Context: an optimization exercise on an open-source flow, tuned for small area, a short achievable clock period and few clock cycles. The choices shown serve that exercise and are no tape-out recipe.
At most, simulation tests tie the RTL to the original design; equivalence was not proved.
Some runs may be left out. An edit can pass the tests and still lose a function that they never use.
The RTL of run 2 was laid out without a check of its function.
Power and IR drop assume default switching activity.

**design.v**
```verilog
typedef logic [127:0] rvga_cacheline;
typedef logic [31:0] rvga_word;
typedef logic [15:0] rvga_short;
typedef logic [7:0] rvga_byte;
typedef logic [4:0] rvga_reg;
typedef logic unsigned [6:0] rvga_funct7;
typedef logic unsigned [2:0] rvga_funct3;
typedef logic unsigned [3:0] rvga_wmask;
typedef logic unsigned [6:0] rvga_opcode;
typedef enum logic[6:0] {
    e_rvga_opcode_err     = 7'b0000000
    , e_rvga_opcode_lui   = 7'b0110111
    , e_rvga_opcode_auipc = 7'b0010111
    , e_rvga_opcode_jal   = 7'b1101111
    , e_rvga_opcode_jalr  = 7'b1100111
    , e_rvga_opcode_br    = 7'b1100011
    , e_rvga_opcode_ld    = 7'b0000011
    , e_rvga_opcode_st    = 7'b0100011
    , e_rvga_opcode_imm   = 7'b0010011
    , e_rvga_opcode_reg   = 7'b0110011
    , e_rvga_opcode_fence = 7'b0001111
    , e_rvga_opcode_misc  = 7'b1110011
} rvga_opcode_e;
typedef logic[2:0] rvga_inst_type;
typedef enum logic[2:0] {
    e_rvga_inst_type_e = 3'b000
    , e_rvga_inst_type_r = 3'b001
    , e_rvga_inst_type_i = 3'b010
    , e_rvga_inst_type_s = 3'b011
    , e_rvga_inst_type_b = 3'b100
    , e_rvga_inst_type_u = 3'b101
    , e_rvga_inst_type_j = 3'b110
} rvga_inst_type_e;
typedef logic[2:0] rvga_artop;
typedef enum logic[2:0] {
    e_rvga_artop_addsub  = 3'b000
    , e_rvga_artop_sll   = 3'b001 
    , e_rvga_artop_slt   = 3'b010
    , e_rvga_artop_sltu  = 3'b011
    , e_rvga_artop_xor   = 3'b100
    , e_rvga_artop_srx   = 3'b101
    , e_rvga_artop_or    = 3'b110
    , e_rvga_artop_and   = 3'b111
} rvga_artop_e;
typedef logic[2:0] rvga_brop;
typedef enum logic[2:0] {
    e_rvga_brop_beq    = 3'b000
    , e_rvga_brop_bne  = 3'b001
    , e_rvga_brop_blt  = 3'b100
    , e_rvga_brop_bge  = 3'b101
    , e_rvga_brop_bltu = 3'b110
    , e_rvga_brop_bgeu = 3'b111
} rvga_brop_e;
typedef logic[2:0] rvga_ldop;
typedef enum logic[2:0] {
    e_rvga_ldop_lb    = 3'b000
    , e_rvga_ldop_lh  = 3'b001
    , e_rvga_ldop_lw  = 3'b010
    , e_rvga_ldop_lbu = 3'b100
    , e_rvga_ldop_lhu = 3'b101
} rvga_ldop_e;
typedef logic[2:0] rvga_strop;
typedef enum logic[2:0] {
    e_rvga_strop_sb   = 3'b000
    , e_rvga_strop_sh = 3'b001
    , e_rvga_strop_sw = 3'b010
} rvga_strop_e;
typedef struct packed {
  rvga_word pc;
  rvga_opcode opcode;
  rvga_inst_type inst_type;
  rvga_reg rs1;
  rvga_reg rs2;
  rvga_reg rd;
  rvga_funct3 funct3;
  rvga_funct7 funct7;
  logic v;
  logic br_v;
  logic rd_w_v;
  logic imm_v;
  logic dmem_r_v;
  logic dmem_w_v;
  logic addpc_v;
  logic jmp_v;
  logic shift_v;
} rvga_cword;
typedef struct packed {
  rvga_word imm_data;
  rvga_word rs1_data;
  rvga_word rs2_data;
  rvga_word alu_result;
  rvga_word ld_result;
} rvga_dword;
module dff #(parameter width_p = 1
             , parameter reset_val_p = 0)
  ( input logic clk_i
    , input logic rst_i
    , input logic[width_p-1:0] i
    , input logic w_v_i
    , output logic[width_p-1:0] o
    );
logic[width_p-1:0] data_r, data_n;
always_comb begin
  data_n = i;
  o = data_r;
end
always_ff @(posedge clk_i) begin
  if (rst_i) begin
    data_r <= reset_val_p;
  end else if(w_v_i) begin
    data_r <= data_n;
  end else begin
    data_r <= data_r;
  end
end
endmodule
module mux #(parameter els_p = 2
             , parameter width_p = 1
	     )
  ( input logic [$clog2(els_p)-1:0] sel_i
    , input logic [els_p-1:0][width_p-1:0] i
   , output logic [width_p-1:0] o
   );
  assign o = i[sel_i];
endmodule
module adder #(parameter width_p = 1)
  ( input logic[width_p-1:0] a_i
    , input logic[width_p-1:0] b_i
    , output logic[width_p-1:0] o
    );
always_comb begin
  o = a_i + b_i;
end 
endmodule
module regfile #(parameter width_p = 32
                 , parameter els_p = 32
                 , parameter zero_init_p = 0
		         )
  ( input logic clk_i
    , input logic rst_i
    , input logic rd_w_v_i
    , input logic[$clog2(els_p)-1:0] rd_i
    , input logic[width_p-1:0] rd_data_i
    , input logic[$clog2(els_p)-1:0] rs1_i
    , output logic[width_p-1:0] rs1_data_o
    , input logic[$clog2(els_p)-1:0] rs2_i
    , output logic[width_p-1:0] rs2_data_o
    );
logic[width_p-1:0] phys_r[els_p-1:0];
always_comb begin
  rs1_data_o = (rd_w_v_i && (rs1_i == rd_i) && (rd_i != 0)) ? rd_data_i : phys_r[rs1_i];
  rs2_data_o = (rd_w_v_i && (rs2_i == rd_i) && (rd_i != 0)) ? rd_data_i : phys_r[rs2_i];
end
always_ff @(posedge clk_i) begin
  if (rst_i) begin
    for (integer i = 0; i < els_p; i++) begin
      if(zero_init_p) begin
        phys_r[i] <= '0;
      end else begin
        phys_r[i] <= i;
      end
    end
  end else if (rd_w_v_i) begin
    phys_r[rd_i] <= (rd_i == 0) ? 0 : rd_data_i;
  end
end
endmodule
module inst_decoder
  ( input rvga_word pc_i
    , input logic ir_v_i
    , input rvga_word ir_i
    , output rvga_cword decoded_o
    );
rvga_inst_type inst_type;
always_comb begin
  decoded_o.pc = pc_i;
  decoded_o.opcode = ir_i[6:0];
  decoded_o.rs1 = ir_i[19:15];
  decoded_o.rs2 = ir_i[24:20];
  decoded_o.rd = ir_i[11:7];
  decoded_o.funct3 = ir_i[14:12];
  decoded_o.funct7 = ir_i[31:25];
  decoded_o.v = ir_v_i;
  decoded_o.br_v = '0;
  decoded_o.rd_w_v = '0;
  decoded_o.imm_v = '0;
  decoded_o.dmem_r_v = '0;
  decoded_o.dmem_w_v = '0;
  decoded_o.addpc_v = '0;
  decoded_o.jmp_v = '0;
  decoded_o.shift_v = '0;
  case (decoded_o.opcode) 
    e_rvga_opcode_auipc: begin
      decoded_o.inst_type = e_rvga_inst_type_u;
      decoded_o.imm_v = '1;
      decoded_o.addpc_v = '1;
      decoded_o.rd_w_v = '1;
    end
    e_rvga_opcode_lui: begin
      decoded_o.inst_type = e_rvga_inst_type_u;
      decoded_o.funct3 = e_rvga_artop_addsub;
      decoded_o.funct7 = '0;
      decoded_o.rs1 = '0;
      decoded_o.imm_v = '1;
      decoded_o.rd_w_v = '1;
    end
    e_rvga_opcode_jal: begin
      decoded_o.inst_type = e_rvga_inst_type_j;
      decoded_o.addpc_v = '1;
      decoded_o.imm_v = '1;
      decoded_o.jmp_v = '1;
      decoded_o.rd_w_v = '1;
    end   
    e_rvga_opcode_jalr: begin 
      decoded_o.inst_type = e_rvga_inst_type_i;
      decoded_o.funct3 = e_rvga_artop_addsub;
      decoded_o.funct7 = '0;
      decoded_o.imm_v = '1;
      decoded_o.jmp_v = '1;
      decoded_o.rd_w_v = '1;
    end 
    e_rvga_opcode_imm: begin
      decoded_o.inst_type = e_rvga_inst_type_i;
      decoded_o.imm_v = '1;
      decoded_o.rd_w_v = '1;
      if((decoded_o.funct3 == e_rvga_artop_sll) || (decoded_o.funct3 == e_rvga_artop_srx)) begin
        decoded_o.shift_v = '1;
      end else begin
        decoded_o.funct7 = '0;
      end
    end
    e_rvga_opcode_reg: begin
      decoded_o.inst_type = e_rvga_inst_type_r;
      decoded_o.rd_w_v = '1;
      if((decoded_o.funct3 == e_rvga_artop_sll) || (decoded_o.funct3 == e_rvga_artop_srx)) begin
        decoded_o.shift_v = '1;
      end
    end
    e_rvga_opcode_br: begin
      decoded_o.inst_type = e_rvga_inst_type_b;
      decoded_o.br_v = '1;
      decoded_o.addpc_v = '1;
      decoded_o.imm_v = '1;
    end
    e_rvga_opcode_ld: begin
      decoded_o.inst_type = e_rvga_inst_type_i;
      decoded_o.imm_v = '1;
      decoded_o.dmem_r_v = '1;
      decoded_o.rd_w_v = '1;
    end
    e_rvga_opcode_st: begin
      decoded_o.inst_type = e_rvga_inst_type_s;
      decoded_o.imm_v = '1;
      decoded_o.dmem_w_v = '1;
    end
    default: begin
      decoded_o.inst_type = e_rvga_inst_type_e;
    end
  endcase
end
endmodule
module imm_construct
  ( input rvga_inst_type inst_type_i
    , input logic[31:7] imm_raw_i
    , input logic shift_v_i
    , output rvga_word imm_o
    );
logic[6:0] inst_unused;
always_comb begin
  case(inst_type_i)
    e_rvga_inst_type_i: if(shift_v_i) begin
                            imm_o = {27'b0, imm_raw_i[24:20]};
                        end else begin
                            imm_o = {{20{imm_raw_i[31]}}, imm_raw_i[31:20]};
                        end
    e_rvga_inst_type_s: imm_o = {{20{imm_raw_i[31]}}, imm_raw_i[31:25], imm_raw_i[11:7]};
    e_rvga_inst_type_b: imm_o = {{20{imm_raw_i[31]}}, imm_raw_i[7], imm_raw_i[30:25], imm_raw_i[11:8], 1'b0};
    e_rvga_inst_type_u: imm_o = {imm_raw_i[31:12], {12{1'b0}}};
    e_rvga_inst_type_j: imm_o = {{12{imm_raw_i[31]}}, imm_raw_i[19:12], imm_raw_i[20], imm_raw_i[30:21], 1'b0};
    default: imm_o = 0;
  endcase
end
endmodule
module decode_stage
  (input logic clk_i
   , input logic rst_i
   , input logic stall_v_i
   , input logic bubble_v_i
   , input rvga_word pc_i
   , input logic inst_v_i
   , input rvga_word inst_i
   , output rvga_cword cword_o
   , output logic[31:7] imm_raw_o
   , output logic br_v_o
   );
rvga_cword decoded;
rvga_word ir_n, ir_r;
logic ir_v_r;
rvga_word rvga_nop;
dff #(.width_p(32)
      ,.reset_val_p(32'h13)
      )
  ir(.clk_i(clk_i)
       ,.rst_i(rst_i)
       ,.i(ir_n)
       ,.w_v_i(~stall_v_i)
       ,.o(ir_r)
       );
  dff #(.width_p((1)))
 inst_v(.clk_i(clk_i)
        ,.rst_i(rst_i)
        ,.i(inst_v_i)
        ,.w_v_i(~stall_v_i)
        ,.o(ir_v_r)
        );
 mux #(.els_p(2)
       ,.width_p(32)
       )
 irmux(.sel_i(bubble_v_i)
       ,.i({rvga_nop, inst_i})
       ,.o(ir_n)
       );
 inst_decoder #()
       decoder (.pc_i(pc_i)
                ,.ir_v_i(ir_v_r)
                ,.ir_i(ir_r)
                ,.decoded_o(decoded)
                );
always_comb begin
  rvga_nop = 32'b0000_0000_0000_0000_0000_0000_0001_0011;
  cword_o = decoded;
  imm_raw_o = ir_r[31:7];
  br_v_o = decoded.br_v | decoded.jmp_v;
end
endmodule
module idrf_latch
  (input logic clk_i
   , input logic rst_i
   , input logic stall_v_i
   , input rvga_cword cword_i
   , output rvga_cword cword_o
   );
rvga_cword cword_n, cword_r;
   dff #(.width_p(76))
  cword (.clk_i(clk_i)
        ,.rst_i(rst_i)
        ,.w_v_i(~stall_v_i)
        ,.i(cword_i)
        ,.o(cword_r)
        );
always_comb begin
  cword_n = cword_i;
  cword_o = cword_r;
end
endmodule
module rfetch_stage
  (input logic clk_i
   , input logic rst_i
   , input logic stall_v_i
   , input rvga_cword cword_i
   , input rvga_reg rd_i
   , input rvga_word rd_data_i 
   , input logic rd_w_v_i
   , input logic[31:7] imm_raw_i
   , output rvga_word imm_data_o
   , output rvga_word rs1_data_o
   , output rvga_word rs2_data_o
   , output logic br_v_o
   );
logic[31:7] imm_raw_n, imm_raw_r;
  regfile #(.width_p(32)
            ,.els_p(32)
            ,.zero_init_p('1)
            )
   regfile (.clk_i(clk_i)
            ,.rst_i(rst_i)
            ,.rd_w_v_i(rd_w_v_i)
            ,.rd_i(rd_i)
            ,.rd_data_i(rd_data_i)
            ,.rs1_i(cword_i.rs1)
            ,.rs1_data_o(rs1_data_o)
            ,.rs2_i(cword_i.rs2)
            ,.rs2_data_o(rs2_data_o)
            );
     dff #(.width_p(25))
  imm_raw (.clk_i(clk_i)
           ,.rst_i(rst_i)
           ,.w_v_i(~stall_v_i)
           ,.i(imm_raw_n)
           ,.o(imm_raw_r)
           );
imm_construct #()
  imm_construct(.inst_type_i(cword_i.inst_type)
                ,.imm_raw_i(imm_raw_r[31:7])
                ,.shift_v_i(cword_i.shift_v)
                ,.imm_o(imm_data_o)
                );
always_comb begin
  imm_raw_n = imm_raw_i;
  br_v_o = cword_i.br_v | cword_i.jmp_v;
end
endmodule
module rfex_latch
  (input logic clk_i
   , input logic rst_i
   , input logic stall_v_i
   , input rvga_cword cword_i
   , output rvga_cword cword_o
   );
rvga_cword cword_n, cword_r;
   dff #(.width_p(76))
  cword (.clk_i(clk_i)
        ,.rst_i(rst_i)
        ,.w_v_i(~stall_v_i)
        ,.i(cword_i)
        ,.o(cword_r)
        );
always_comb begin
  cword_n = cword_i;
  cword_o = cword_r;
end
endmodule
module rvga_alu 
  ( input rvga_word a_i
    , input rvga_word b_i
    , input rvga_funct3 op_i
    , input logic alt_i
    , input logic addr_calc_v_i
    , output rvga_word o
    );
always_comb begin
  if (addr_calc_v_i) begin
    o = (a_i + b_i);
  end else begin
    case (op_i) 
      e_rvga_artop_addsub: o = alt_i ? (a_i - b_i) : (a_i + b_i);
      e_rvga_artop_sll: o = a_i << b_i;  
      e_rvga_artop_slt: o = {{31{'0}}, ($signed(a_i) < $signed(b_i))};
      e_rvga_artop_sltu: o = {{31{'0}}, ($unsigned(a_i) < $unsigned(b_i))};
      e_rvga_artop_xor: o = a_i ^ b_i;
      e_rvga_artop_srx: o = alt_i ? $signed($signed(a_i) >>> $signed(b_i)) : (a_i >> b_i);
      e_rvga_artop_or: o = a_i | b_i;   
      e_rvga_artop_and: o = a_i & b_i;
    endcase
  end
end
endmodule
module rvga_bru 
  ( input rvga_word a_i
    , input rvga_word b_i
    , input rvga_funct3 op_i
    , output logic o
    );
always_comb begin
  case (op_i) 
    e_rvga_brop_beq : o = (a_i == b_i);
    e_rvga_brop_bne : o = (a_i != b_i);
    e_rvga_brop_blt : o = ($signed(a_i) <  $signed(b_i));
    e_rvga_brop_bge : o = ($signed(a_i) >= $signed(b_i));
    e_rvga_brop_bltu: o = ($unsigned(a_i) < $unsigned(b_i));
    e_rvga_brop_bgeu: o = ($unsigned(a_i) >= $unsigned(b_i));
    default         : o = '0;
  endcase
end
endmodule
module execute_stage
  (input logic clk_i
   , input logic rst_i
   , input logic stall_v_i
   , input rvga_cword cword_i
   , input rvga_word imm_data_i
   , input rvga_word rs1_data_i
   , input rvga_word rs2_data_i
   , input logic forward_memory_execute_rs1_v_i
   , input logic forward_memory_execute_rs2_v_i
   , input logic forward_writeback_execute_rs1_v_i
   , input logic forward_writeback_execute_rs2_v_i 
   , input rvga_word memory_rd_data_i
   , input rvga_word writeback_rd_data_i
   , output rvga_word alu_result_o
   , output logic bru_result_o
   , output rvga_word st_data_o
   , output logic br_v_o
   );
rvga_word rs1_mux_o, rs2_mux_o;
rvga_word alua_mux_o, alub_mux_o;
rvga_word imm_data_r, rs1_data_r, rs2_data_r;
    mux #(.els_p(4)
          ,.width_p(32)
          )
 rs1_mux (.sel_i({forward_memory_execute_rs1_v_i, forward_writeback_execute_rs1_v_i})
          ,.i({memory_rd_data_i, memory_rd_data_i, writeback_rd_data_i, rs1_data_r})
          ,.o(rs1_mux_o)
          );
    mux #(.els_p(4)
          ,.width_p(32)
          )
 rs2_mux (.sel_i({forward_memory_execute_rs2_v_i, forward_writeback_execute_rs2_v_i})
          ,.i({memory_rd_data_i, memory_rd_data_i, writeback_rd_data_i, rs2_data_r})
          ,.o(rs2_mux_o)
          );
mux #(.els_p(2)
      ,.width_p(32)
      )
amux (.sel_i(cword_i.addpc_v)
      ,.i({cword_i.pc, rs1_mux_o})
      ,.o({alua_mux_o})
      );
mux #(.els_p(4)
      ,.width_p(32)            
      )
bmux (.sel_i({cword_i.imm_v, cword_i.shift_v})
      ,.i({imm_data_r, imm_data_r, {27'b0, rs2_mux_o[4:0]}, rs2_mux_o})
      ,.o({alub_mux_o})
      );
rvga_alu #()
      alu (.a_i(alua_mux_o)
           ,.b_i(alub_mux_o)
           ,.op_i(cword_i.funct3)
           ,.alt_i(cword_i.funct7[5])
           ,.addr_calc_v_i(cword_i.addpc_v || cword_i.dmem_r_v || cword_i.dmem_w_v)
           ,.o(alu_result_o)
           );
 rvga_bru #()
       bru (.a_i(rs1_mux_o)
            ,.b_i(rs2_mux_o)
            ,.op_i(cword_i.funct3)
            ,.o(bru_result_o)
            );
     dff #(.width_p(32)) 
 rs1_data (.clk_i(clk_i)
           ,.rst_i(rst_i)
           ,.w_v_i(~stall_v_i)
           ,.i(rs1_data_i)
           ,.o(rs1_data_r)
           );
     dff #(.width_p(32)) 
 rs2_data (.clk_i(clk_i)
           ,.rst_i(rst_i)
           ,.w_v_i(~stall_v_i)
           ,.i(rs2_data_i)
           ,.o(rs2_data_r)
           );
     dff #(.width_p(32)) 
 imm_data (.clk_i(clk_i)
           ,.rst_i(rst_i)
           ,.w_v_i(~stall_v_i)
           ,.i(imm_data_i)
           ,.o(imm_data_r)
           );
always_comb begin
  br_v_o = cword_i.br_v | cword_i.jmp_v;
  st_data_o = rs2_mux_o;
end
endmodule
module exmem_latch
  (input logic clk_i
   , input logic rst_i
   , input logic stall_v_i
   , input rvga_cword cword_i
   , output rvga_cword cword_o
   );
rvga_cword cword_n, cword_r;
   dff #(.width_p(76))
  cword (.clk_i(clk_i)
        ,.rst_i(rst_i)
        ,.w_v_i(~stall_v_i)
        ,.i(cword_i)
        ,.o(cword_r)
        );
always_comb begin
  cword_n = cword_i;
  cword_o = cword_r;
end
endmodule
module memory_slicer
  ( input rvga_word ld_data_i
    , input rvga_word st_data_i
    , input rvga_funct3 op_i
    , output rvga_wmask wmask_o
    , output rvga_word  ld_result_o
    , output rvga_word  st_result_o
   );
always_comb begin
  case(op_i)
    e_rvga_ldop_lb : ld_result_o = {{24{ld_data_i[7]}}, ld_data_i[7:0]};
    e_rvga_ldop_lh : ld_result_o = {{16{ld_data_i[15]}},ld_data_i[15:0]};
    e_rvga_ldop_lw : ld_result_o = ld_data_i[31:0];
    e_rvga_ldop_lbu: ld_result_o = {{24{'0}}, ld_data_i[7:0]};
    e_rvga_ldop_lhu: ld_result_o = {{16{'0}}, ld_data_i[15:0]};
    default: ld_result_o = '0;
  endcase
  case(op_i)
    e_rvga_strop_sb : begin 
                        st_result_o = {{24{st_data_i[7]}}, st_data_i[7:0]};
                        wmask_o = 4'b0001;
                      end
    e_rvga_strop_sh : begin 
                        st_result_o = {{16{st_data_i[15]}}, st_data_i[15:0]};
                        wmask_o = 4'b0011;
                      end
    e_rvga_strop_sw : begin 
                        st_result_o = st_data_i[31:0];
                        wmask_o = 4'b1111;
                      end
    default:          begin 
                        st_result_o = '0;
                        wmask_o = '0;
                      end
  endcase
end
endmodule
module memory_stage
  (input logic clk_i
   , input logic rst_i
   , input logic stall_v_i
   , input rvga_cword cword_i
   , input rvga_word alu_result_i
   , input logic bru_result_i
   , input rvga_word st_data_i
   , output logic dmem_r_v_o
   , output logic dmem_w_v_o
   , output rvga_word dmem_addr_o
   , input rvga_word dmem_data_i
   , output rvga_word dmem_data_o   
   , output rvga_wmask dmem_wmask_o
   , output logic btaken_o
   , output rvga_word alu_or_ld_result_o   
   , output logic br_v_o  
   );
 rvga_word st_data_n, st_data_r;
 logic bru_result_n, bru_result_r;
 rvga_word alu_result_r;
 rvga_word ld_result;
    mux #(.els_p(2)
          ,.width_p(32)
          )
result_mux(.sel_i(cword_i.dmem_r_v)
          ,.i({ld_result, alu_result_r})
          ,.o(alu_or_ld_result_o)
          );    
  memory_slicer #()
           slicer(.ld_data_i(dmem_data_i)
                  ,.st_data_i(st_data_r)
                  ,.op_i(cword_i.funct3)
                  ,.wmask_o(dmem_wmask_o)
                  ,.ld_result_o(ld_result)
                  ,.st_result_o(dmem_data_o)
                  );
        dff #(.width_p(32))
  alu_result(.clk_i(clk_i)
              ,.rst_i(rst_i)
              ,.w_v_i(~stall_v_i)
              ,.i(alu_result_i)
              ,.o(alu_result_r)
              );
      dff #(.width_p(32))
    st_data(.clk_i(clk_i)
            ,.rst_i(rst_i)
            ,.w_v_i(~stall_v_i)
            ,.i(st_data_n)
            ,.o(st_data_r)
            );
      dff #(.width_p(1))
 bru_result(.clk_i(clk_i)
            ,.rst_i(rst_i)
            ,.w_v_i(~stall_v_i)
            ,.i(bru_result_n)
            ,.o(bru_result_r)
            );      
always_comb begin
  st_data_n = st_data_i;
  bru_result_n = bru_result_i;
  dmem_r_v_o = cword_i.dmem_r_v;
  dmem_w_v_o = cword_i.dmem_w_v;
  dmem_addr_o = alu_result_r;
  btaken_o = cword_i.jmp_v || (cword_i.br_v && bru_result_r);
  br_v_o = cword_i.jmp_v || cword_i.br_v;
end
endmodule
module memwb_latch
  (input logic clk_i
   , input logic rst_i
   , input logic stall_v_i
   , input rvga_cword cword_i
   , output rvga_cword cword_o
   , input rvga_word alu_or_ld_result_i
   , output rvga_word alu_or_ld_result_o
   , input logic btaken_i
   , output logic btaken_o
   );
rvga_cword cword_n, cword_r;
rvga_word alu_or_ld_result_n, alu_or_ld_result_r;
logic btaken_n, btaken_r;
   dff #(.width_p(76))
  cword (.clk_i(clk_i)
        ,.rst_i(rst_i)
        ,.w_v_i(~stall_v_i)
        ,.i(cword_i)
        ,.o(cword_r)
        );
             dff #(.width_p(32))
 alu_or_ld_result (.clk_i(clk_i)
                   ,.rst_i(rst_i)
                   ,.w_v_i(~stall_v_i)
                   ,.i(alu_or_ld_result_n)
                   ,.o(alu_or_ld_result_r)
                   );
   dff #(.width_p(1))
 btaken (.clk_i(clk_i)
         ,.rst_i(rst_i)
         ,.w_v_i(~stall_v_i)
         ,.i(btaken_n)
         ,.o(btaken_r)
         );
always_comb begin
  cword_n = cword_i;
  cword_o = cword_r;
  alu_or_ld_result_n = alu_or_ld_result_i;
  alu_or_ld_result_o = alu_or_ld_result_r;
  btaken_n = btaken_i;
  btaken_o = btaken_r;
end
endmodule
module writeback_stage  
  (input logic clk_i
   , input logic rst_i
   , input logic stall_v_i
   , input rvga_cword cword_i
   , input rvga_word alu_or_ld_result_i
   , input logic btaken_i
   , output logic br_v_o
   , output logic btaken_o
   , output rvga_word btgt_o
   , output rvga_reg rd_o
   , output rvga_word rd_data_o 
   , output logic rd_w_v_o
   );
logic rdmux_sel;
rvga_word pc_plus4, rvga_zero;
rvga_word rdmux_o;
  mux #(.els_p(2)
        ,.width_p(32)
        )
 rdmux (.sel_i(cword_i.jmp_v)
        ,.i({pc_plus4, alu_or_ld_result_i})
        ,.o(rdmux_o)
        );    
  adder #(.width_p(32))
  pc_inc (.a_i(cword_i.pc)
          ,.b_i(32'd4)
          ,.o(pc_plus4)
          );   
always_comb begin
  rd_o = cword_i.rd;
  rd_w_v_o = cword_i.rd_w_v;
  rd_data_o = rdmux_o;
  br_v_o = cword_i.jmp_v || cword_i.br_v;
  btaken_o = btaken_i;
  btgt_o = alu_or_ld_result_i;
end
endmodule
module ifetch_stage
  (input logic clk_i
   , input logic rst_i
   , output rvga_word imem_addr_o
   , input rvga_word imem_data_i
   , input logic stall_v_i
   , input logic bubble_v_i
   , output rvga_word pc_o
   , output logic inst_v_o
   , output rvga_word inst_o
   , input logic btaken_i
   , input rvga_word btgt_i
   );
rvga_word prev_pc_r, pc_r, pcmux_o;
rvga_word pc_plus4; 
dff #(.width_p(32)
      )
 pc(.clk_i(clk_i)
      ,.rst_i(rst_i)
      ,.i(pcmux_o)
      ,.w_v_i(~(stall_v_i || (bubble_v_i && ~btaken_i)))
      ,.o(pc_r)
      );
   dff #(.width_p(32)
         )
 prev_pc(.clk_i(clk_i)
         ,.rst_i(rst_i)
         ,.i(pc_r)
         ,.w_v_i(~(stall_v_i || (bubble_v_i && ~btaken_i)))
         ,.o(prev_pc_r)
         );
 mux #(.els_p(2)
       ,.width_p(32)
       )
 pcmux(.sel_i(btaken_i)
       ,.i({btgt_i, pc_plus4})
       ,.o(pcmux_o)
       );
adder #(.width_p(32)
        ) 
 pc_inc (.a_i(pc_r)
         ,.b_i(32'd4)
         ,.o(pc_plus4)
         );
always_comb begin
  imem_addr_o = pc_r;
  pc_o = prev_pc_r;
  inst_o = imem_data_i;
  inst_v_o = ~bubble_v_i;
end
endmodule
module hazard
  ( input logic imem_read_v_i
    , input logic imem_resp_v_i
    , input logic dmem_read_v_i
    , input logic dmem_resp_v_i
    , input logic decode_br_v_i
    , input logic rfetch_br_v_i
    , input logic execute_br_v_i
    , input logic memory_br_v_i
    , input logic writeback_br_v_i
    , output logic hazard_stall_v_o
    , output logic bubble_v_o
    );
always_comb begin
  hazard_stall_v_o = (imem_read_v_i && ~imem_resp_v_i) || (dmem_read_v_i && ~dmem_resp_v_i);
  bubble_v_o = decode_br_v_i || rfetch_br_v_i || execute_br_v_i || memory_br_v_i || writeback_br_v_i;
end
endmodule
module forwarding
  ( input logic memory_rd_w_v_i
    , input rvga_reg memory_rd_i
    , input logic writeback_rd_w_v_i
    , input rvga_reg writeback_rd_i
    , input rvga_reg execute_rs1_i
    , input rvga_reg execute_rs2_i
    , input logic execute_rs1_v_i
    , input logic execute_rs2_v_i
    , output logic forward_memory_execute_rs1_v_o
    , output logic forward_memory_execute_rs2_v_o
    , output logic forward_writeback_execute_rs1_v_o
    , output logic forward_writeback_execute_rs2_v_o
  );
always_comb begin
  forward_memory_execute_rs1_v_o = execute_rs1_v_i && (memory_rd_w_v_i && (memory_rd_i == execute_rs1_i) && (memory_rd_i != 0));
  forward_memory_execute_rs2_v_o = execute_rs2_v_i && (memory_rd_w_v_i && (memory_rd_i == execute_rs2_i) && (memory_rd_i != 0));
  forward_writeback_execute_rs1_v_o = execute_rs1_v_i && (writeback_rd_w_v_i && (writeback_rd_i == execute_rs1_i) && (writeback_rd_i != 0));
  forward_writeback_execute_rs2_v_o = execute_rs2_v_i && (writeback_rd_w_v_i && (writeback_rd_i == execute_rs2_i) && (writeback_rd_i != 0));
end
endmodule
module rvga_top #()
(
    input logic clk_i
    , input logic rst_i
    , output rvga_word imem_addr_o
    , input rvga_word imem_data_i
    , input logic imem_resp_v_i
	, output logic dmem_r_v_o
    , output logic dmem_w_v_o
    , output rvga_word dmem_addr_o
    , input rvga_word dmem_data_i
    , output rvga_word dmem_data_o
    , output rvga_wmask dmem_wmask_o
    , input logic dmem_resp_v_i
);
rvga_word pc;
rvga_word inst;
logic inst_v;
rvga_inst_type decode_inst_type;
logic[31:7] decode_imm_raw;
rvga_word rfetch_imm_data;
rvga_word rfetch_rs1_data;
rvga_word rfetch_rs2_data;
rvga_word execute_st_data;
logic hazard_stall_v;
logic bubble_v;
logic forward_writeback_execute_rs1_v, forward_writeback_execute_rs2_v, forward_memory_execute_rs1_v, forward_memory_execute_rs2_v;
rvga_cword decode_cword, idrf_cword, rfex_cword, exmem_cword, memwb_cword, debug_cword;
logic decode_br_v, rfetch_br_v, execute_br_v, memory_br_v, writeback_br_v;
rvga_word writeback_rd_data;
logic writeback_btaken;
rvga_word writeback_btgt;
rvga_reg writeback_rd;
rvga_word memory_alu_or_ld_result, memwb_alu_or_ld_result; 
logic writeback_rd_w_v;
rvga_word execute_alu_result;
logic execute_bru_result;
logic bru_result;
logic memory_btaken, memwb_btaken;
  ifetch_stage ifetch(.clk_i(clk_i)
                      ,.rst_i(rst_i)
                      ,.imem_addr_o(imem_addr_o)
                      ,.imem_data_i(imem_data_i)
                      ,.stall_v_i(hazard_stall_v)
                      ,.bubble_v_i(bubble_v)
                      ,.pc_o(pc)
                      ,.inst_v_o(inst_v)
                      ,.inst_o(inst)
                      ,.btaken_i(writeback_btaken)
                      ,.btgt_i(writeback_btgt)
                      );
  decode_stage decode(.clk_i(clk_i)
                      ,.rst_i(rst_i)
                      ,.stall_v_i(hazard_stall_v)
                      ,.bubble_v_i(bubble_v)
                      ,.pc_i(pc)
                      ,.inst_v_i(inst_v)
                      ,.inst_i(inst)
                      ,.cword_o(decode_cword)
                      ,.imm_raw_o(decode_imm_raw)
                      ,.br_v_o(decode_br_v)
                      );
  idrf_latch idrf(.clk_i(clk_i)
                  ,.rst_i(rst_i)
                  ,.stall_v_i(hazard_stall_v)
                  ,.cword_i(decode_cword)
                  ,.cword_o(idrf_cword)
                  );
  rfetch_stage rfetch(.clk_i(clk_i)
                      ,.rst_i(rst_i)
                      ,.stall_v_i(hazard_stall_v)
                      ,.cword_i(idrf_cword)
                      ,.rd_i(writeback_rd)
                      ,.rd_data_i(writeback_rd_data) 
                      ,.rd_w_v_i(writeback_rd_w_v)
                      ,.imm_raw_i(decode_imm_raw)
                      ,.imm_data_o(rfetch_imm_data)
                      ,.rs1_data_o(rfetch_rs1_data)
                      ,.rs2_data_o(rfetch_rs2_data)
                      ,.br_v_o(rfetch_br_v)
                      );
  rfex_latch rfex(.clk_i(clk_i)
                  ,.rst_i(rst_i)
                  ,.stall_v_i(hazard_stall_v)
                  ,.cword_i(idrf_cword)
                  ,.cword_o(rfex_cword)
                  );
  execute_stage execute(.clk_i(clk_i)
                        ,.rst_i(rst_i)
                        ,.stall_v_i(hazard_stall_v)
                        ,.cword_i(rfex_cword)
                        ,.imm_data_i(rfetch_imm_data)
                        ,.rs1_data_i(rfetch_rs1_data)
                        ,.rs2_data_i(rfetch_rs2_data)
                        ,.forward_memory_execute_rs1_v_i(forward_memory_execute_rs1_v)
                        ,.forward_memory_execute_rs2_v_i(forward_memory_execute_rs2_v)
                        ,.forward_writeback_execute_rs1_v_i(forward_writeback_execute_rs1_v)
                        ,.forward_writeback_execute_rs2_v_i(forward_writeback_execute_rs2_v)                          
                        ,.memory_rd_data_i(memory_alu_or_ld_result)           
                        ,.writeback_rd_data_i(writeback_rd_data)   
                        ,.alu_result_o(execute_alu_result)
                        ,.bru_result_o(execute_bru_result)  
                        ,.st_data_o(execute_st_data)
                        ,.br_v_o(execute_br_v)
                        );
  exmem_latch exmem(.clk_i(clk_i)
                    ,.rst_i(rst_i)
                    ,.stall_v_i(hazard_stall_v)
                    ,.cword_i(rfex_cword)
                    ,.cword_o(exmem_cword)
                    );
  memory_stage memory(.clk_i(clk_i)
                      ,.rst_i(rst_i)
                      ,.stall_v_i(hazard_stall_v)
                      ,.cword_i(exmem_cword)
                      ,.alu_result_i(execute_alu_result)
                      ,.bru_result_i(execute_bru_result)
                      ,.st_data_i(execute_st_data)
                      ,.dmem_r_v_o(dmem_r_v_o)
                      ,.dmem_w_v_o(dmem_w_v_o)
                      ,.dmem_addr_o(dmem_addr_o)
                      ,.dmem_data_i(dmem_data_i)
                      ,.dmem_data_o(dmem_data_o)
                      ,.dmem_wmask_o(dmem_wmask_o)
                      ,.btaken_o(memory_btaken)
                      ,.alu_or_ld_result_o(memory_alu_or_ld_result)
                      ,.br_v_o(memory_br_v)
                      );
  memwb_latch memwb(.clk_i(clk_i)
                    ,.rst_i(rst_i)
                    ,.stall_v_i(hazard_stall_v)
                    ,.cword_i(exmem_cword)
                    ,.cword_o(memwb_cword)
                    ,.alu_or_ld_result_i(memory_alu_or_ld_result)
                    ,.alu_or_ld_result_o(memwb_alu_or_ld_result)
                    ,.btaken_i(memory_btaken)
                    ,.btaken_o(memwb_btaken)
                    );
  writeback_stage writeback(.clk_i(clk_i)
                            ,.rst_i(rst_i)
                            ,.stall_v_i(hazard_stall_v)
                            ,.cword_i(memwb_cword)
                            ,.alu_or_ld_result_i(memwb_alu_or_ld_result)
                            ,.rd_o(writeback_rd)
                            ,.rd_data_o(writeback_rd_data)
                            ,.rd_w_v_o(writeback_rd_w_v)
                            ,.btaken_i(memwb_btaken)
                            ,.br_v_o(writeback_br_v)
                            ,.btaken_o(writeback_btaken)
                            ,.btgt_o(writeback_btgt)
                            );
  hazard hazard(.imem_read_v_i('1)
                ,.imem_resp_v_i(imem_resp_v_i)
                ,.dmem_read_v_i(dmem_r_v_o)
                ,.dmem_resp_v_i(dmem_resp_v_i)
                ,.decode_br_v_i(decode_br_v)
                ,.rfetch_br_v_i(rfetch_br_v)
                ,.execute_br_v_i(execute_br_v)
                ,.memory_br_v_i(memory_br_v)
                ,.writeback_br_v_i(writeback_br_v)
                ,.hazard_stall_v_o(hazard_stall_v)
                ,.bubble_v_o(bubble_v)
                ); 
  forwarding #()
    forward(.memory_rd_w_v_i(exmem_cword.rd_w_v)
            ,.memory_rd_i(exmem_cword.rd)
            ,.writeback_rd_w_v_i(memwb_cword.rd_w_v)
            ,.writeback_rd_i(memwb_cword.rd)
            ,.execute_rs1_i(rfex_cword.rs1)
            ,.execute_rs2_i(rfex_cword.rs2)
            ,.execute_rs1_v_i(~rfex_cword.addpc_v || rfex_cword.br_v)
            ,.execute_rs2_v_i(~rfex_cword.imm_v || rfex_cword.br_v || rfex_cword.dmem_w_v)
            ,.forward_memory_execute_rs1_v_o(forward_memory_execute_rs1_v)
            ,.forward_memory_execute_rs2_v_o(forward_memory_execute_rs2_v)
            ,.forward_writeback_execute_rs1_v_o(forward_writeback_execute_rs1_v)
            ,.forward_writeback_execute_rs2_v_o(forward_writeback_execute_rs2_v)
            );
endmodule
```
**run.sh**
```bash
#!/bin/bash
# synth_recipe.tcl (not shown) runs the flow's synth.tcl, then flattens the netlist and writes it again
# the make line also repeats each setting of config.mk as NAME=value (left out here)
make -C /OpenROAD-flow-scripts/flow DESIGN_CONFIG=/design/flow/config.mk WORK_HOME=/design/flow/orfs CLKGATE_MAP_FILE= SYNTH_SCRIPT=/design/flow/synth_recipe.tcl finish
```
**config.mk**
```make
export PLATFORM = sky130hd
export DESIGN_NAME = rvga_top
export DESIGN_NICKNAME = rvga_top
export VERILOG_FILES = /design/flow/design.v
export SDC_FILE = /design/flow/constraint.sdc
export NUM_CORES = 4
export LEC_CHECK = 0
export CAP_MARGIN = 20
export CORE_MARGIN = 2
export CORE_UTILIZATION = 40
export SLEW_MARGIN = 20
```
**constraint.sdc**
```tcl
create_clock -name core_clock -period 9.0 [get_ports {clk_i}]
set_input_delay 1.8000 -clock core_clock [delete_from_list [all_inputs] [get_ports {clk_i}]]
set_output_delay 1.8000 -clock core_clock [all_outputs]
set_load 0.01 [all_outputs]
```
Fig. 1: run 1, M3 wires
Drawn at 1 px/um. Cells faint in the background.
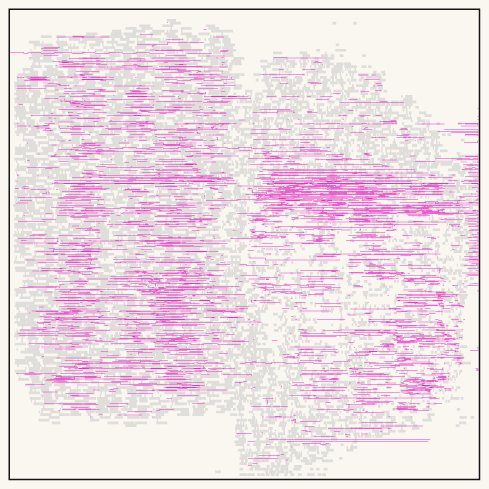
share of all routed wire: 11%
longest straight run: 161 um
nets with wire on the layer: 1104
wire length on this layer: 37.8 mm

Fig. 2: run 1, met1 routing
Drawn at 1 px/um. Supply wires on this layer in grey.
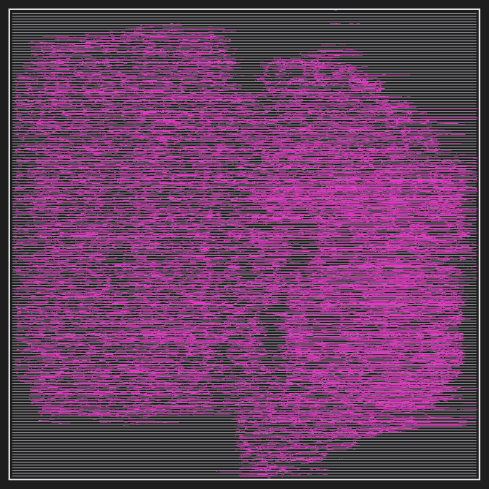
wire length on this layer: 133 mm
longest straight run: 88.8 um
main direction: horizontal

==> results.yml, run 1 <==
status:
  status: "finished clean"
grt:
  antenna_found_initial: 15
  met1_usage_pct: 40.79
timing:
  max-slew-margin-rel_pct: 8.847
  fin_setup_tns_ps: 0
  hold_viol_final: 0
  fin_crit_ps: 7477
  fin_crit_sh_pct: 83.07
min_path:
  min_path_cells: 2
die:
  die_y_um: 468.6
  initial_core_util_pct: 40.24
routing:
  routed.top_layer: "met5"
  via_per_inst: 6.450
  met2_length_mm: 162.4
worst_setup_path:
  cp.required_ps: 9670
  cp-endpoint: "memory.alu_result.data_r[9]"
  end_kind: "register"
finish:
  final-seq-area_sq_um: 41220
  buffers: 405
  nMultiInputCombCells: 5641
  clk_share_pct: 5.795
  final_common_cell: "nor2_1"
  fin_area_sq_um: 96790
logic_synthesis:
  synth_compound_area_share_pct: 11.49
  synthArstFlopShare_pct: 0
  yosysSeqAreaShare_pct: 47.69
power_and_ir_drop:
  top_power_group: "sequential cells"
  internal-power_mw: 12.69
  finalPower_mw: 17.58
cts:
  holdBufCountCts: 0
  cts_setup_buffers: 0
  clock_latency_ps: 850
  post_cts_resized: 0
Testbench counts for the RTL of run 1, summed over its fixed seeds: cycles 262,573.
Fig. 3: run 1, supply voltage drop heat map
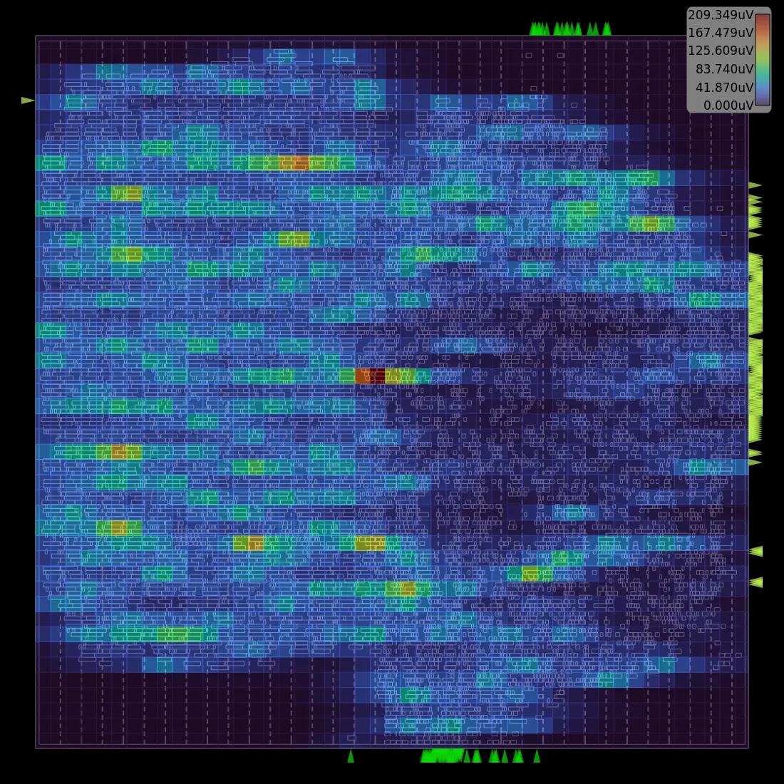
pwr dens: 181.6 nW/um^2
switching pwr: 4.886 mW

Fig. 4: run 1, sequential cells coloured by netlist name
Drawn at 1 px/um.
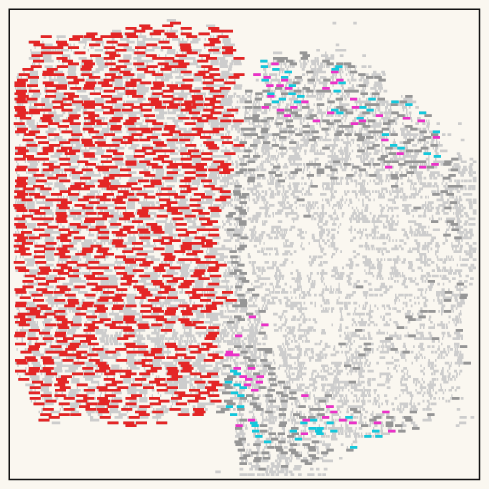

## Run 2: files that changed since run 1, shown whole
==> design.v <==
typedef logic [127:0] rvga_cacheline;
typedef logic [31:0] rvga_word;
typedef logic [15:0] rvga_short;
typedef logic [7:0] rvga_byte;
typedef logic [4:0] rvga_reg;
typedef logic unsigned [6:0] rvga_funct7;
typedef logic unsigned [2:0] rvga_funct3;
typedef logic unsigned [3:0] rvga_wmask;
typedef logic unsigned [6:0] rvga_opcode;
typedef enum logic[6:0] {
    e_rvga_opcode_err     = 7'b0000000
    , e_rvga_opcode_lui   = 7'b0110111
    , e_rvga_opcode_auipc = 7'b0010111
    , e_rvga_opcode_jal   = 7'b1101111
    , e_rvga_opcode_jalr  = 7'b1100111
    , e_rvga_opcode_br    = 7'b1100011
    , e_rvga_opcode_ld    = 7'b0000011
    , e_rvga_opcode_st    = 7'b0100011
    , e_rvga_opcode_imm   = 7'b0010011
    , e_rvga_opcode_reg   = 7'b0110011
    , e_rvga_opcode_fence = 7'b0001111
    , e_rvga_opcode_misc  = 7'b1110011
} rvga_opcode_e;
typedef logic[2:0] rvga_inst_type;
typedef enum logic[2:0] {
    e_rvga_inst_type_e = 3'b000
    , e_rvga_inst_type_r = 3'b001
    , e_rvga_inst_type_i = 3'b010
    , e_rvga_inst_type_s = 3'b011
    , e_rvga_inst_type_b = 3'b100
    , e_rvga_inst_type_u = 3'b101
    , e_rvga_inst_type_j = 3'b110
} rvga_inst_type_e;
typedef logic[2:0] rvga_artop;
typedef enum logic[2:0] {
    e_rvga_artop_addsub  = 3'b000
    , e_rvga_artop_sll   = 3'b001 
    , e_rvga_artop_slt   = 3'b010
    , e_rvga_artop_sltu  = 3'b011
    , e_rvga_artop_xor   = 3'b100
    , e_rvga_artop_srx   = 3'b101
    , e_rvga_artop_or    = 3'b110
    , e_rvga_artop_and   = 3'b111
} rvga_artop_e;
typedef logic[2:0] rvga_brop;
typedef enum logic[2:0] {
    e_rvga_brop_beq    = 3'b000
    , e_rvga_brop_bne  = 3'b001
    , e_rvga_brop_blt  = 3'b100
    , e_rvga_brop_bge  = 3'b101
    , e_rvga_brop_bltu = 3'b110
    , e_rvga_brop_bgeu = 3'b111
} rvga_brop_e;
typedef logic[2:0] rvga_ldop;
typedef enum logic[2:0] {
    e_rvga_ldop_lb    = 3'b000
    , e_rvga_ldop_lh  = 3'b001
    , e_rvga_ldop_lw  = 3'b010
    , e_rvga_ldop_lbu = 3'b100
    , e_rvga_ldop_lhu = 3'b101
} rvga_ldop_e;
typedef logic[2:0] rvga_strop;
typedef enum logic[2:0] {
    e_rvga_strop_sb   = 3'b000
    , e_rvga_strop_sh = 3'b001
    , e_rvga_strop_sw = 3'b010
} rvga_strop_e;
typedef struct packed {
  rvga_word pc;
  rvga_opcode opcode;
  rvga_inst_type inst_type;
  rvga_reg rs1;
  rvga_reg rs2;
  rvga_reg rd;
  rvga_funct3 funct3;
  rvga_funct7 funct7;
  logic v;
  logic br_v;
  logic rd_w_v;
  logic imm_v;
  logic dmem_r_v;
  logic dmem_w_v;
  logic addpc_v;
  logic jmp_v;
  logic shift_v;
} rvga_cword;
typedef struct packed {
  rvga_word imm_data;
  rvga_word rs1_data;
  rvga_word rs2_data;
  rvga_word alu_result;
  rvga_word ld_result;
} rvga_dword;
module rvga_top #()
(
    input logic clk_i
    , input logic rst_i
    , output rvga_word imem_addr_o
    , input rvga_word imem_data_i
    , input logic imem_resp_v_i
    , output logic dmem_r_v_o
    , output logic dmem_w_v_o
    , output rvga_word dmem_addr_o
    , input rvga_word dmem_data_i
    , output rvga_word dmem_data_o
    , output rvga_wmask dmem_wmask_o
    , input logic dmem_resp_v_i
);
logic [31:2] pc_r;       
logic        e_v;        
rvga_word    e_a;        
rvga_word    e_b;        
rvga_word    e_imm;      
rvga_reg     e_rd;
logic [2:0]  e_f3;
logic        e_we;       
logic        e_ld, e_st, e_br, e_jal, e_jalr;
logic        e_uns;      
logic        e_sub;
logic        e_sra;
logic        r_add, r_lt, r_xor, r_or, r_and, r_sr, r_sl, r_pc4, r_tgt, r_lui, r_ld;
logic [31:0][31:0] rfv;   
logic [31:1]       rf_wen;
rvga_word          rf_wdata;
rvga_word          res;
logic              stall;
assign rfv[0] = '0;
for (genvar i = 1; i < 32; i++) begin : g_rf
  logic [31:0] q;
  always_ff @(posedge clk_i) begin
    if (rf_wen[i]) q <= rf_wdata;
  end
  assign rfv[i] = q;
end
always_comb begin
  for (int i = 1; i < 32; i++) begin
    rf_wen[i] = rst_i || (e_we && !stall && (e_rd == 5'(i)));
  end
  rf_wdata = rst_i ? '0 : res;
end
function automatic rvga_word rf_read(input logic [4:0] s, input logic [31:0][31:0] v);
  logic [15:0][31:0] l1;
  logic [7:0][31:0]  l2;
  logic [3:0][31:0]  l3;
  logic [1:0][31:0]  l4;
  for (int j = 0; j < 16; j++) l1[j] = s[0] ? v[2*j+1] : v[2*j];
  for (int j = 0; j < 8; j++)  l2[j] = s[1] ? l1[2*j+1] : l1[2*j];
  for (int j = 0; j < 4; j++)  l3[j] = s[2] ? l2[2*j+1] : l2[2*j];
  for (int j = 0; j < 2; j++)  l4[j] = s[3] ? l3[2*j+1] : l3[2*j];
  rf_read = s[4] ? l4[1] : l4[0];
endfunction
rvga_word ins;
logic [4:0] op;
logic f_lui, f_auipc, f_jal, f_jalr, f_br, f_ld, f_st, f_opi, f_op;
logic [4:0] f_rs1, f_rs2, f_rd;
logic [2:0] f3;
rvga_word imm_i, imm_s, imm_b, imm_u, imm_j, f_imm, f_bimm;
rvga_word rs1_rf, rs2_rf, rs1_v, rs2_v, f_b;
logic fwd1, fwd2, f_b_imm;
logic f_alu;
always_comb begin
  ins = imem_data_i;
  op = ins[6:2];
  f_lui   = (op == 5'b01101);
  f_auipc = (op == 5'b00101);
  f_jal   = (op == 5'b11011);
  f_jalr  = (op == 5'b11001);
  f_br    = (op == 5'b11000);
  f_ld    = (op == 5'b00000);
  f_st    = (op == 5'b01000);
  f_opi   = (op == 5'b00100);
  f_op    = (op == 5'b01100);
  f_alu   = f_opi || f_op;
  f_rs1 = ins[19:15];
  f_rs2 = ins[24:20];
  f_rd  = ins[11:7];
  f3    = ins[14:12];
  imm_i = {{20{ins[31]}}, ins[31:20]};
  imm_s = {{20{ins[31]}}, ins[31:25], ins[11:7]};
  imm_b = {{19{ins[31]}}, ins[31], ins[7], ins[30:25], ins[11:8], 1'b0};
  imm_u = {ins[31:12], 12'b0};
  imm_j = {{11{ins[31]}}, ins[31], ins[19:12], ins[20], ins[30:21], 1'b0};
  if (f_st)                f_imm = imm_s;
  else if (f_br)           f_imm = imm_b;
  else if (f_jal)          f_imm = imm_j;
  else if (f_lui || f_auipc) f_imm = imm_u;
  else                     f_imm = imm_i;
  f_bimm = f_lui ? imm_u : imm_i;
  f_b_imm = f_opi || f_lui;
  rs1_rf = rf_read(f_rs1, rfv);
  rs2_rf = rf_read(f_rs2, rfv);
  fwd1 = e_we && (e_rd == f_rs1);
  fwd2 = e_we && (e_rd == f_rs2);
  rs1_v = fwd1 ? res : rs1_rf;
  rs2_v = fwd2 ? res : rs2_rf;
  f_b = (!f_b_imm && !fwd2) ? rs2_rf : (f_b_imm ? f_bimm : res);
end
logic [32:0] sum33;
rvga_word    bx, sum, addr, sr, sl, ld;
logic [31:2] tgt, seq, npc;
logic        eq, ltu, lts, lt, cond, redirect;
logic        fill, sgn;
function automatic rvga_word rev32(input rvga_word x);
  for (int k = 0; k < 32; k++) rev32[k] = x[31-k];
endfunction
always_comb begin
  bx    = e_b ^ {32{e_sub}};
  sum33 = {1'b0, e_a} + {1'b0, bx} + {32'b0, e_sub};
  sum   = sum33[31:0];
  ltu   = !sum33[32];
  lts   = (e_a[31] ^ e_b[31]) ? e_a[31] : ltu;
  lt    = e_uns ? ltu : lts;
  eq    = (e_a == e_b);
  fill = e_sra && e_a[31];
  sr   = 32'($signed({fill, r_sl ? rev32(e_a) : e_a}) >>> e_b[4:0]);
  sl   = rev32(sr);
  sgn = !e_f3[2] && (e_f3[0] ? dmem_data_i[15] : dmem_data_i[7]);
  ld[7:0]   = dmem_data_i[7:0];
  ld[15:8]  = (e_f3[1:0] == 2'b00) ? {8{sgn}} : dmem_data_i[15:8];
  ld[31:16] = e_f3[1] ? dmem_data_i[31:16] : {16{sgn}};
  addr = e_a + e_imm;
  tgt  = pc_r + e_imm[31:2];
  seq  = pc_r + {29'b0, e_v};
  res = ({32{r_add}} & sum)
      | ({32{r_lt}}  & {31'b0, lt})
      | ({32{r_xor}} & (e_a ^ e_b))
      | ({32{r_or}}  & (e_a | e_b))
      | ({32{r_and}} & (e_a & e_b))
      | ({32{r_sr}}  & sr)
      | ({32{r_sl}}  & sl)
      | ({32{r_pc4}} & {seq, 2'b00})
      | ({32{r_tgt}} & {tgt, 2'b00})
      | ({32{r_lui}} & e_b)
      | ({32{r_ld}}  & ld);
  cond = (e_f3[2] ? lt : eq) ^ e_f3[0];
  redirect = e_jal || (e_br && cond);
  if (e_jalr)        npc = addr[31:2];
  else if (redirect) npc = tgt;
  else               npc = seq;
  stall = e_ld && !dmem_resp_v_i;
  imem_addr_o  = {npc, 2'b00};
  dmem_r_v_o   = e_ld;
  dmem_w_v_o   = e_st;
  dmem_addr_o  = addr;
  dmem_data_o  = e_b;
  dmem_wmask_o = {e_f3[1], e_f3[1], e_f3[1] | e_f3[0], 1'b1};
end
logic go;   
assign go = imem_resp_v_i;
always_ff @(posedge clk_i) begin
  if (rst_i) begin
    pc_r <= '0;
  end else if (!stall) begin
    pc_r <= npc;
  end
end
always_ff @(posedge clk_i) begin
  if (rst_i) begin
    e_v <= 1'b0; e_we <= 1'b0; e_ld <= 1'b0; e_st <= 1'b0; e_br <= 1'b0;
    e_jal <= 1'b0; e_jalr <= 1'b0;
  end else if (!stall) begin
    e_v    <= go;
    e_we   <= go && (f_rd != 5'd0) && (f_alu || f_lui || f_auipc || f_jal || f_jalr || f_ld);
    e_ld   <= go && f_ld;
    e_st   <= go && f_st;
    e_br   <= go && f_br;
    e_jal  <= go && f_jal;
    e_jalr <= go && f_jalr;
  end
end
always_ff @(posedge clk_i) begin
  if (!stall) begin
    e_a   <= rs1_v;
    e_b   <= f_b;
    e_imm <= f_imm;
    e_rd  <= f_rd;
    e_f3  <= f3;
    e_uns <= f_br ? f3[1] : f3[0];
    e_sub <= f_br || (f_alu && (f3[2:1] == 2'b01)) || (f_op && (f3 == 3'b000) && ins[30]);
    e_sra <= ins[30];
    r_add  <= f_alu && (f3 == 3'b000);
    r_lt   <= f_alu && (f3[2:1] == 2'b01);
    r_xor  <= f_alu && (f3 == 3'b100);
    r_or   <= f_alu && (f3 == 3'b110);
    r_and  <= f_alu && (f3 == 3'b111);
    r_sr   <= f_alu && (f3 == 3'b101);
    r_sl   <= f_alu && (f3 == 3'b001);
    r_pc4  <= f_jal || f_jalr;
    r_tgt  <= f_auipc;
    r_lui  <= f_lui;
    r_ld   <= f_ld;
  end
end
endmodule
==> config.mk <==
export PLATFORM = sky130hd
export DESIGN_NAME = rvga_top
export DESIGN_NICKNAME = rvga_top
export VERILOG_FILES = /design/flow/design.v
export SDC_FILE = /design/flow/constraint.sdc
export NUM_CORES = 4
export LEC_CHECK = 0
export ABC_CLOCK_PERIOD_IN_PS = 4000
export CAP_MARGIN = 20
export CORE_MARGIN = 2
export CORE_UTILIZATION = 50
export SETUP_SLACK_MARGIN = 5
export SLEW_MARGIN = 20
Fig. 5: run 2, sequential cells coloured by netlist name
Drawn at 1 px/um.
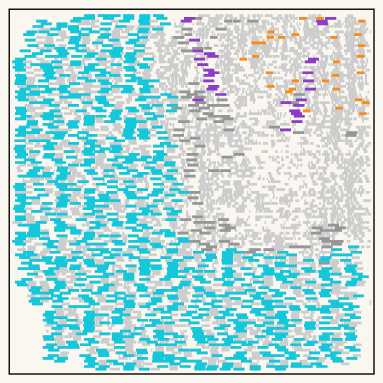
[pc_r] orange | placed flops: 30 | where: north-east
[e_imm] purple | placed flops: 32
[g_rf.q] cyan | placed flops: 992 | where: widely spread
not coloured: 93

Fig. 6: run 2, met1 routing
Drawn at 1.5 px/um. Supply wires on this layer in grey.
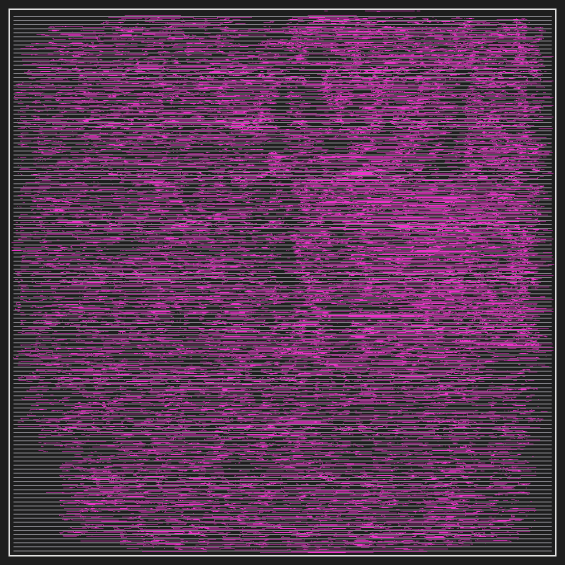
met1 Resource Use GR: 48.19%
vias post-DR: 44810
Total Routed Length: 234.4 mm

==> run 2 against run 1 <==
- clock power fell by 31%
- global-route usage rose by 3.1 points
- hold slack improved by 15 ps
- non-clock buffer count rose by 173
- die area fell by 40%
- final cell count fell by 40%
- critical endpoint is now imem_addr_o[5]
- synthesized area fell by 25%
- sequential power fell by 18%
- worst setup slack improved by 720 ps
- total power fell by 10%
==> results.yml, run 2 <==
finish:
  fin_area_sq_um: 77880
  nMultiInputCombCells: 2764
  final_common_cell: "edfxtp_1"
  final-seq-area_sq_um: 34080
  final_cell_mix: "edfxtp_1 (1110), mux4_2 (613), nand2_1 (265)"
  clk_share_pct: 4.908
power_and_ir_drop:
  top_power_group: "sequential cells"
  powerDensity_nw_per_um2: 202.4
  internal-power_mw: 10.94
routing:
  via_per_inst: 6.904
  met2_length_mm: 108.7
  routed.top_layer: "met5"
timing:
  hold_viol_final: 0
  fin_setup_tns_ps: 0
  fin_crit_sh_pct: 75.08
  max-slew-margin-rel_pct: 10.10
worst_setup_path:
  cp-endpoint: "imem_addr_o[5]"
  end_kind: "output port"
  cp.required_ps: 7200
  rr_endpoint: "e_b[29]"
logic_synthesis:
  synthArstFlopShare_pct: 0
  synth-main-ff-cell: "edfxtp_1"
  synthMuxAreaShare_pct: 24.91
  yosysSeqAreaShare_pct: 52.78
  synth_compound_area_share_pct: 8.695
cts:
  cts_setup_buffers: 191
  clock_latency_ps: 790
  holdBufCountCts: 0
  post_cts_resized: 585
die:
  initial_core_util_pct: 50.49
  die_y_um: 363.3
status:
  status: "finished clean"
grt:
  antenna_found_initial: 10
placed_design:
  portBuffers: 164
Fig. 7: run 2, M3 wires
Drawn at 1 px/um. Cells faint in the background.
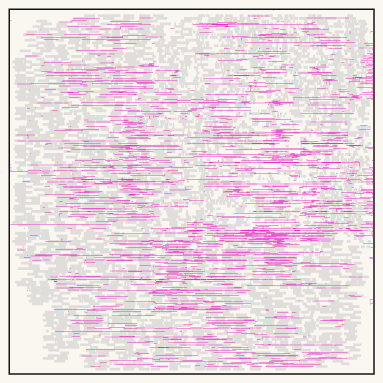
longest straight run: 143 um
wire length on this layer: 23.6 mm
share of all routed wire: 10%

Fig. 8: run 2, gate families picked out
Drawn at 2 px/um.
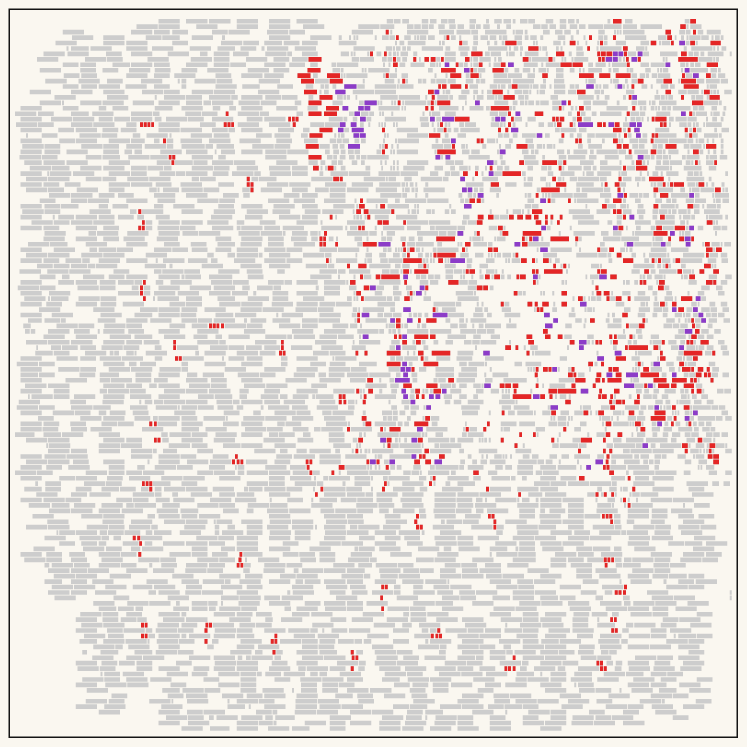

--- run 3 (changed files replaced; the others as in run 2) ---
removed: run.sh
==> design.v <==
typedef logic [127:0] rvga_cacheline;
typedef logic [31:0] rvga_word;
typedef logic [15:0] rvga_short;
typedef logic [7:0] rvga_byte;
typedef logic [4:0] rvga_reg;
typedef logic unsigned [6:0] rvga_funct7;
typedef logic unsigned [2:0] rvga_funct3;
typedef logic unsigned [3:0] rvga_wmask;
typedef logic unsigned [6:0] rvga_opcode;
typedef enum logic[6:0] {
    e_rvga_opcode_err     = 7'b0000000
    , e_rvga_opcode_lui   = 7'b0110111
    , e_rvga_opcode_auipc = 7'b0010111
    , e_rvga_opcode_jal   = 7'b1101111
    , e_rvga_opcode_jalr  = 7'b1100111
    , e_rvga_opcode_br    = 7'b1100011
    , e_rvga_opcode_ld    = 7'b0000011
    , e_rvga_opcode_st    = 7'b0100011
    , e_rvga_opcode_imm   = 7'b0010011
    , e_rvga_opcode_reg   = 7'b0110011
    , e_rvga_opcode_fence = 7'b0001111
    , e_rvga_opcode_misc  = 7'b1110011
} rvga_opcode_e;
typedef logic[2:0] rvga_inst_type;
typedef enum logic[2:0] {
    e_rvga_inst_type_e = 3'b000
    , e_rvga_inst_type_r = 3'b001
    , e_rvga_inst_type_i = 3'b010
    , e_rvga_inst_type_s = 3'b011
    , e_rvga_inst_type_b = 3'b100
    , e_rvga_inst_type_u = 3'b101
    , e_rvga_inst_type_j = 3'b110
} rvga_inst_type_e;
typedef logic[2:0] rvga_artop;
typedef enum logic[2:0] {
    e_rvga_artop_addsub  = 3'b000
    , e_rvga_artop_sll   = 3'b001 
    , e_rvga_artop_slt   = 3'b010
    , e_rvga_artop_sltu  = 3'b011
    , e_rvga_artop_xor   = 3'b100
    , e_rvga_artop_srx   = 3'b101
    , e_rvga_artop_or    = 3'b110
    , e_rvga_artop_and   = 3'b111
} rvga_artop_e;
typedef logic[2:0] rvga_brop;
typedef enum logic[2:0] {
    e_rvga_brop_beq    = 3'b000
    , e_rvga_brop_bne  = 3'b001
    , e_rvga_brop_blt  = 3'b100
    , e_rvga_brop_bge  = 3'b101
    , e_rvga_brop_bltu = 3'b110
    , e_rvga_brop_bgeu = 3'b111
} rvga_brop_e;
typedef logic[2:0] rvga_ldop;
typedef enum logic[2:0] {
    e_rvga_ldop_lb    = 3'b000
    , e_rvga_ldop_lh  = 3'b001
    , e_rvga_ldop_lw  = 3'b010
    , e_rvga_ldop_lbu = 3'b100
    , e_rvga_ldop_lhu = 3'b101
} rvga_ldop_e;
typedef logic[2:0] rvga_strop;
typedef enum logic[2:0] {
    e_rvga_strop_sb   = 3'b000
    , e_rvga_strop_sh = 3'b001
    , e_rvga_strop_sw = 3'b010
} rvga_strop_e;
typedef struct packed {
  rvga_word pc;
  rvga_opcode opcode;
  rvga_inst_type inst_type;
  rvga_reg rs1;
  rvga_reg rs2;
  rvga_reg rd;
  rvga_funct3 funct3;
  rvga_funct7 funct7;
  logic v;
  logic br_v;
  logic rd_w_v;
  logic imm_v;
  logic dmem_r_v;
  logic dmem_w_v;
  logic addpc_v;
  logic jmp_v;
  logic shift_v;
} rvga_cword;
typedef struct packed {
  rvga_word imm_data;
  rvga_word rs1_data;
  rvga_word rs2_data;
  rvga_word alu_result;
  rvga_word ld_result;
} rvga_dword;
module rvga_top #()
(
    input logic clk_i
    , input logic rst_i
    , output rvga_word imem_addr_o
    , input rvga_word imem_data_i
    , input logic imem_resp_v_i
    , output logic dmem_r_v_o
    , output logic dmem_w_v_o
    , output rvga_word dmem_addr_o
    , input rvga_word dmem_data_i
    , output rvga_word dmem_data_o
    , output rvga_wmask dmem_wmask_o
    , input logic dmem_resp_v_i
);
logic        e_v;        
rvga_word    e_a;        
rvga_word    e_b;        
rvga_word    e_imm;      
logic [31:2] e_seq;      
logic [31:2] e_tgt;      
rvga_reg     e_rd;
logic [2:0]  e_f3;
logic        e_we;       
logic        e_ld, e_st, e_br, e_jalr, e_pt;   
logic        e_uns;      
logic        e_sub;
logic        e_inv;      
logic        e_sra;
logic        r_add, r_lt, r_xor, r_or, r_and, r_sr, r_sl, r_pc4, r_b;
rvga_word    m_addr;
rvga_word    m_res;      
rvga_reg     m_rd;
logic [2:0]  m_f3;
logic        m_we, m_ld, m_st;
logic [31:0][31:0] rfv;   
logic [31:1]       rf_wen;
rvga_word          rf_wdata;
rvga_word          m_wdata;
logic              mstall;
assign rfv[0] = '0;
for (genvar i = 1; i < 32; i++) begin : g_rf
  logic [31:0] q;
  always_ff @(posedge clk_i) begin
    if (rf_wen[i]) q <= rf_wdata;
  end
  assign rfv[i] = q;
end
always_comb begin
  for (int i = 1; i < 32; i++) begin
    rf_wen[i] = rst_i || (m_we && (m_rd == 5'(i)));
  end
  rf_wdata = rst_i ? '0 : m_wdata;
end
function automatic rvga_word rf_read(input logic [4:0] s, input logic [31:0][31:0] v);
  rf_read = '0;
  for (int j = 1; j < 32; j++) rf_read = rf_read | ({32{s == 5'(j)}} & v[j]);
endfunction
rvga_word ld;
logic     sgn;
always_comb begin
  mstall = m_ld && !dmem_resp_v_i;
  sgn = !m_f3[2] && (m_f3[0] ? dmem_data_i[15] : dmem_data_i[7]);
  ld[7:0]   = dmem_data_i[7:0];
  ld[15:8]  = (m_f3[1:0] == 2'b00) ? {8{sgn}} : dmem_data_i[15:8];
  ld[31:16] = m_f3[1] ? dmem_data_i[31:16] : {16{sgn}};
  m_wdata = m_ld ? ld : m_res;
  dmem_r_v_o   = m_ld;
  dmem_w_v_o   = m_st;
  dmem_addr_o  = m_addr;
  dmem_data_o  = m_res;
  dmem_wmask_o = {m_f3[1], m_f3[1], m_f3[1] | m_f3[0], 1'b1};
end
rvga_word    bx, sum, sr, sl, addr, res;
logic [31:2] npc, retry;
logic        eq, lt, mispred, redir;
logic        fill;
function automatic rvga_word rev32(input rvga_word x);
  for (int k = 0; k < 32; k++) rev32[k] = x[31-k];
endfunction
always_comb begin
  bx    = e_b ^ {32{e_sub}};
  sum   = e_a + bx + {31'b0, e_sub};
  lt    = {e_a[31] ^ !e_uns, e_a[30:0]} < {e_b[31] ^ !e_uns, e_b[30:0]};
  eq    = (e_a == e_b);
  fill = e_sra && e_a[31];
  sr   = 32'($signed({fill, r_sl ? rev32(e_a) : e_a}) >>> e_b[4:0]);
  sl   = rev32(sr);
  addr = e_a + e_imm;
  res = ({32{r_add}} & sum)
      | ({32{r_lt}}  & {31'b0, lt})
      | ({32{r_xor}} & (e_a ^ e_b))
      | ({32{r_or}}  & (e_a | e_b))
      | ({32{r_and}} & (e_a & e_b))
      | ({32{r_sr}}  & sr)
      | ({32{r_sl}}  & sl)
      | ({32{r_pc4}} & {e_seq, 2'b00})
      | ({32{r_b}}   & e_b);
  npc = e_pt ? e_tgt : e_seq;
  mispred = e_br && ((e_f3[2] ? lt : eq) ^ e_inv);
  redir   = mispred || e_jalr;
  imem_addr_o = {npc, 2'b00};
end
rvga_word ins;
logic [4:0] op;
logic f_lui, f_auipc, f_jal, f_jalr, f_br, f_ld, f_st, f_opi, f_op;
logic [4:0] f_rs1, f_rs2, f_rd;
logic [2:0] f3;
rvga_word imm_i, imm_s, imm_b, imm_u, imm_j, f_aimm, f_bimm, f_auipc_v;
logic [31:2] tgt_b, tgt_j;
logic [12:2] tb_lo;
logic [20:2] tj_lo;
logic [31:13] npc_hi_b_inc, npc_hi_b_dec;
logic [31:21] npc_hi_j_inc, npc_hi_j_dec;
logic cb, cj;
rvga_word rs1_rf, rs2_rf, rs1_v, rs2_v, f_b;
logic fwde1, fwde2, fwdm1, fwdm2, f_b_imm, f_use1, f_use2, loaduse, go;
logic f_alu;
always_comb begin
  ins = imem_data_i;
  op = ins[6:2];
  f_lui   = (op == 5'b01101);
  f_auipc = (op == 5'b00101);
  f_jal   = (op == 5'b11011);
  f_jalr  = (op == 5'b11001);
  f_br    = (op == 5'b11000);
  f_ld    = (op == 5'b00000);
  f_st    = (op == 5'b01000);
  f_opi   = (op == 5'b00100);
  f_op    = (op == 5'b01100);
  f_alu   = f_opi || f_op;
  f_rs1 = ins[19:15];
  f_rs2 = ins[24:20];
  f_rd  = ins[11:7];
  f3    = ins[14:12];
  f_use1 = !(f_lui || f_auipc || f_jal);
  f_use2 = f_op || f_br || f_st;
  imm_i = {{20{ins[31]}}, ins[31:20]};
  imm_s = {{20{ins[31]}}, ins[31:25], ins[11:7]};
  imm_b = {{19{ins[31]}}, ins[31], ins[7], ins[30:25], ins[11:8], 1'b0};
  imm_u = {ins[31:12], 12'b0};
  imm_j = {{11{ins[31]}}, ins[31], ins[19:12], ins[20], ins[30:21], 1'b0};
  f_aimm = f_st ? imm_s : imm_i;                               
  {cb, tb_lo} = {1'b0, npc[12:2]} + {1'b0, imm_b[12:2]};
  npc_hi_b_inc = npc[31:13] + 19'd1;
  npc_hi_b_dec = npc[31:13] - 19'd1;
  tgt_b = {({19{cb == ins[31]}} & npc[31:13]) | ({19{cb && !ins[31]}} & npc_hi_b_inc)
           | ({19{!cb && ins[31]}} & npc_hi_b_dec), tb_lo};
  {cj, tj_lo} = {1'b0, npc[20:2]} + {1'b0, imm_j[20:2]};
  npc_hi_j_inc = npc[31:21] + 11'd1;
  npc_hi_j_dec = npc[31:21] - 11'd1;
  tgt_j = {({11{cj == ins[31]}} & npc[31:21]) | ({11{cj && !ins[31]}} & npc_hi_j_inc)
           | ({11{!cj && ins[31]}} & npc_hi_j_dec), tj_lo};
  f_auipc_v = {npc[31:12] + ins[31:12], npc[11:2], 2'b00};    
  if (f_auipc)    f_bimm = f_auipc_v;                         
  else if (f_lui) f_bimm = imm_u;
  else            f_bimm = imm_i;
  f_b_imm = f_opi || f_lui || f_auipc;
  rs1_rf = rf_read(f_rs1, rfv);
  rs2_rf = rf_read(f_rs2, rfv);
  fwde1 = e_we && (e_rd == f_rs1);
  fwde2 = e_we && (e_rd == f_rs2);
  fwdm1 = m_we && (m_rd == f_rs1);
  fwdm2 = m_we && (m_rd == f_rs2);
  rs1_v = fwde1 ? res : (fwdm1 ? m_wdata : rs1_rf);
  rs2_v = fwde2 ? res : (fwdm2 ? m_wdata : rs2_rf);
  f_b = f_b_imm ? f_bimm : rs2_v;
  loaduse = e_ld && ((fwde1 && f_use1) || (fwde2 && f_use2));
  go = imem_resp_v_i && !mstall && !redir && !loaduse;
  if (mstall)       retry = e_seq - {29'd0, e_v};
  else if (mispred) retry = e_pt ? e_seq : e_tgt;
  else if (e_jalr)  retry = addr[31:2];
  else              retry = npc;
end
always_ff @(posedge clk_i) begin
  if (rst_i) begin
    e_v <= 1'b0; e_we <= 1'b0; e_ld <= 1'b0; e_st <= 1'b0; e_br <= 1'b0; e_jalr <= 1'b0;
    e_pt <= 1'b0; e_seq <= '0;
  end else begin
    e_v    <= go;
    e_we   <= go && (f_rd != 5'd0) && (f_alu || f_lui || f_auipc || f_jal || f_jalr || f_ld);
    e_ld   <= go && f_ld;
    e_st   <= go && f_st;
    e_br   <= go && f_br;
    e_jalr <= go && f_jalr;
    e_pt   <= go && (f_jal || (f_br && (ins[31] || f3[0])));
    e_seq  <= go ? npc + 30'd1 : retry;
  end
end
always_ff @(posedge clk_i) begin
  e_a    <= rs1_v;
  e_b    <= f_b;
  e_imm  <= f_aimm;
  e_tgt  <= ins[3] ? tgt_j : tgt_b;
  e_rd   <= f_rd;
  e_f3   <= f3;
  e_uns  <= f_br ? f3[1] : f3[0];
  e_sub  <= f_op && (f3 == 3'b000) && ins[30];
  e_inv  <= f3[0] ^ (ins[31] || f3[0]);
  e_sra  <= ins[30];
  r_add  <= f_alu && (f3 == 3'b000);
  r_lt   <= f_alu && (f3[2:1] == 2'b01);
  r_xor  <= f_alu && (f3 == 3'b100);
  r_or   <= f_alu && (f3 == 3'b110);
  r_and  <= f_alu && (f3 == 3'b111);
  r_sr   <= f_alu && (f3 == 3'b101);
  r_sl   <= f_alu && (f3 == 3'b001);
  r_pc4  <= f_jal || f_jalr;
  r_b    <= f_lui || f_auipc || f_st;
end
always_ff @(posedge clk_i) begin
  if (rst_i) begin
    m_we <= 1'b0; m_ld <= 1'b0; m_st <= 1'b0;
  end else if (!mstall) begin
    m_we <= e_we;
    m_ld <= e_ld;
    m_st <= e_st;
  end
end
always_ff @(posedge clk_i) begin
  if (!mstall) begin
    m_addr <= addr;
    m_rd   <= e_rd;
    m_f3   <= e_f3;
  end
  m_res <= res;
end
endmodule
==> flow/run.sh <==
#!/bin/bash
set -euo pipefail
bash standard.sh BUFFER_PORTS_ARGS="-buffer_cell sky130_fd_sc_hd__buf_4" finish > standard.log 2>&1
==> standard.sh <==
#!/bin/bash
# synth_recipe.tcl (not shown) runs the flow's synth.tcl, then flattens the netlist and writes it again
# the make line also repeats each setting of config.mk as NAME=value (left out here)
make -C /OpenROAD-flow-scripts/flow DESIGN_CONFIG=/design/flow/config.mk WORK_HOME=/design/flow/orfs CLKGATE_MAP_FILE= SYNTH_SCRIPT=/design/flow/synth_recipe.tcl "${@:-finish}"
==> config.mk <==
export PLATFORM = sky130hd
export DESIGN_NAME = rvga_top
export DESIGN_NICKNAME = rvga_top
export VERILOG_FILES = /design/flow/design.v
export SDC_FILE = /design/flow/constraint.sdc
export NUM_CORES = 4
export LEC_CHECK = 0
export ABC_CLOCK_PERIOD_IN_PS = 4000
export CAP_MARGIN = 20
export CORE_MARGIN = 2
export CORE_UTILIZATION = 45
export CTS_CLUSTER_SIZE = 25
export SETUP_SLACK_MARGIN = 5
export SLEW_MARGIN = 20
Fig. 9: run 3, gate families picked out
Drawn at 2 px/um.
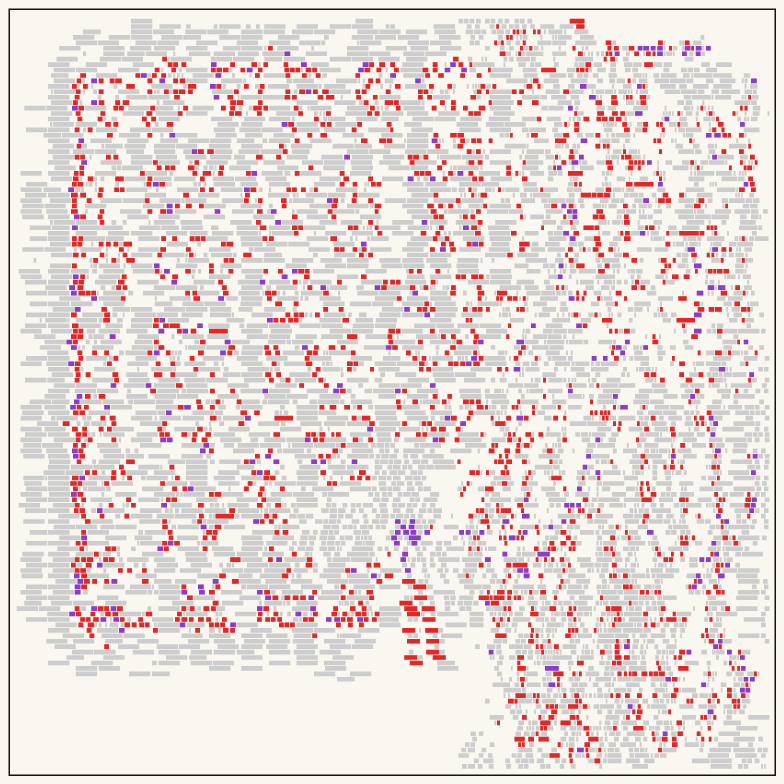
[inverting AOI/OAI gates] red | cells: 1601 | where: widely spread
[AND-OR and OR-AND gates] purple | cells: 301 | where: widely spread

Fig. 10: run 3, sequential cells coloured by netlist name
Drawn at 1 px/um.
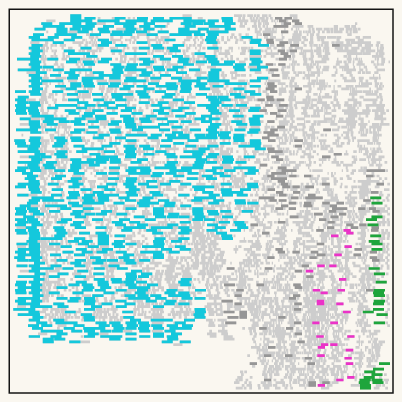
Final Util: 54.30%
Reg area: 35050 sq um
P_seq: 7.03 mW
Seq/total area: 45.53%

==> run 3 against run 2 <==
- still clean
- combinational power down about 30%
- critical path depth down 8
- global-route usage up 9.4 points
- maximum frequency up 62%
- routed wire length up 44%
- clock power up 14%
- final cell count up 23%
- worst setup slack better by 2600 ps
- critical path type is now in -> reg
- largest cell class unchanged
==> results.yml, run 3 <==
cts:
  clock_latency_ps: 850
  cts_setup_buffers: 100
  cts_tree: "built"
  cts_max_level: 4
  post_cts_resized: 226
timing:
  hold_viol_final: 0
  fin_crit_ps: 4176
  holdWs_ps: 400.1
  fin_setup_tns_ps: 0
  fin_crit_sh_pct: 46.40
  max-slew-margin-rel_pct: 7.909
finish:
  fin_area_sq_um: 76970
  final_common_cell: "edfxtp_1"
  buffers: 583
  final_cell_mix: "edfxtp_1 (1032), a22oi_1 (606), buf_4 (498)"
  nMultiInputCombCells: 3839
logic_synthesis:
  synthMuxAreaShare_pct: 3.399
  synth_most_common_cell: "edfxtp_1"
  yosysSeqAreaShare_pct: 54.29
  synthSimpleGateAreaFrac_pct: 9.933
  synth-main-ff-cell: "edfxtp_1"
  synthArstFlopShare_pct: 0
  synth_compound_area_share_pct: 21.89
worst_setup_path:
  cp.required_ps: 9780
  end_kind: "register"
  cp-endpoint: "e_a[30]"
  rr_endpoint: "e_tgt[23]"
  worstRegToRegCells: 23
  arrival_ps: 4950
power_and_ir_drop:
  top_power_group: "sequential cells"
routing:
  route.vias.total: 60290
  wl_mm: 338.3
  routed.top_layer: "met5"
  first_pass_iters: 14
  met2_length_mm: 137.3
  via_per_inst: 7.571
status:
  status: "finished clean"
die:
  die_y_um: 382.3
  die_x_um: 382.3
  initial_core_util_pct: 45.42
grt:
  met1_usage_pct: 51.62
  antenna_found_initial: 17
min_path:
  min_path_cells: 0
placed_design:
  portBuffers: 164
Testbench counts for the RTL of run 3, summed over its fixed seeds: cycles 149,448.
Fig. 11: run 3, supply voltage drop heat map
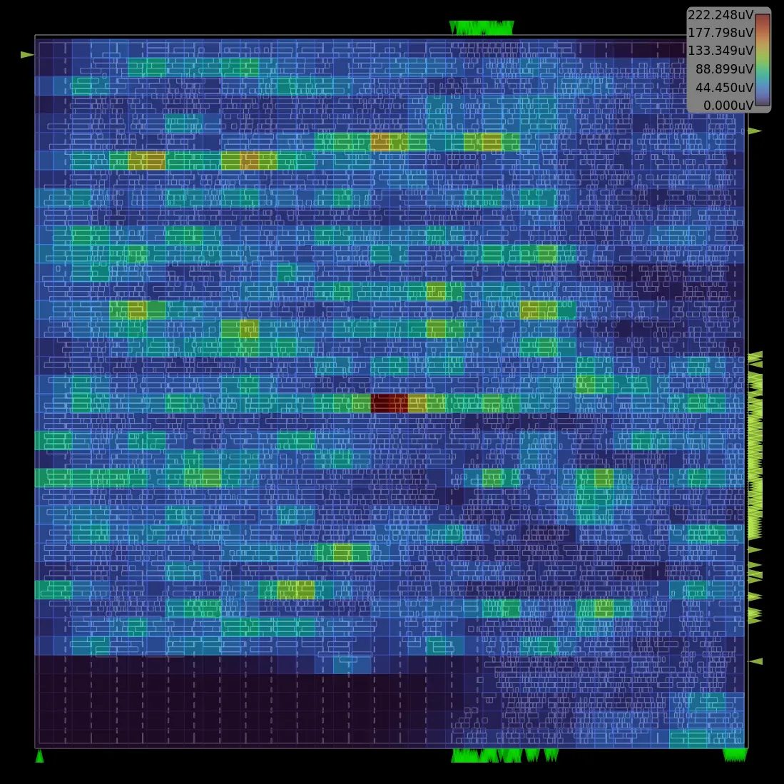
cell internal pwr: 10.71 mW
pwr dens: 202.6 nW/um^2
PnR Total Power: 15.60 mW
switching pwr: 4.883 mW

Fig. 12: run 3, M3 wires
Drawn at 1 px/um. Cells faint in the background.
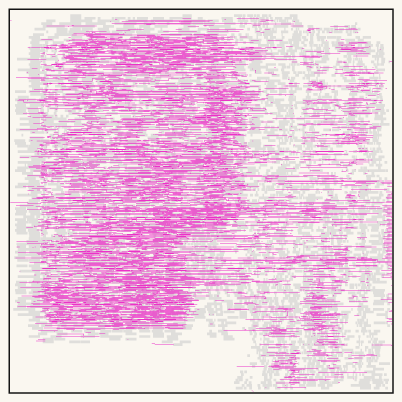

==> run 4, diff against run 3 <==
==> run.sh (new file) <==
#!/bin/bash
# synth_recipe.tcl (not shown) runs the flow's synth.tcl, then flattens the netlist and writes it again
# the make line also repeats each setting of config.mk as NAME=value (left out here)
make -C /OpenROAD-flow-scripts/flow DESIGN_CONFIG=/design/flow/config.mk WORK_HOME=/design/flow/orfs CLKGATE_MAP_FILE= SYNTH_SCRIPT=/design/flow/synth_recipe.tcl finish
--- a/config.mk
+++ b/config.mk
@@ -9,6 +9,5 @@
 export CAP_MARGIN = 20
 export CORE_MARGIN = 2
 export CORE_UTILIZATION = 45
-export CTS_CLUSTER_SIZE = 25
 export SETUP_SLACK_MARGIN = 5
 export SLEW_MARGIN = 20
removed: flow/run.sh
removed: standard.sh
Fig. 13: run 4, M3 wires
Drawn at 1 px/um. Cells faint in the background.
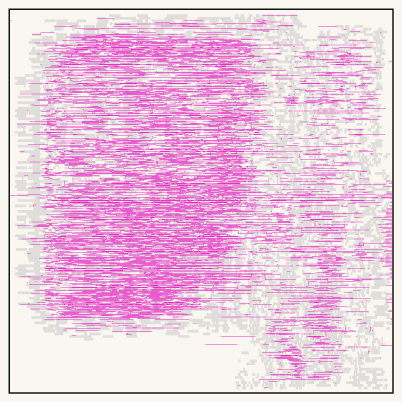
longest straight run: 193 um
nets with wire on the layer: 1232
main direction: horizontal

Fig. 14: run 4, supply voltage drop heat map
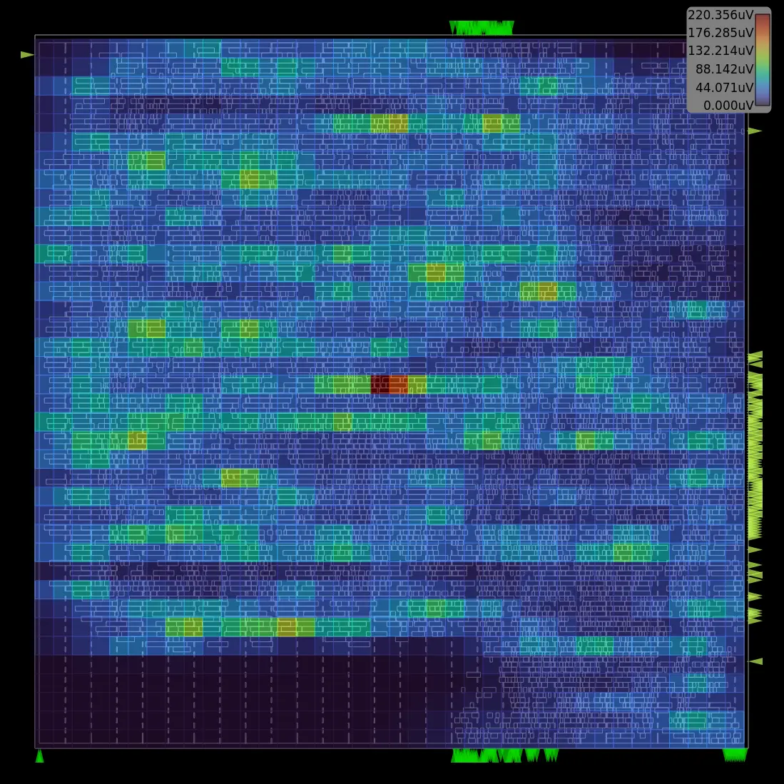
pwr dens: 201.8 nW/um^2
switching pwr: 4.892 mW
PnR Total Power: 15.82 mW
cell internal pwr: 10.93 mW

==> run 4 against run 3 <==
- core utilization increased by 1.0 points
- first-iteration DRC count increased by 11%
- sequential share of layout area fell by 0.86 points
- clock skew decreased by 20 ps
- total power up 1.5%
- worst setup slack got worse by 25 ps
- combinational power is 1% higher
- die area is the same
- sequential cell count did not move
==> results.yml, run 4 <==
status:
  status: "finished clean"
worst_setup_path:
  arrival_ps: 4930
  cp-endpoint: "e_a[16]"
  end_kind: "register"
  rr_endpoint: "e_b[30]"
  cp.required_ps: 9730
timing:
  fin_setup_tns_ps: 0
  fin_crit_ps: 4201
  holdWs_ps: 405.4
  hold_viol_final: 0
  fin_crit_sh_pct: 46.68
  max-slew-margin-rel_pct: 10.23
  worstMarginPinSlew_ps: 1347
cts:
  clock_latency_ps: 830
  cts_tree: "built"
  cts_max_level: 4
  cts_setup_buffers: 211
  post_cts_resized: 501
  holdBufCountCts: 0
finish:
  final_core_util_pct: 55.30
  final_common_cell: "edfxtp_1"
  clk_share_pct: 5.800
  fin_area_sq_um: 78400
  final_cell_mix: "edfxtp_1 (1032), a22oi_1 (602), buf_4 (413)"
  nMultiInputCombCells: 3839
  seq_share_pct: 44.68
  final-seq-area_sq_um: 35030
power_and_ir_drop:
  pg_seq_mw: 7.02
  pwr-share-clk_pct: 36.5
  top_power_group: "sequential cells"
  comb_power_share_pct: 19.2
logic_synthesis:
  syn-mean-instance-area_sq_um: 11.45
  synth_most_common_cell: "edfxtp_1"
  synthMuxAreaShare_pct: 3.399
  synthArstFlopShare_pct: 0
  synth-main-ff-cell: "edfxtp_1"
  yosysSeqAreaShare_pct: 54.29
die:
  initial_core_util_pct: 45.42
  die_x_um: 382.3
routing:
  met2_length_mm: 134.9
  via_per_inst: 7.578
  routed.top_layer: "met5"
placed_design:
  portBuffers: 164
min_path:
  min_path_cells: 0
grt:
  antenna_found_initial: 19
Fig. 15: run 4, met1 routing
Drawn at 1.5 px/um. Supply wires on this layer in grey.
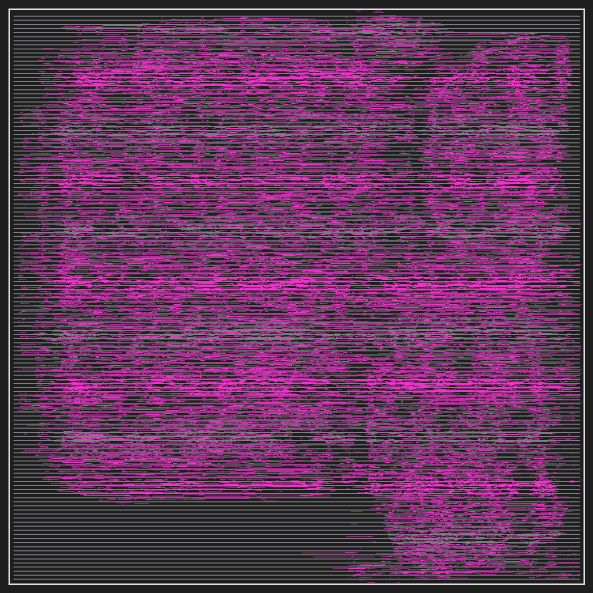
Total Routed Length: 340.9 mm
vias post-DR: 61010
met1 Resource Use GR: 52.09%

Fig. 16: run 4, sequential cells coloured by netlist name
Drawn at 1 px/um.
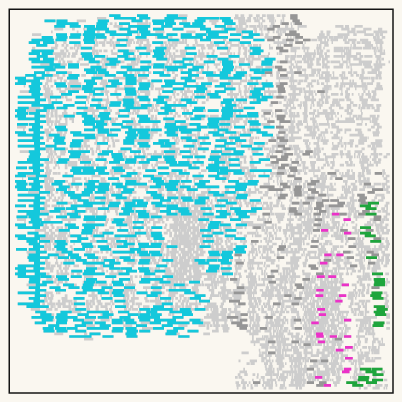

==> run 5, diff against run 4 <==
--- a/design.v
+++ b/design.v
@@ -116,6 +116,7 @@
 logic [2:0]  e_f3;
 logic        e_we;       
 logic        e_ld, e_st, e_br, e_jalr, e_pt;   
+logic        e_npt;      
 logic        e_uns;      
 logic        e_sub;
 logic        e_inv;      
@@ -192,7 +193,7 @@
   npc = e_pt ? e_tgt : e_seq;
   mispred = e_br && ((e_f3[2] ? lt : eq) ^ e_inv);
   redir   = mispred || e_jalr;
-  imem_addr_o = {npc, 2'b00};
+  imem_addr_o = {e_npt ? e_seq : e_tgt, 2'b00};
 end
 rvga_word ins;
 logic [4:0] op;
@@ -268,7 +269,7 @@
 always_ff @(posedge clk_i) begin
   if (rst_i) begin
     e_v <= 1'b0; e_we <= 1'b0; e_ld <= 1'b0; e_st <= 1'b0; e_br <= 1'b0; e_jalr <= 1'b0;
-    e_pt <= 1'b0; e_seq <= '0;
+    e_pt <= 1'b0; e_npt <= 1'b1; e_seq <= '0;
   end else begin
     e_v    <= go;
     e_we   <= go && (f_rd != 5'd0) && (f_alu || f_lui || f_auipc || f_jal || f_jalr || f_ld);
@@ -277,6 +278,7 @@
     e_br   <= go && f_br;
     e_jalr <= go && f_jalr;
     e_pt   <= go && (f_jal || (f_br && (ins[31] || f3[0])));
+    e_npt  <= !(go && (f_jal || (f_br && (ins[31] || f3[0]))));
     e_seq  <= go ? npc + 30'd1 : retry;
   end
 end
==> flow/run.sh (new file) <==
#!/bin/bash
set -euo pipefail
bash standard.sh BUFFER_PORTS_ARGS="-buffer_cell sky130_fd_sc_hd__buf_4" finish > standard.log 2>&1
==> standard.sh (new file) <==
#!/bin/bash
# synth_recipe.tcl (not shown) runs the flow's synth.tcl, then flattens the netlist and writes it again
# the make line also repeats each setting of config.mk as NAME=value (left out here)
make -C /OpenROAD-flow-scripts/flow DESIGN_CONFIG=/design/flow/config.mk WORK_HOME=/design/flow/orfs CLKGATE_MAP_FILE= SYNTH_SCRIPT=/design/flow/synth_recipe.tcl "${@:-finish}"
--- a/config.mk
+++ b/config.mk
@@ -9,5 +9,6 @@
 export CAP_MARGIN = 20
 export CORE_MARGIN = 2
 export CORE_UTILIZATION = 45
+export CTS_CLUSTER_SIZE = 25
 export SETUP_SLACK_MARGIN = 5
 export SLEW_MARGIN = 20
removed: run.sh
Fig. 17: run 5, sequential cells coloured by netlist name
Drawn at 1 px/um.
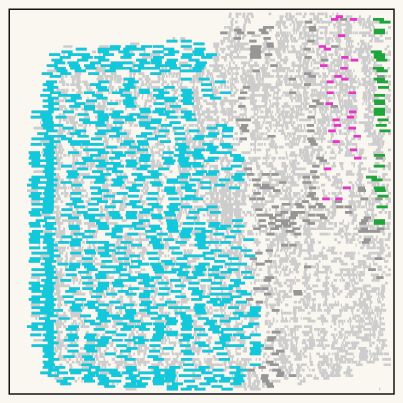
[e_seq] magenta | placed flops: 30
[g_rf.q] cyan | placed flops: 992
[m_addr] green | placed flops: 32

Fig. 18: run 5, gate families picked out
Drawn at 2 px/um.
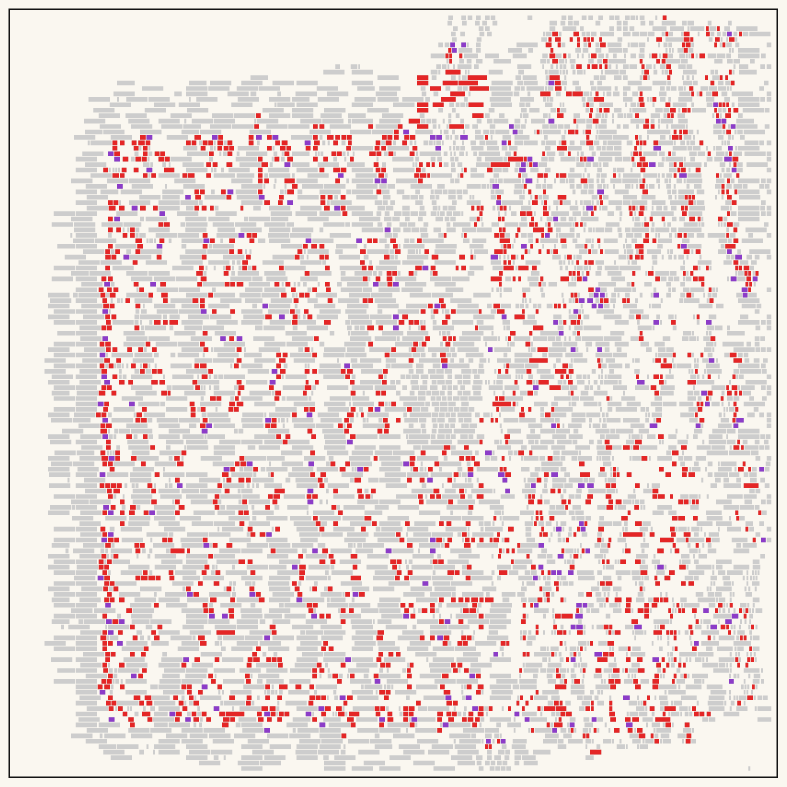
[inverting AOI/OAI gates] red | cells: 1670 | where: widely spread
[AND-OR and OR-AND gates] purple | cells: 246 | where: widely spread

==> run 5 against run 4 <==
- clock-buffer cell count fell by 4
- clock skew fell by 13 ps
- sequential share of layout area rose by 0.88 points
- first-iteration DRC count fell by 8.7%
- core utilization fell by 1.5 points
- synthesized area rose by 0.56%
- worst setup slack got worse by 50 ps
- critical path type unchanged
- largest power group unchanged
- highest routed layer unchanged
==> results.yml, run 5 <==
status:
  status: "finished clean"
logic_synthesis:
  yosysSeqAreaShare_pct: 54.02
  synthArstFlopShare_pct: 0
  synth_compound_area_share_pct: 21.64
  synthSimpleGateAreaFrac_pct: 10.24
  synthMuxAreaShare_pct: 3.484
  synth_most_common_cell: "edfxtp_1"
timing:
  max-slew-margin-rel_pct: 10.54
  fin_crit_sh_pct: 47.23
  hold_viol_final: 0
  holdWs_ps: 402.2
  fin_crit_ps: 4251
  worstMarginPinSlew_ps: 1333
finish:
  final_core_util_pct: 53.76
  seq_share_pct: 45.56
  final_cell_mix: "edfxtp_1 (1032), a22oi_1 (664), nand2_1 (434), buf_4 (434), nor2_1 (290)"
  final-seq-area_sq_um: 35060
  final_common_cell: "edfxtp_1"
  clk_share_pct: 6.014
  fin_area_sq_um: 76950
routing:
  met2_length_mm: 134.9
  wl_mm: 333.4
  route.vias.total: 59570
  routed.top_layer: "met5"
  via_per_inst: 7.435
worst_setup_path:
  cp.required_ps: 9710
  end_kind: "register"
  arrival_ps: 4960
  worstRegToRegCells: 9
  cp-endpoint: "e_b[7]"
power_and_ir_drop:
  pwr-share-clk_pct: 36.7
  pg_seq_mw: 7.01
  comb_power_share_pct: 19.3
  top_power_group: "sequential cells"
grt:
  antenna_found_initial: 14
  met1_usage_pct: 52.14
cts:
  holdBufCountCts: 0
  cts_tree: "built"
  post_cts_resized: 198
  clock_latency_ps: 820
  cts_max_level: 4
placed_design:
  portBuffers: 164
min_path:
  min_path_cells: 0
die:
  initial_core_util_pct: 45.23
  die_x_um: 383.3
Testbench counts for the RTL of run 5, summed over its fixed seeds: cycles 149,448.
Fig. 19: run 5, supply voltage drop heat map
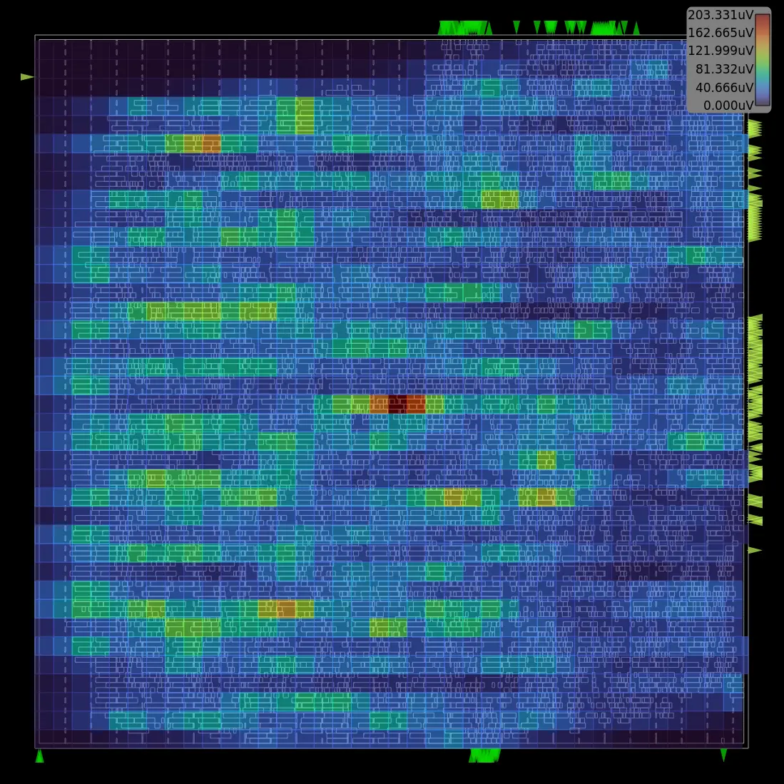
switching pwr: 4.866 mW
cell internal pwr: 11.06 mW
PnR Total Power: 15.93 mW
pwr dens: 207.0 nW/um^2

Fig. 20: run 5, M3 wires
Drawn at 1 px/um. Cells faint in the background.
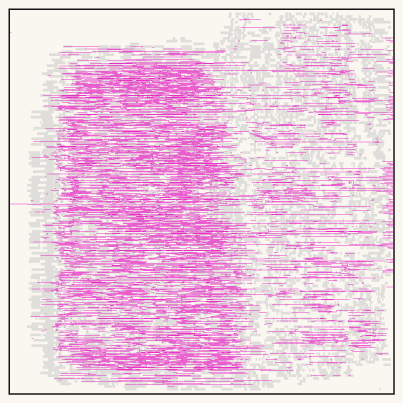

==> run 6, diff against run 5 <==
==> flow/run.sh (replaced) <==
#!/bin/bash
set -euo pipefail
bash standard.sh \
  BUFFER_PORTS_ARGS="-buffer_cell sky130_fd_sc_hd__buf_4" \
  MATCH_CELL_FOOTPRINT=0 \
  CTS_ARGS="-sink_clustering_enable -repair_clock_nets -dont_use_dummy_load" \
  finish > standard.log 2>&1
--- a/config.mk
+++ b/config.mk
@@ -8,7 +8,6 @@
 export ABC_CLOCK_PERIOD_IN_PS = 4000
 export CAP_MARGIN = 20
 export CORE_MARGIN = 2
-export CORE_UTILIZATION = 45
-export CTS_CLUSTER_SIZE = 25
+export CORE_UTILIZATION = 50
 export SETUP_SLACK_MARGIN = 5
 export SLEW_MARGIN = 20
Fig. 21: run 6, M3 wires
Drawn at 1 px/um. Cells faint in the background.
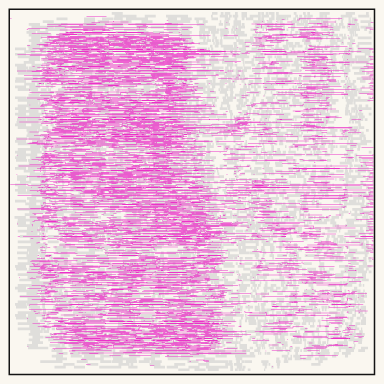
Total Routed Length: 330.7 mm
vias post-DR: 59220
M3 GR Usage: 21.67%

Fig. 22: run 6, gate families picked out
Drawn at 2 px/um.
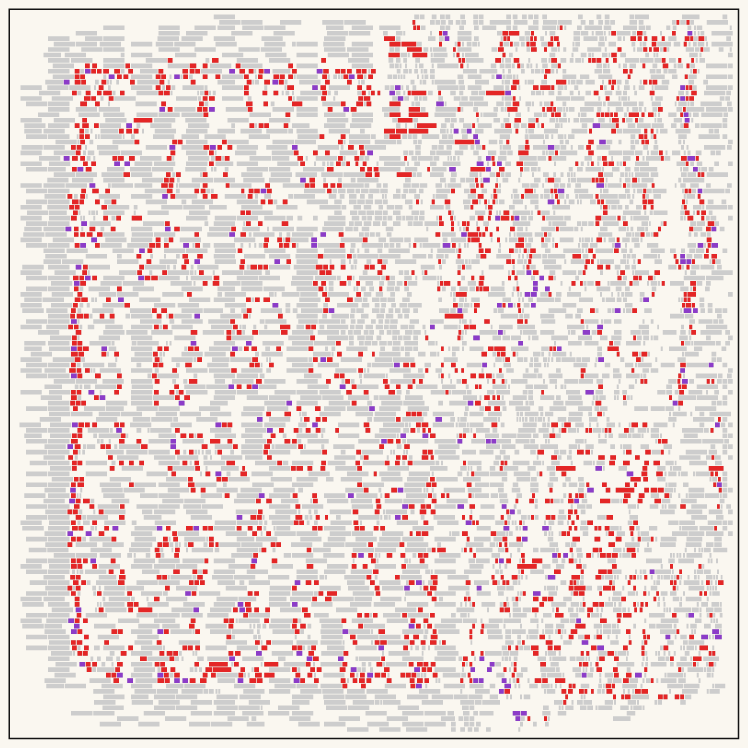
[AND-OR and OR-AND gates] purple | cells: 246 | where: widely spread
[inverting AOI/OAI gates] red | cells: 1670 | where: widely spread

==> run 6 against run 5 <==
- clock-buffer cell count is 22 lower
- routed wire length fell by 0.82%
- core utilization is 4.3 points higher
- worst setup slack better by 87 ps
- via count decreased by 0.58%
- hold slack gained 5.5 ps
- final cell count decreased by 3.8%
- non-clock buffer count is 38 lower
- maximum frequency up 2.1%
- synthesized area unchanged
- final area fell by 2.6%
- combinational power shrank 1%
- critical endpoint is now e_a[16]
- highest routed layer unchanged
==> results.yml, run 6 <==
logic_synthesis:
  syn-mean-instance-area_sq_um: 11.28
  yosysSeqAreaShare_pct: 54.02
  synth_compound_area_share_pct: 21.64
  synthArstFlopShare_pct: 0
  synth_most_common_cell: "edfxtp_1"
  synthSimpleGateAreaFrac_pct: 10.24
  synth-main-ff-cell: "edfxtp_1"
  synthMuxAreaShare_pct: 3.484
status:
  status: "finished clean"
finish:
  final_common_cell: "edfxtp_1"
  final_cell_mix: "edfxtp_1 (1032), a22oi_1 (664), nand2_1 (433)"
  fin_area_sq_um: 74920
  buffers: 481
  final-seq-area_sq_um: 35030
  seq_share_pct: 46.75
routing:
  first_pass_iters: 13
  met2_length_mm: 133.8
power_and_ir_drop:
  switchingPower_mw: 4.541
  finalPower_mw: 14.81
  comb_power_share_pct: 20.4
  comb_power_mw: 3.03
  top_power_group: "sequential cells"
  pg_seq_mw: 7.00
  powerDensity_nw_per_um2: 197.7
  internal-power_mw: 10.27
  pwr-share-clk_pct: 32.3
timing:
  fin_setup_tns_ps: 0
  fin_crit_sh_pct: 46.26
  worstMarginPinSlew_ps: 1314
  max-slew-margin-rel_pct: 11.49
  fin_crit_ps: 4164
  holdWs_ps: 407.7
  hold_viol_final: 0
cts:
  cts_setup_buffers: 42
  holdBufCountCts: 0
  cts_max_level: 4
  post_cts_resized: 142
  clock_latency_ps: 810
  clock_path_buffers: 3
die:
  die_y_um: 363.8
  initial_core_util_pct: 50.19
worst_setup_path:
  arrival_ps: 4890
  rr_endpoint: "e_seq[21]"
  cp.required_ps: 9730
  end_kind: "register"
  cp-start-kind: "input pin"
  worstRegToRegCells: 15
  cp-endpoint: "e_a[16]"
placed_design:
  portBuffers: 164
min_path:
  min_path_cells: 0
Fig. 23: run 6, met1 routing
Drawn at 1.5 px/um. Supply wires on this layer in grey.
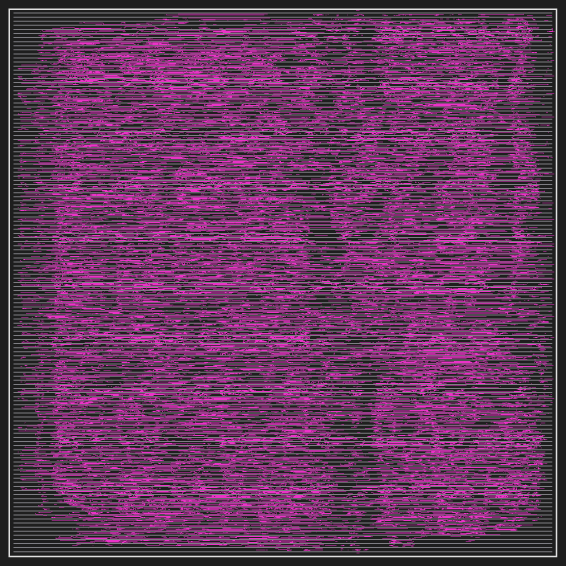
met1 Resource Use GR: 57.60%

Fig. 24: run 6, sequential cells coloured by netlist name
Drawn at 1 px/um.
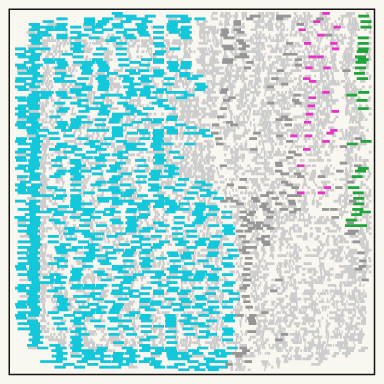

==> run 7, diff against run 6 <==
==> flow/run.sh (replaced) <==
#!/bin/bash
set -euo pipefail
bash standard.sh \
  BUFFER_PORTS_ARGS="-buffer_cell sky130_fd_sc_hd__buf_4" \
  MATCH_CELL_FOOTPRINT=0 \
  CTS_ARGS="-sink_clustering_enable -repair_clock_nets -dont_use_dummy_load -sink_clustering_size 26 -sink_clustering_max_diameter 100" \
  finish > standard.log 2>&1
Fig. 25: run 7, sequential cells coloured by netlist name
Drawn at 1 px/um.
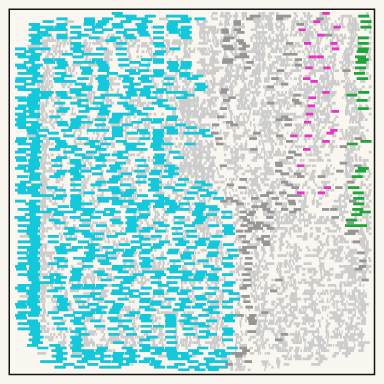
[m_addr] green | placed flops: 32
[e_seq] magenta | placed flops: 30
[g_rf.q] cyan | placed flops: 992

Fig. 26: run 7, gate families picked out
Drawn at 2 px/um.
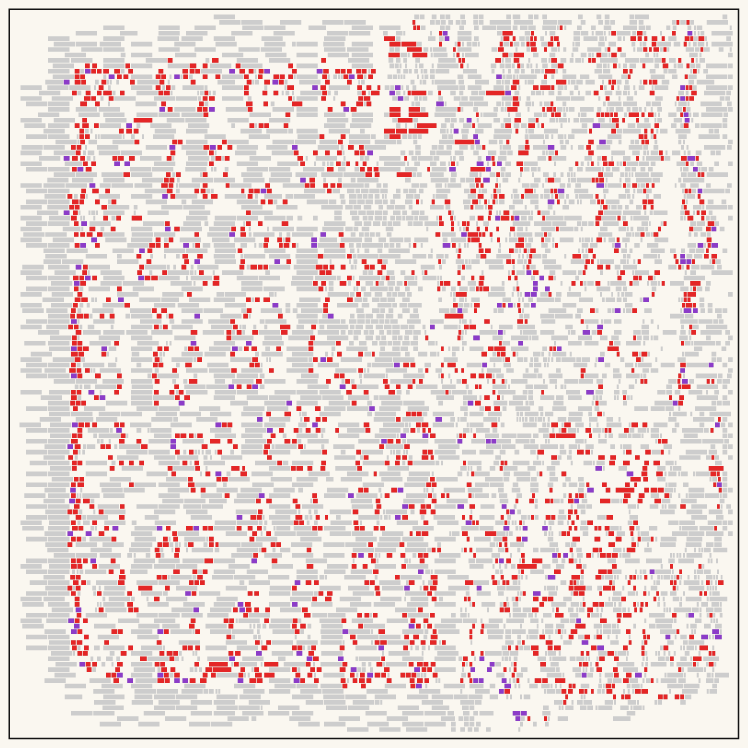
[inverting AOI/OAI gates] red | cells: 1670 | where: widely spread
[AND-OR and OR-AND gates] purple | cells: 246 | where: widely spread

==> run 7 against run 6 <==
- clock skew is 58 ps higher
- total power decreased by 12%
- register-to-register slack better by 80 ps
- critical endpoint is now e_b[14]
- final cell count shrank 0.86%
- synthesized cell count unchanged
- maximum frequency decreased by 0.84%
- critical path type unchanged
- routed wire length is 0.61% lower
- sequential power about the same
- worst setup slack worse by 35 ps
- final area decreased by 2.1%
- sequential share of layout area up 1.0 points
- still clean on timing, DRC and antenna
- clock power shrank 38%
==> results.yml, run 7 <==
worst_setup_path:
  arrival_ps: 4800
  cp.required_ps: 9600
  worstRegToRegCells: 13
  end_kind: "register"
timing:
  holdWs_ps: 404.1
  hold_viol_final: 0
  worstMarginPinSlew_ps: 1368
  fin_setup_tns_ps: 0
  fin_crit_ps: 4199
power_and_ir_drop:
  top_power_group: "sequential cells"
  internal-power_mw: 8.803
  pwr-share-clk_pct: 22.8
  powerDensity_nw_per_um2: 177.6
  comb_power_share_pct: 23.5
  pg_seq_mw: 6.99
cts:
  post_cts_resized: 207
  clock_path_buffers: 3
  clock_latency_ps: 790
  cts_setup_buffers: 65
  cts_max_level: 2
finish:
  final_core_util_pct: 56.86
  final_common_cell: "edfxtp_1"
  final_cell_mix: "edfxtp_1 (1032), a22oi_1 (663), nand2_1 (432)"
  nMultiInputCombCells: 3934
  fin_area_sq_um: 73340
  seq_share_pct: 47.77
logic_synthesis:
  synth-main-ff-cell: "edfxtp_1"
  synth_most_common_cell: "edfxtp_1"
  synthMuxAreaShare_pct: 3.484
  yosysSeqAreaShare_pct: 54.02
  syn-mean-instance-area_sq_um: 11.28
grt:
  antenna_found_initial: 20
  gr-usage-met3_pct: 19.55
routing:
  routed.top_layer: "met5"
  met2_length_mm: 133.0
die:
  die_y_um: 363.8
  die_x_um: 363.8
  initial_core_util_pct: 50.19
status:
  status: "finished clean"
min_path:
  min_path_cells: 0
Fig. 27: run 7, M3 wires
Drawn at 1 px/um. Cells faint in the background.
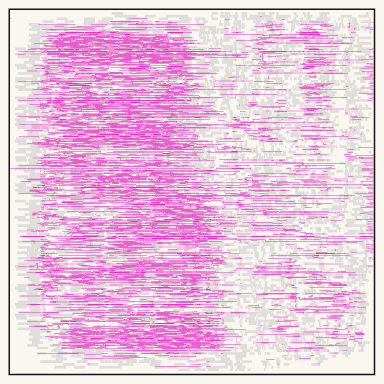
wire length on this layer: 54.7 mm
longest straight run: 175 um


==> layout pictures side by side <==
Met1 routing.
Drawn at 1.5 px/um. Supply wires on this layer in grey.
Plate I
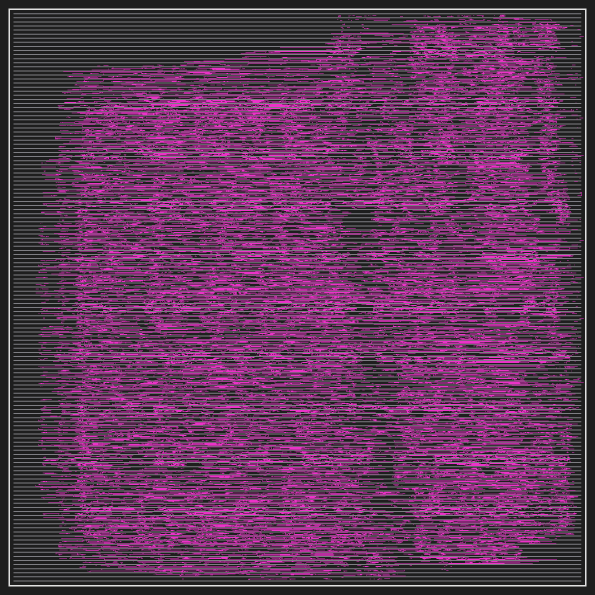
Plate II
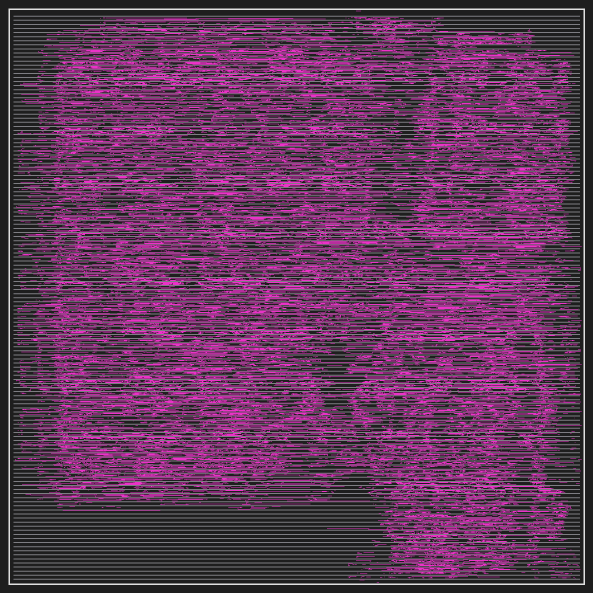
Plate III
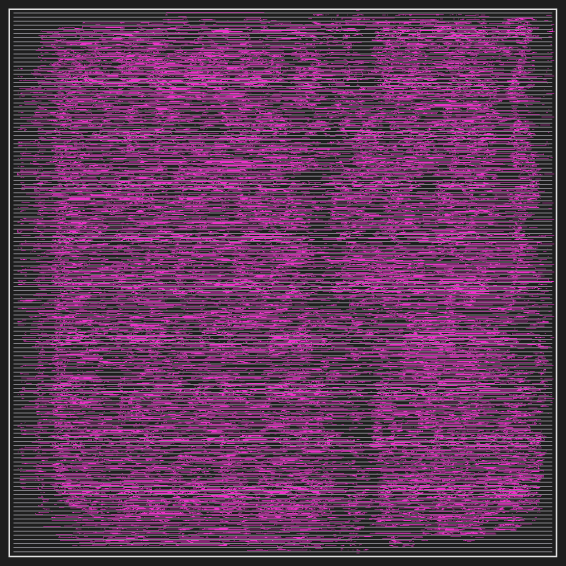
| from | picture |
|---|---|
| run 7 | Plate III |
| run 3 | Plate II |
| run 5 | Plate I |

Key to Plate III:
nets with wire on the layer: 5769
main direction: horizontal
share of all routed wire: 33%
longest straight run: 147 um
wire length on this layer: 108 mm


==> gallery <==
Supply voltage drop heat map.
panel A
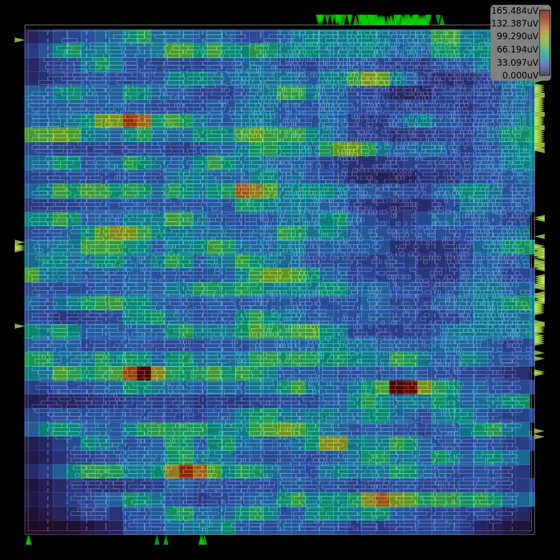
panel B
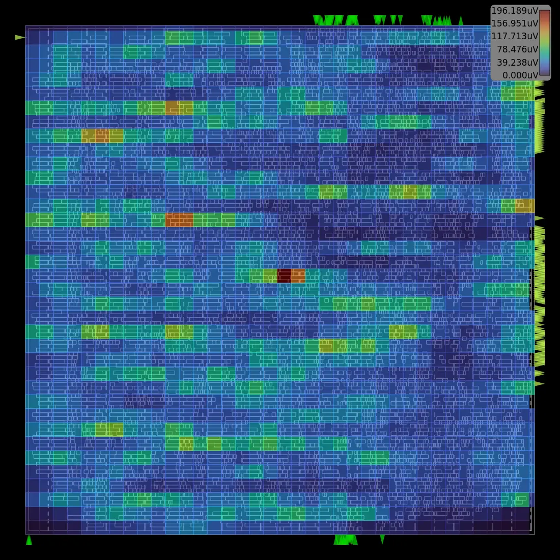
Panel B comes from run 6.
Panel A comes from run 2.

-- separate check: timing with driven ports --
In the flow no input, the clock included, has a driving cell. The finished layouts below were timed again as built, in two steps.
Step 1: set_driving_cell puts a clkbuf_16 on clk_i and a buf_2 on each other input, an assumption about the parent block.
Step 2 times the ports against the registers' clock, not the clock port: input delays grow and output delays shrink by t, the midpoint of the rising clock arrivals with the driver on.
Slacks: ideal / step 1 / step 2; pairs: ideal / step 1.
| run | t, ns | slack for setup (ns) | hold WS [ns] | latest minus earliest clock arrival (ns) |
|---|---|---|---|---|
| run 1 | 0.914 | 1.523 / 1.523 / 0.761 | 0.438 / 0.438 / 0.438 | 0.067 / 0.066 |
| run 2 | 0.818 | 2.243 / 2.172 / 2.990 | 0.453 / 0.453 / 0.453 | 0.088 / 0.088 |
| run 3 | 0.895 | 4.824 / 4.791 / 3.982 | 0.400 / 0.400 / 0.400 | 0.073 / 0.073 |
| run 4 | 0.883 | 4.799 / 4.846 / 3.963 | 0.405 / 0.405 / 0.405 | 0.055 / 0.055 |
| run 5 | 0.878 | 4.749 / 4.793 / 3.915 | 0.402 / 0.402 / 0.402 | 0.044 / 0.044 |
| run 6 | 0.839 | 4.836 / 4.797 / 3.958 | 0.408 / 0.408 / 0.408 | 0.093 / 0.093 |
| run 7 | 0.798 | 4.801 / 4.732 / 3.933 | 0.404 / 0.404 / 0.404 | 0.142 / 0.143 |
After both steps every run listed still meets setup and hold. The setup slack of run 6, which loses most, moves by -0.039 ns with the drivers and by -0.878 ns with both steps.
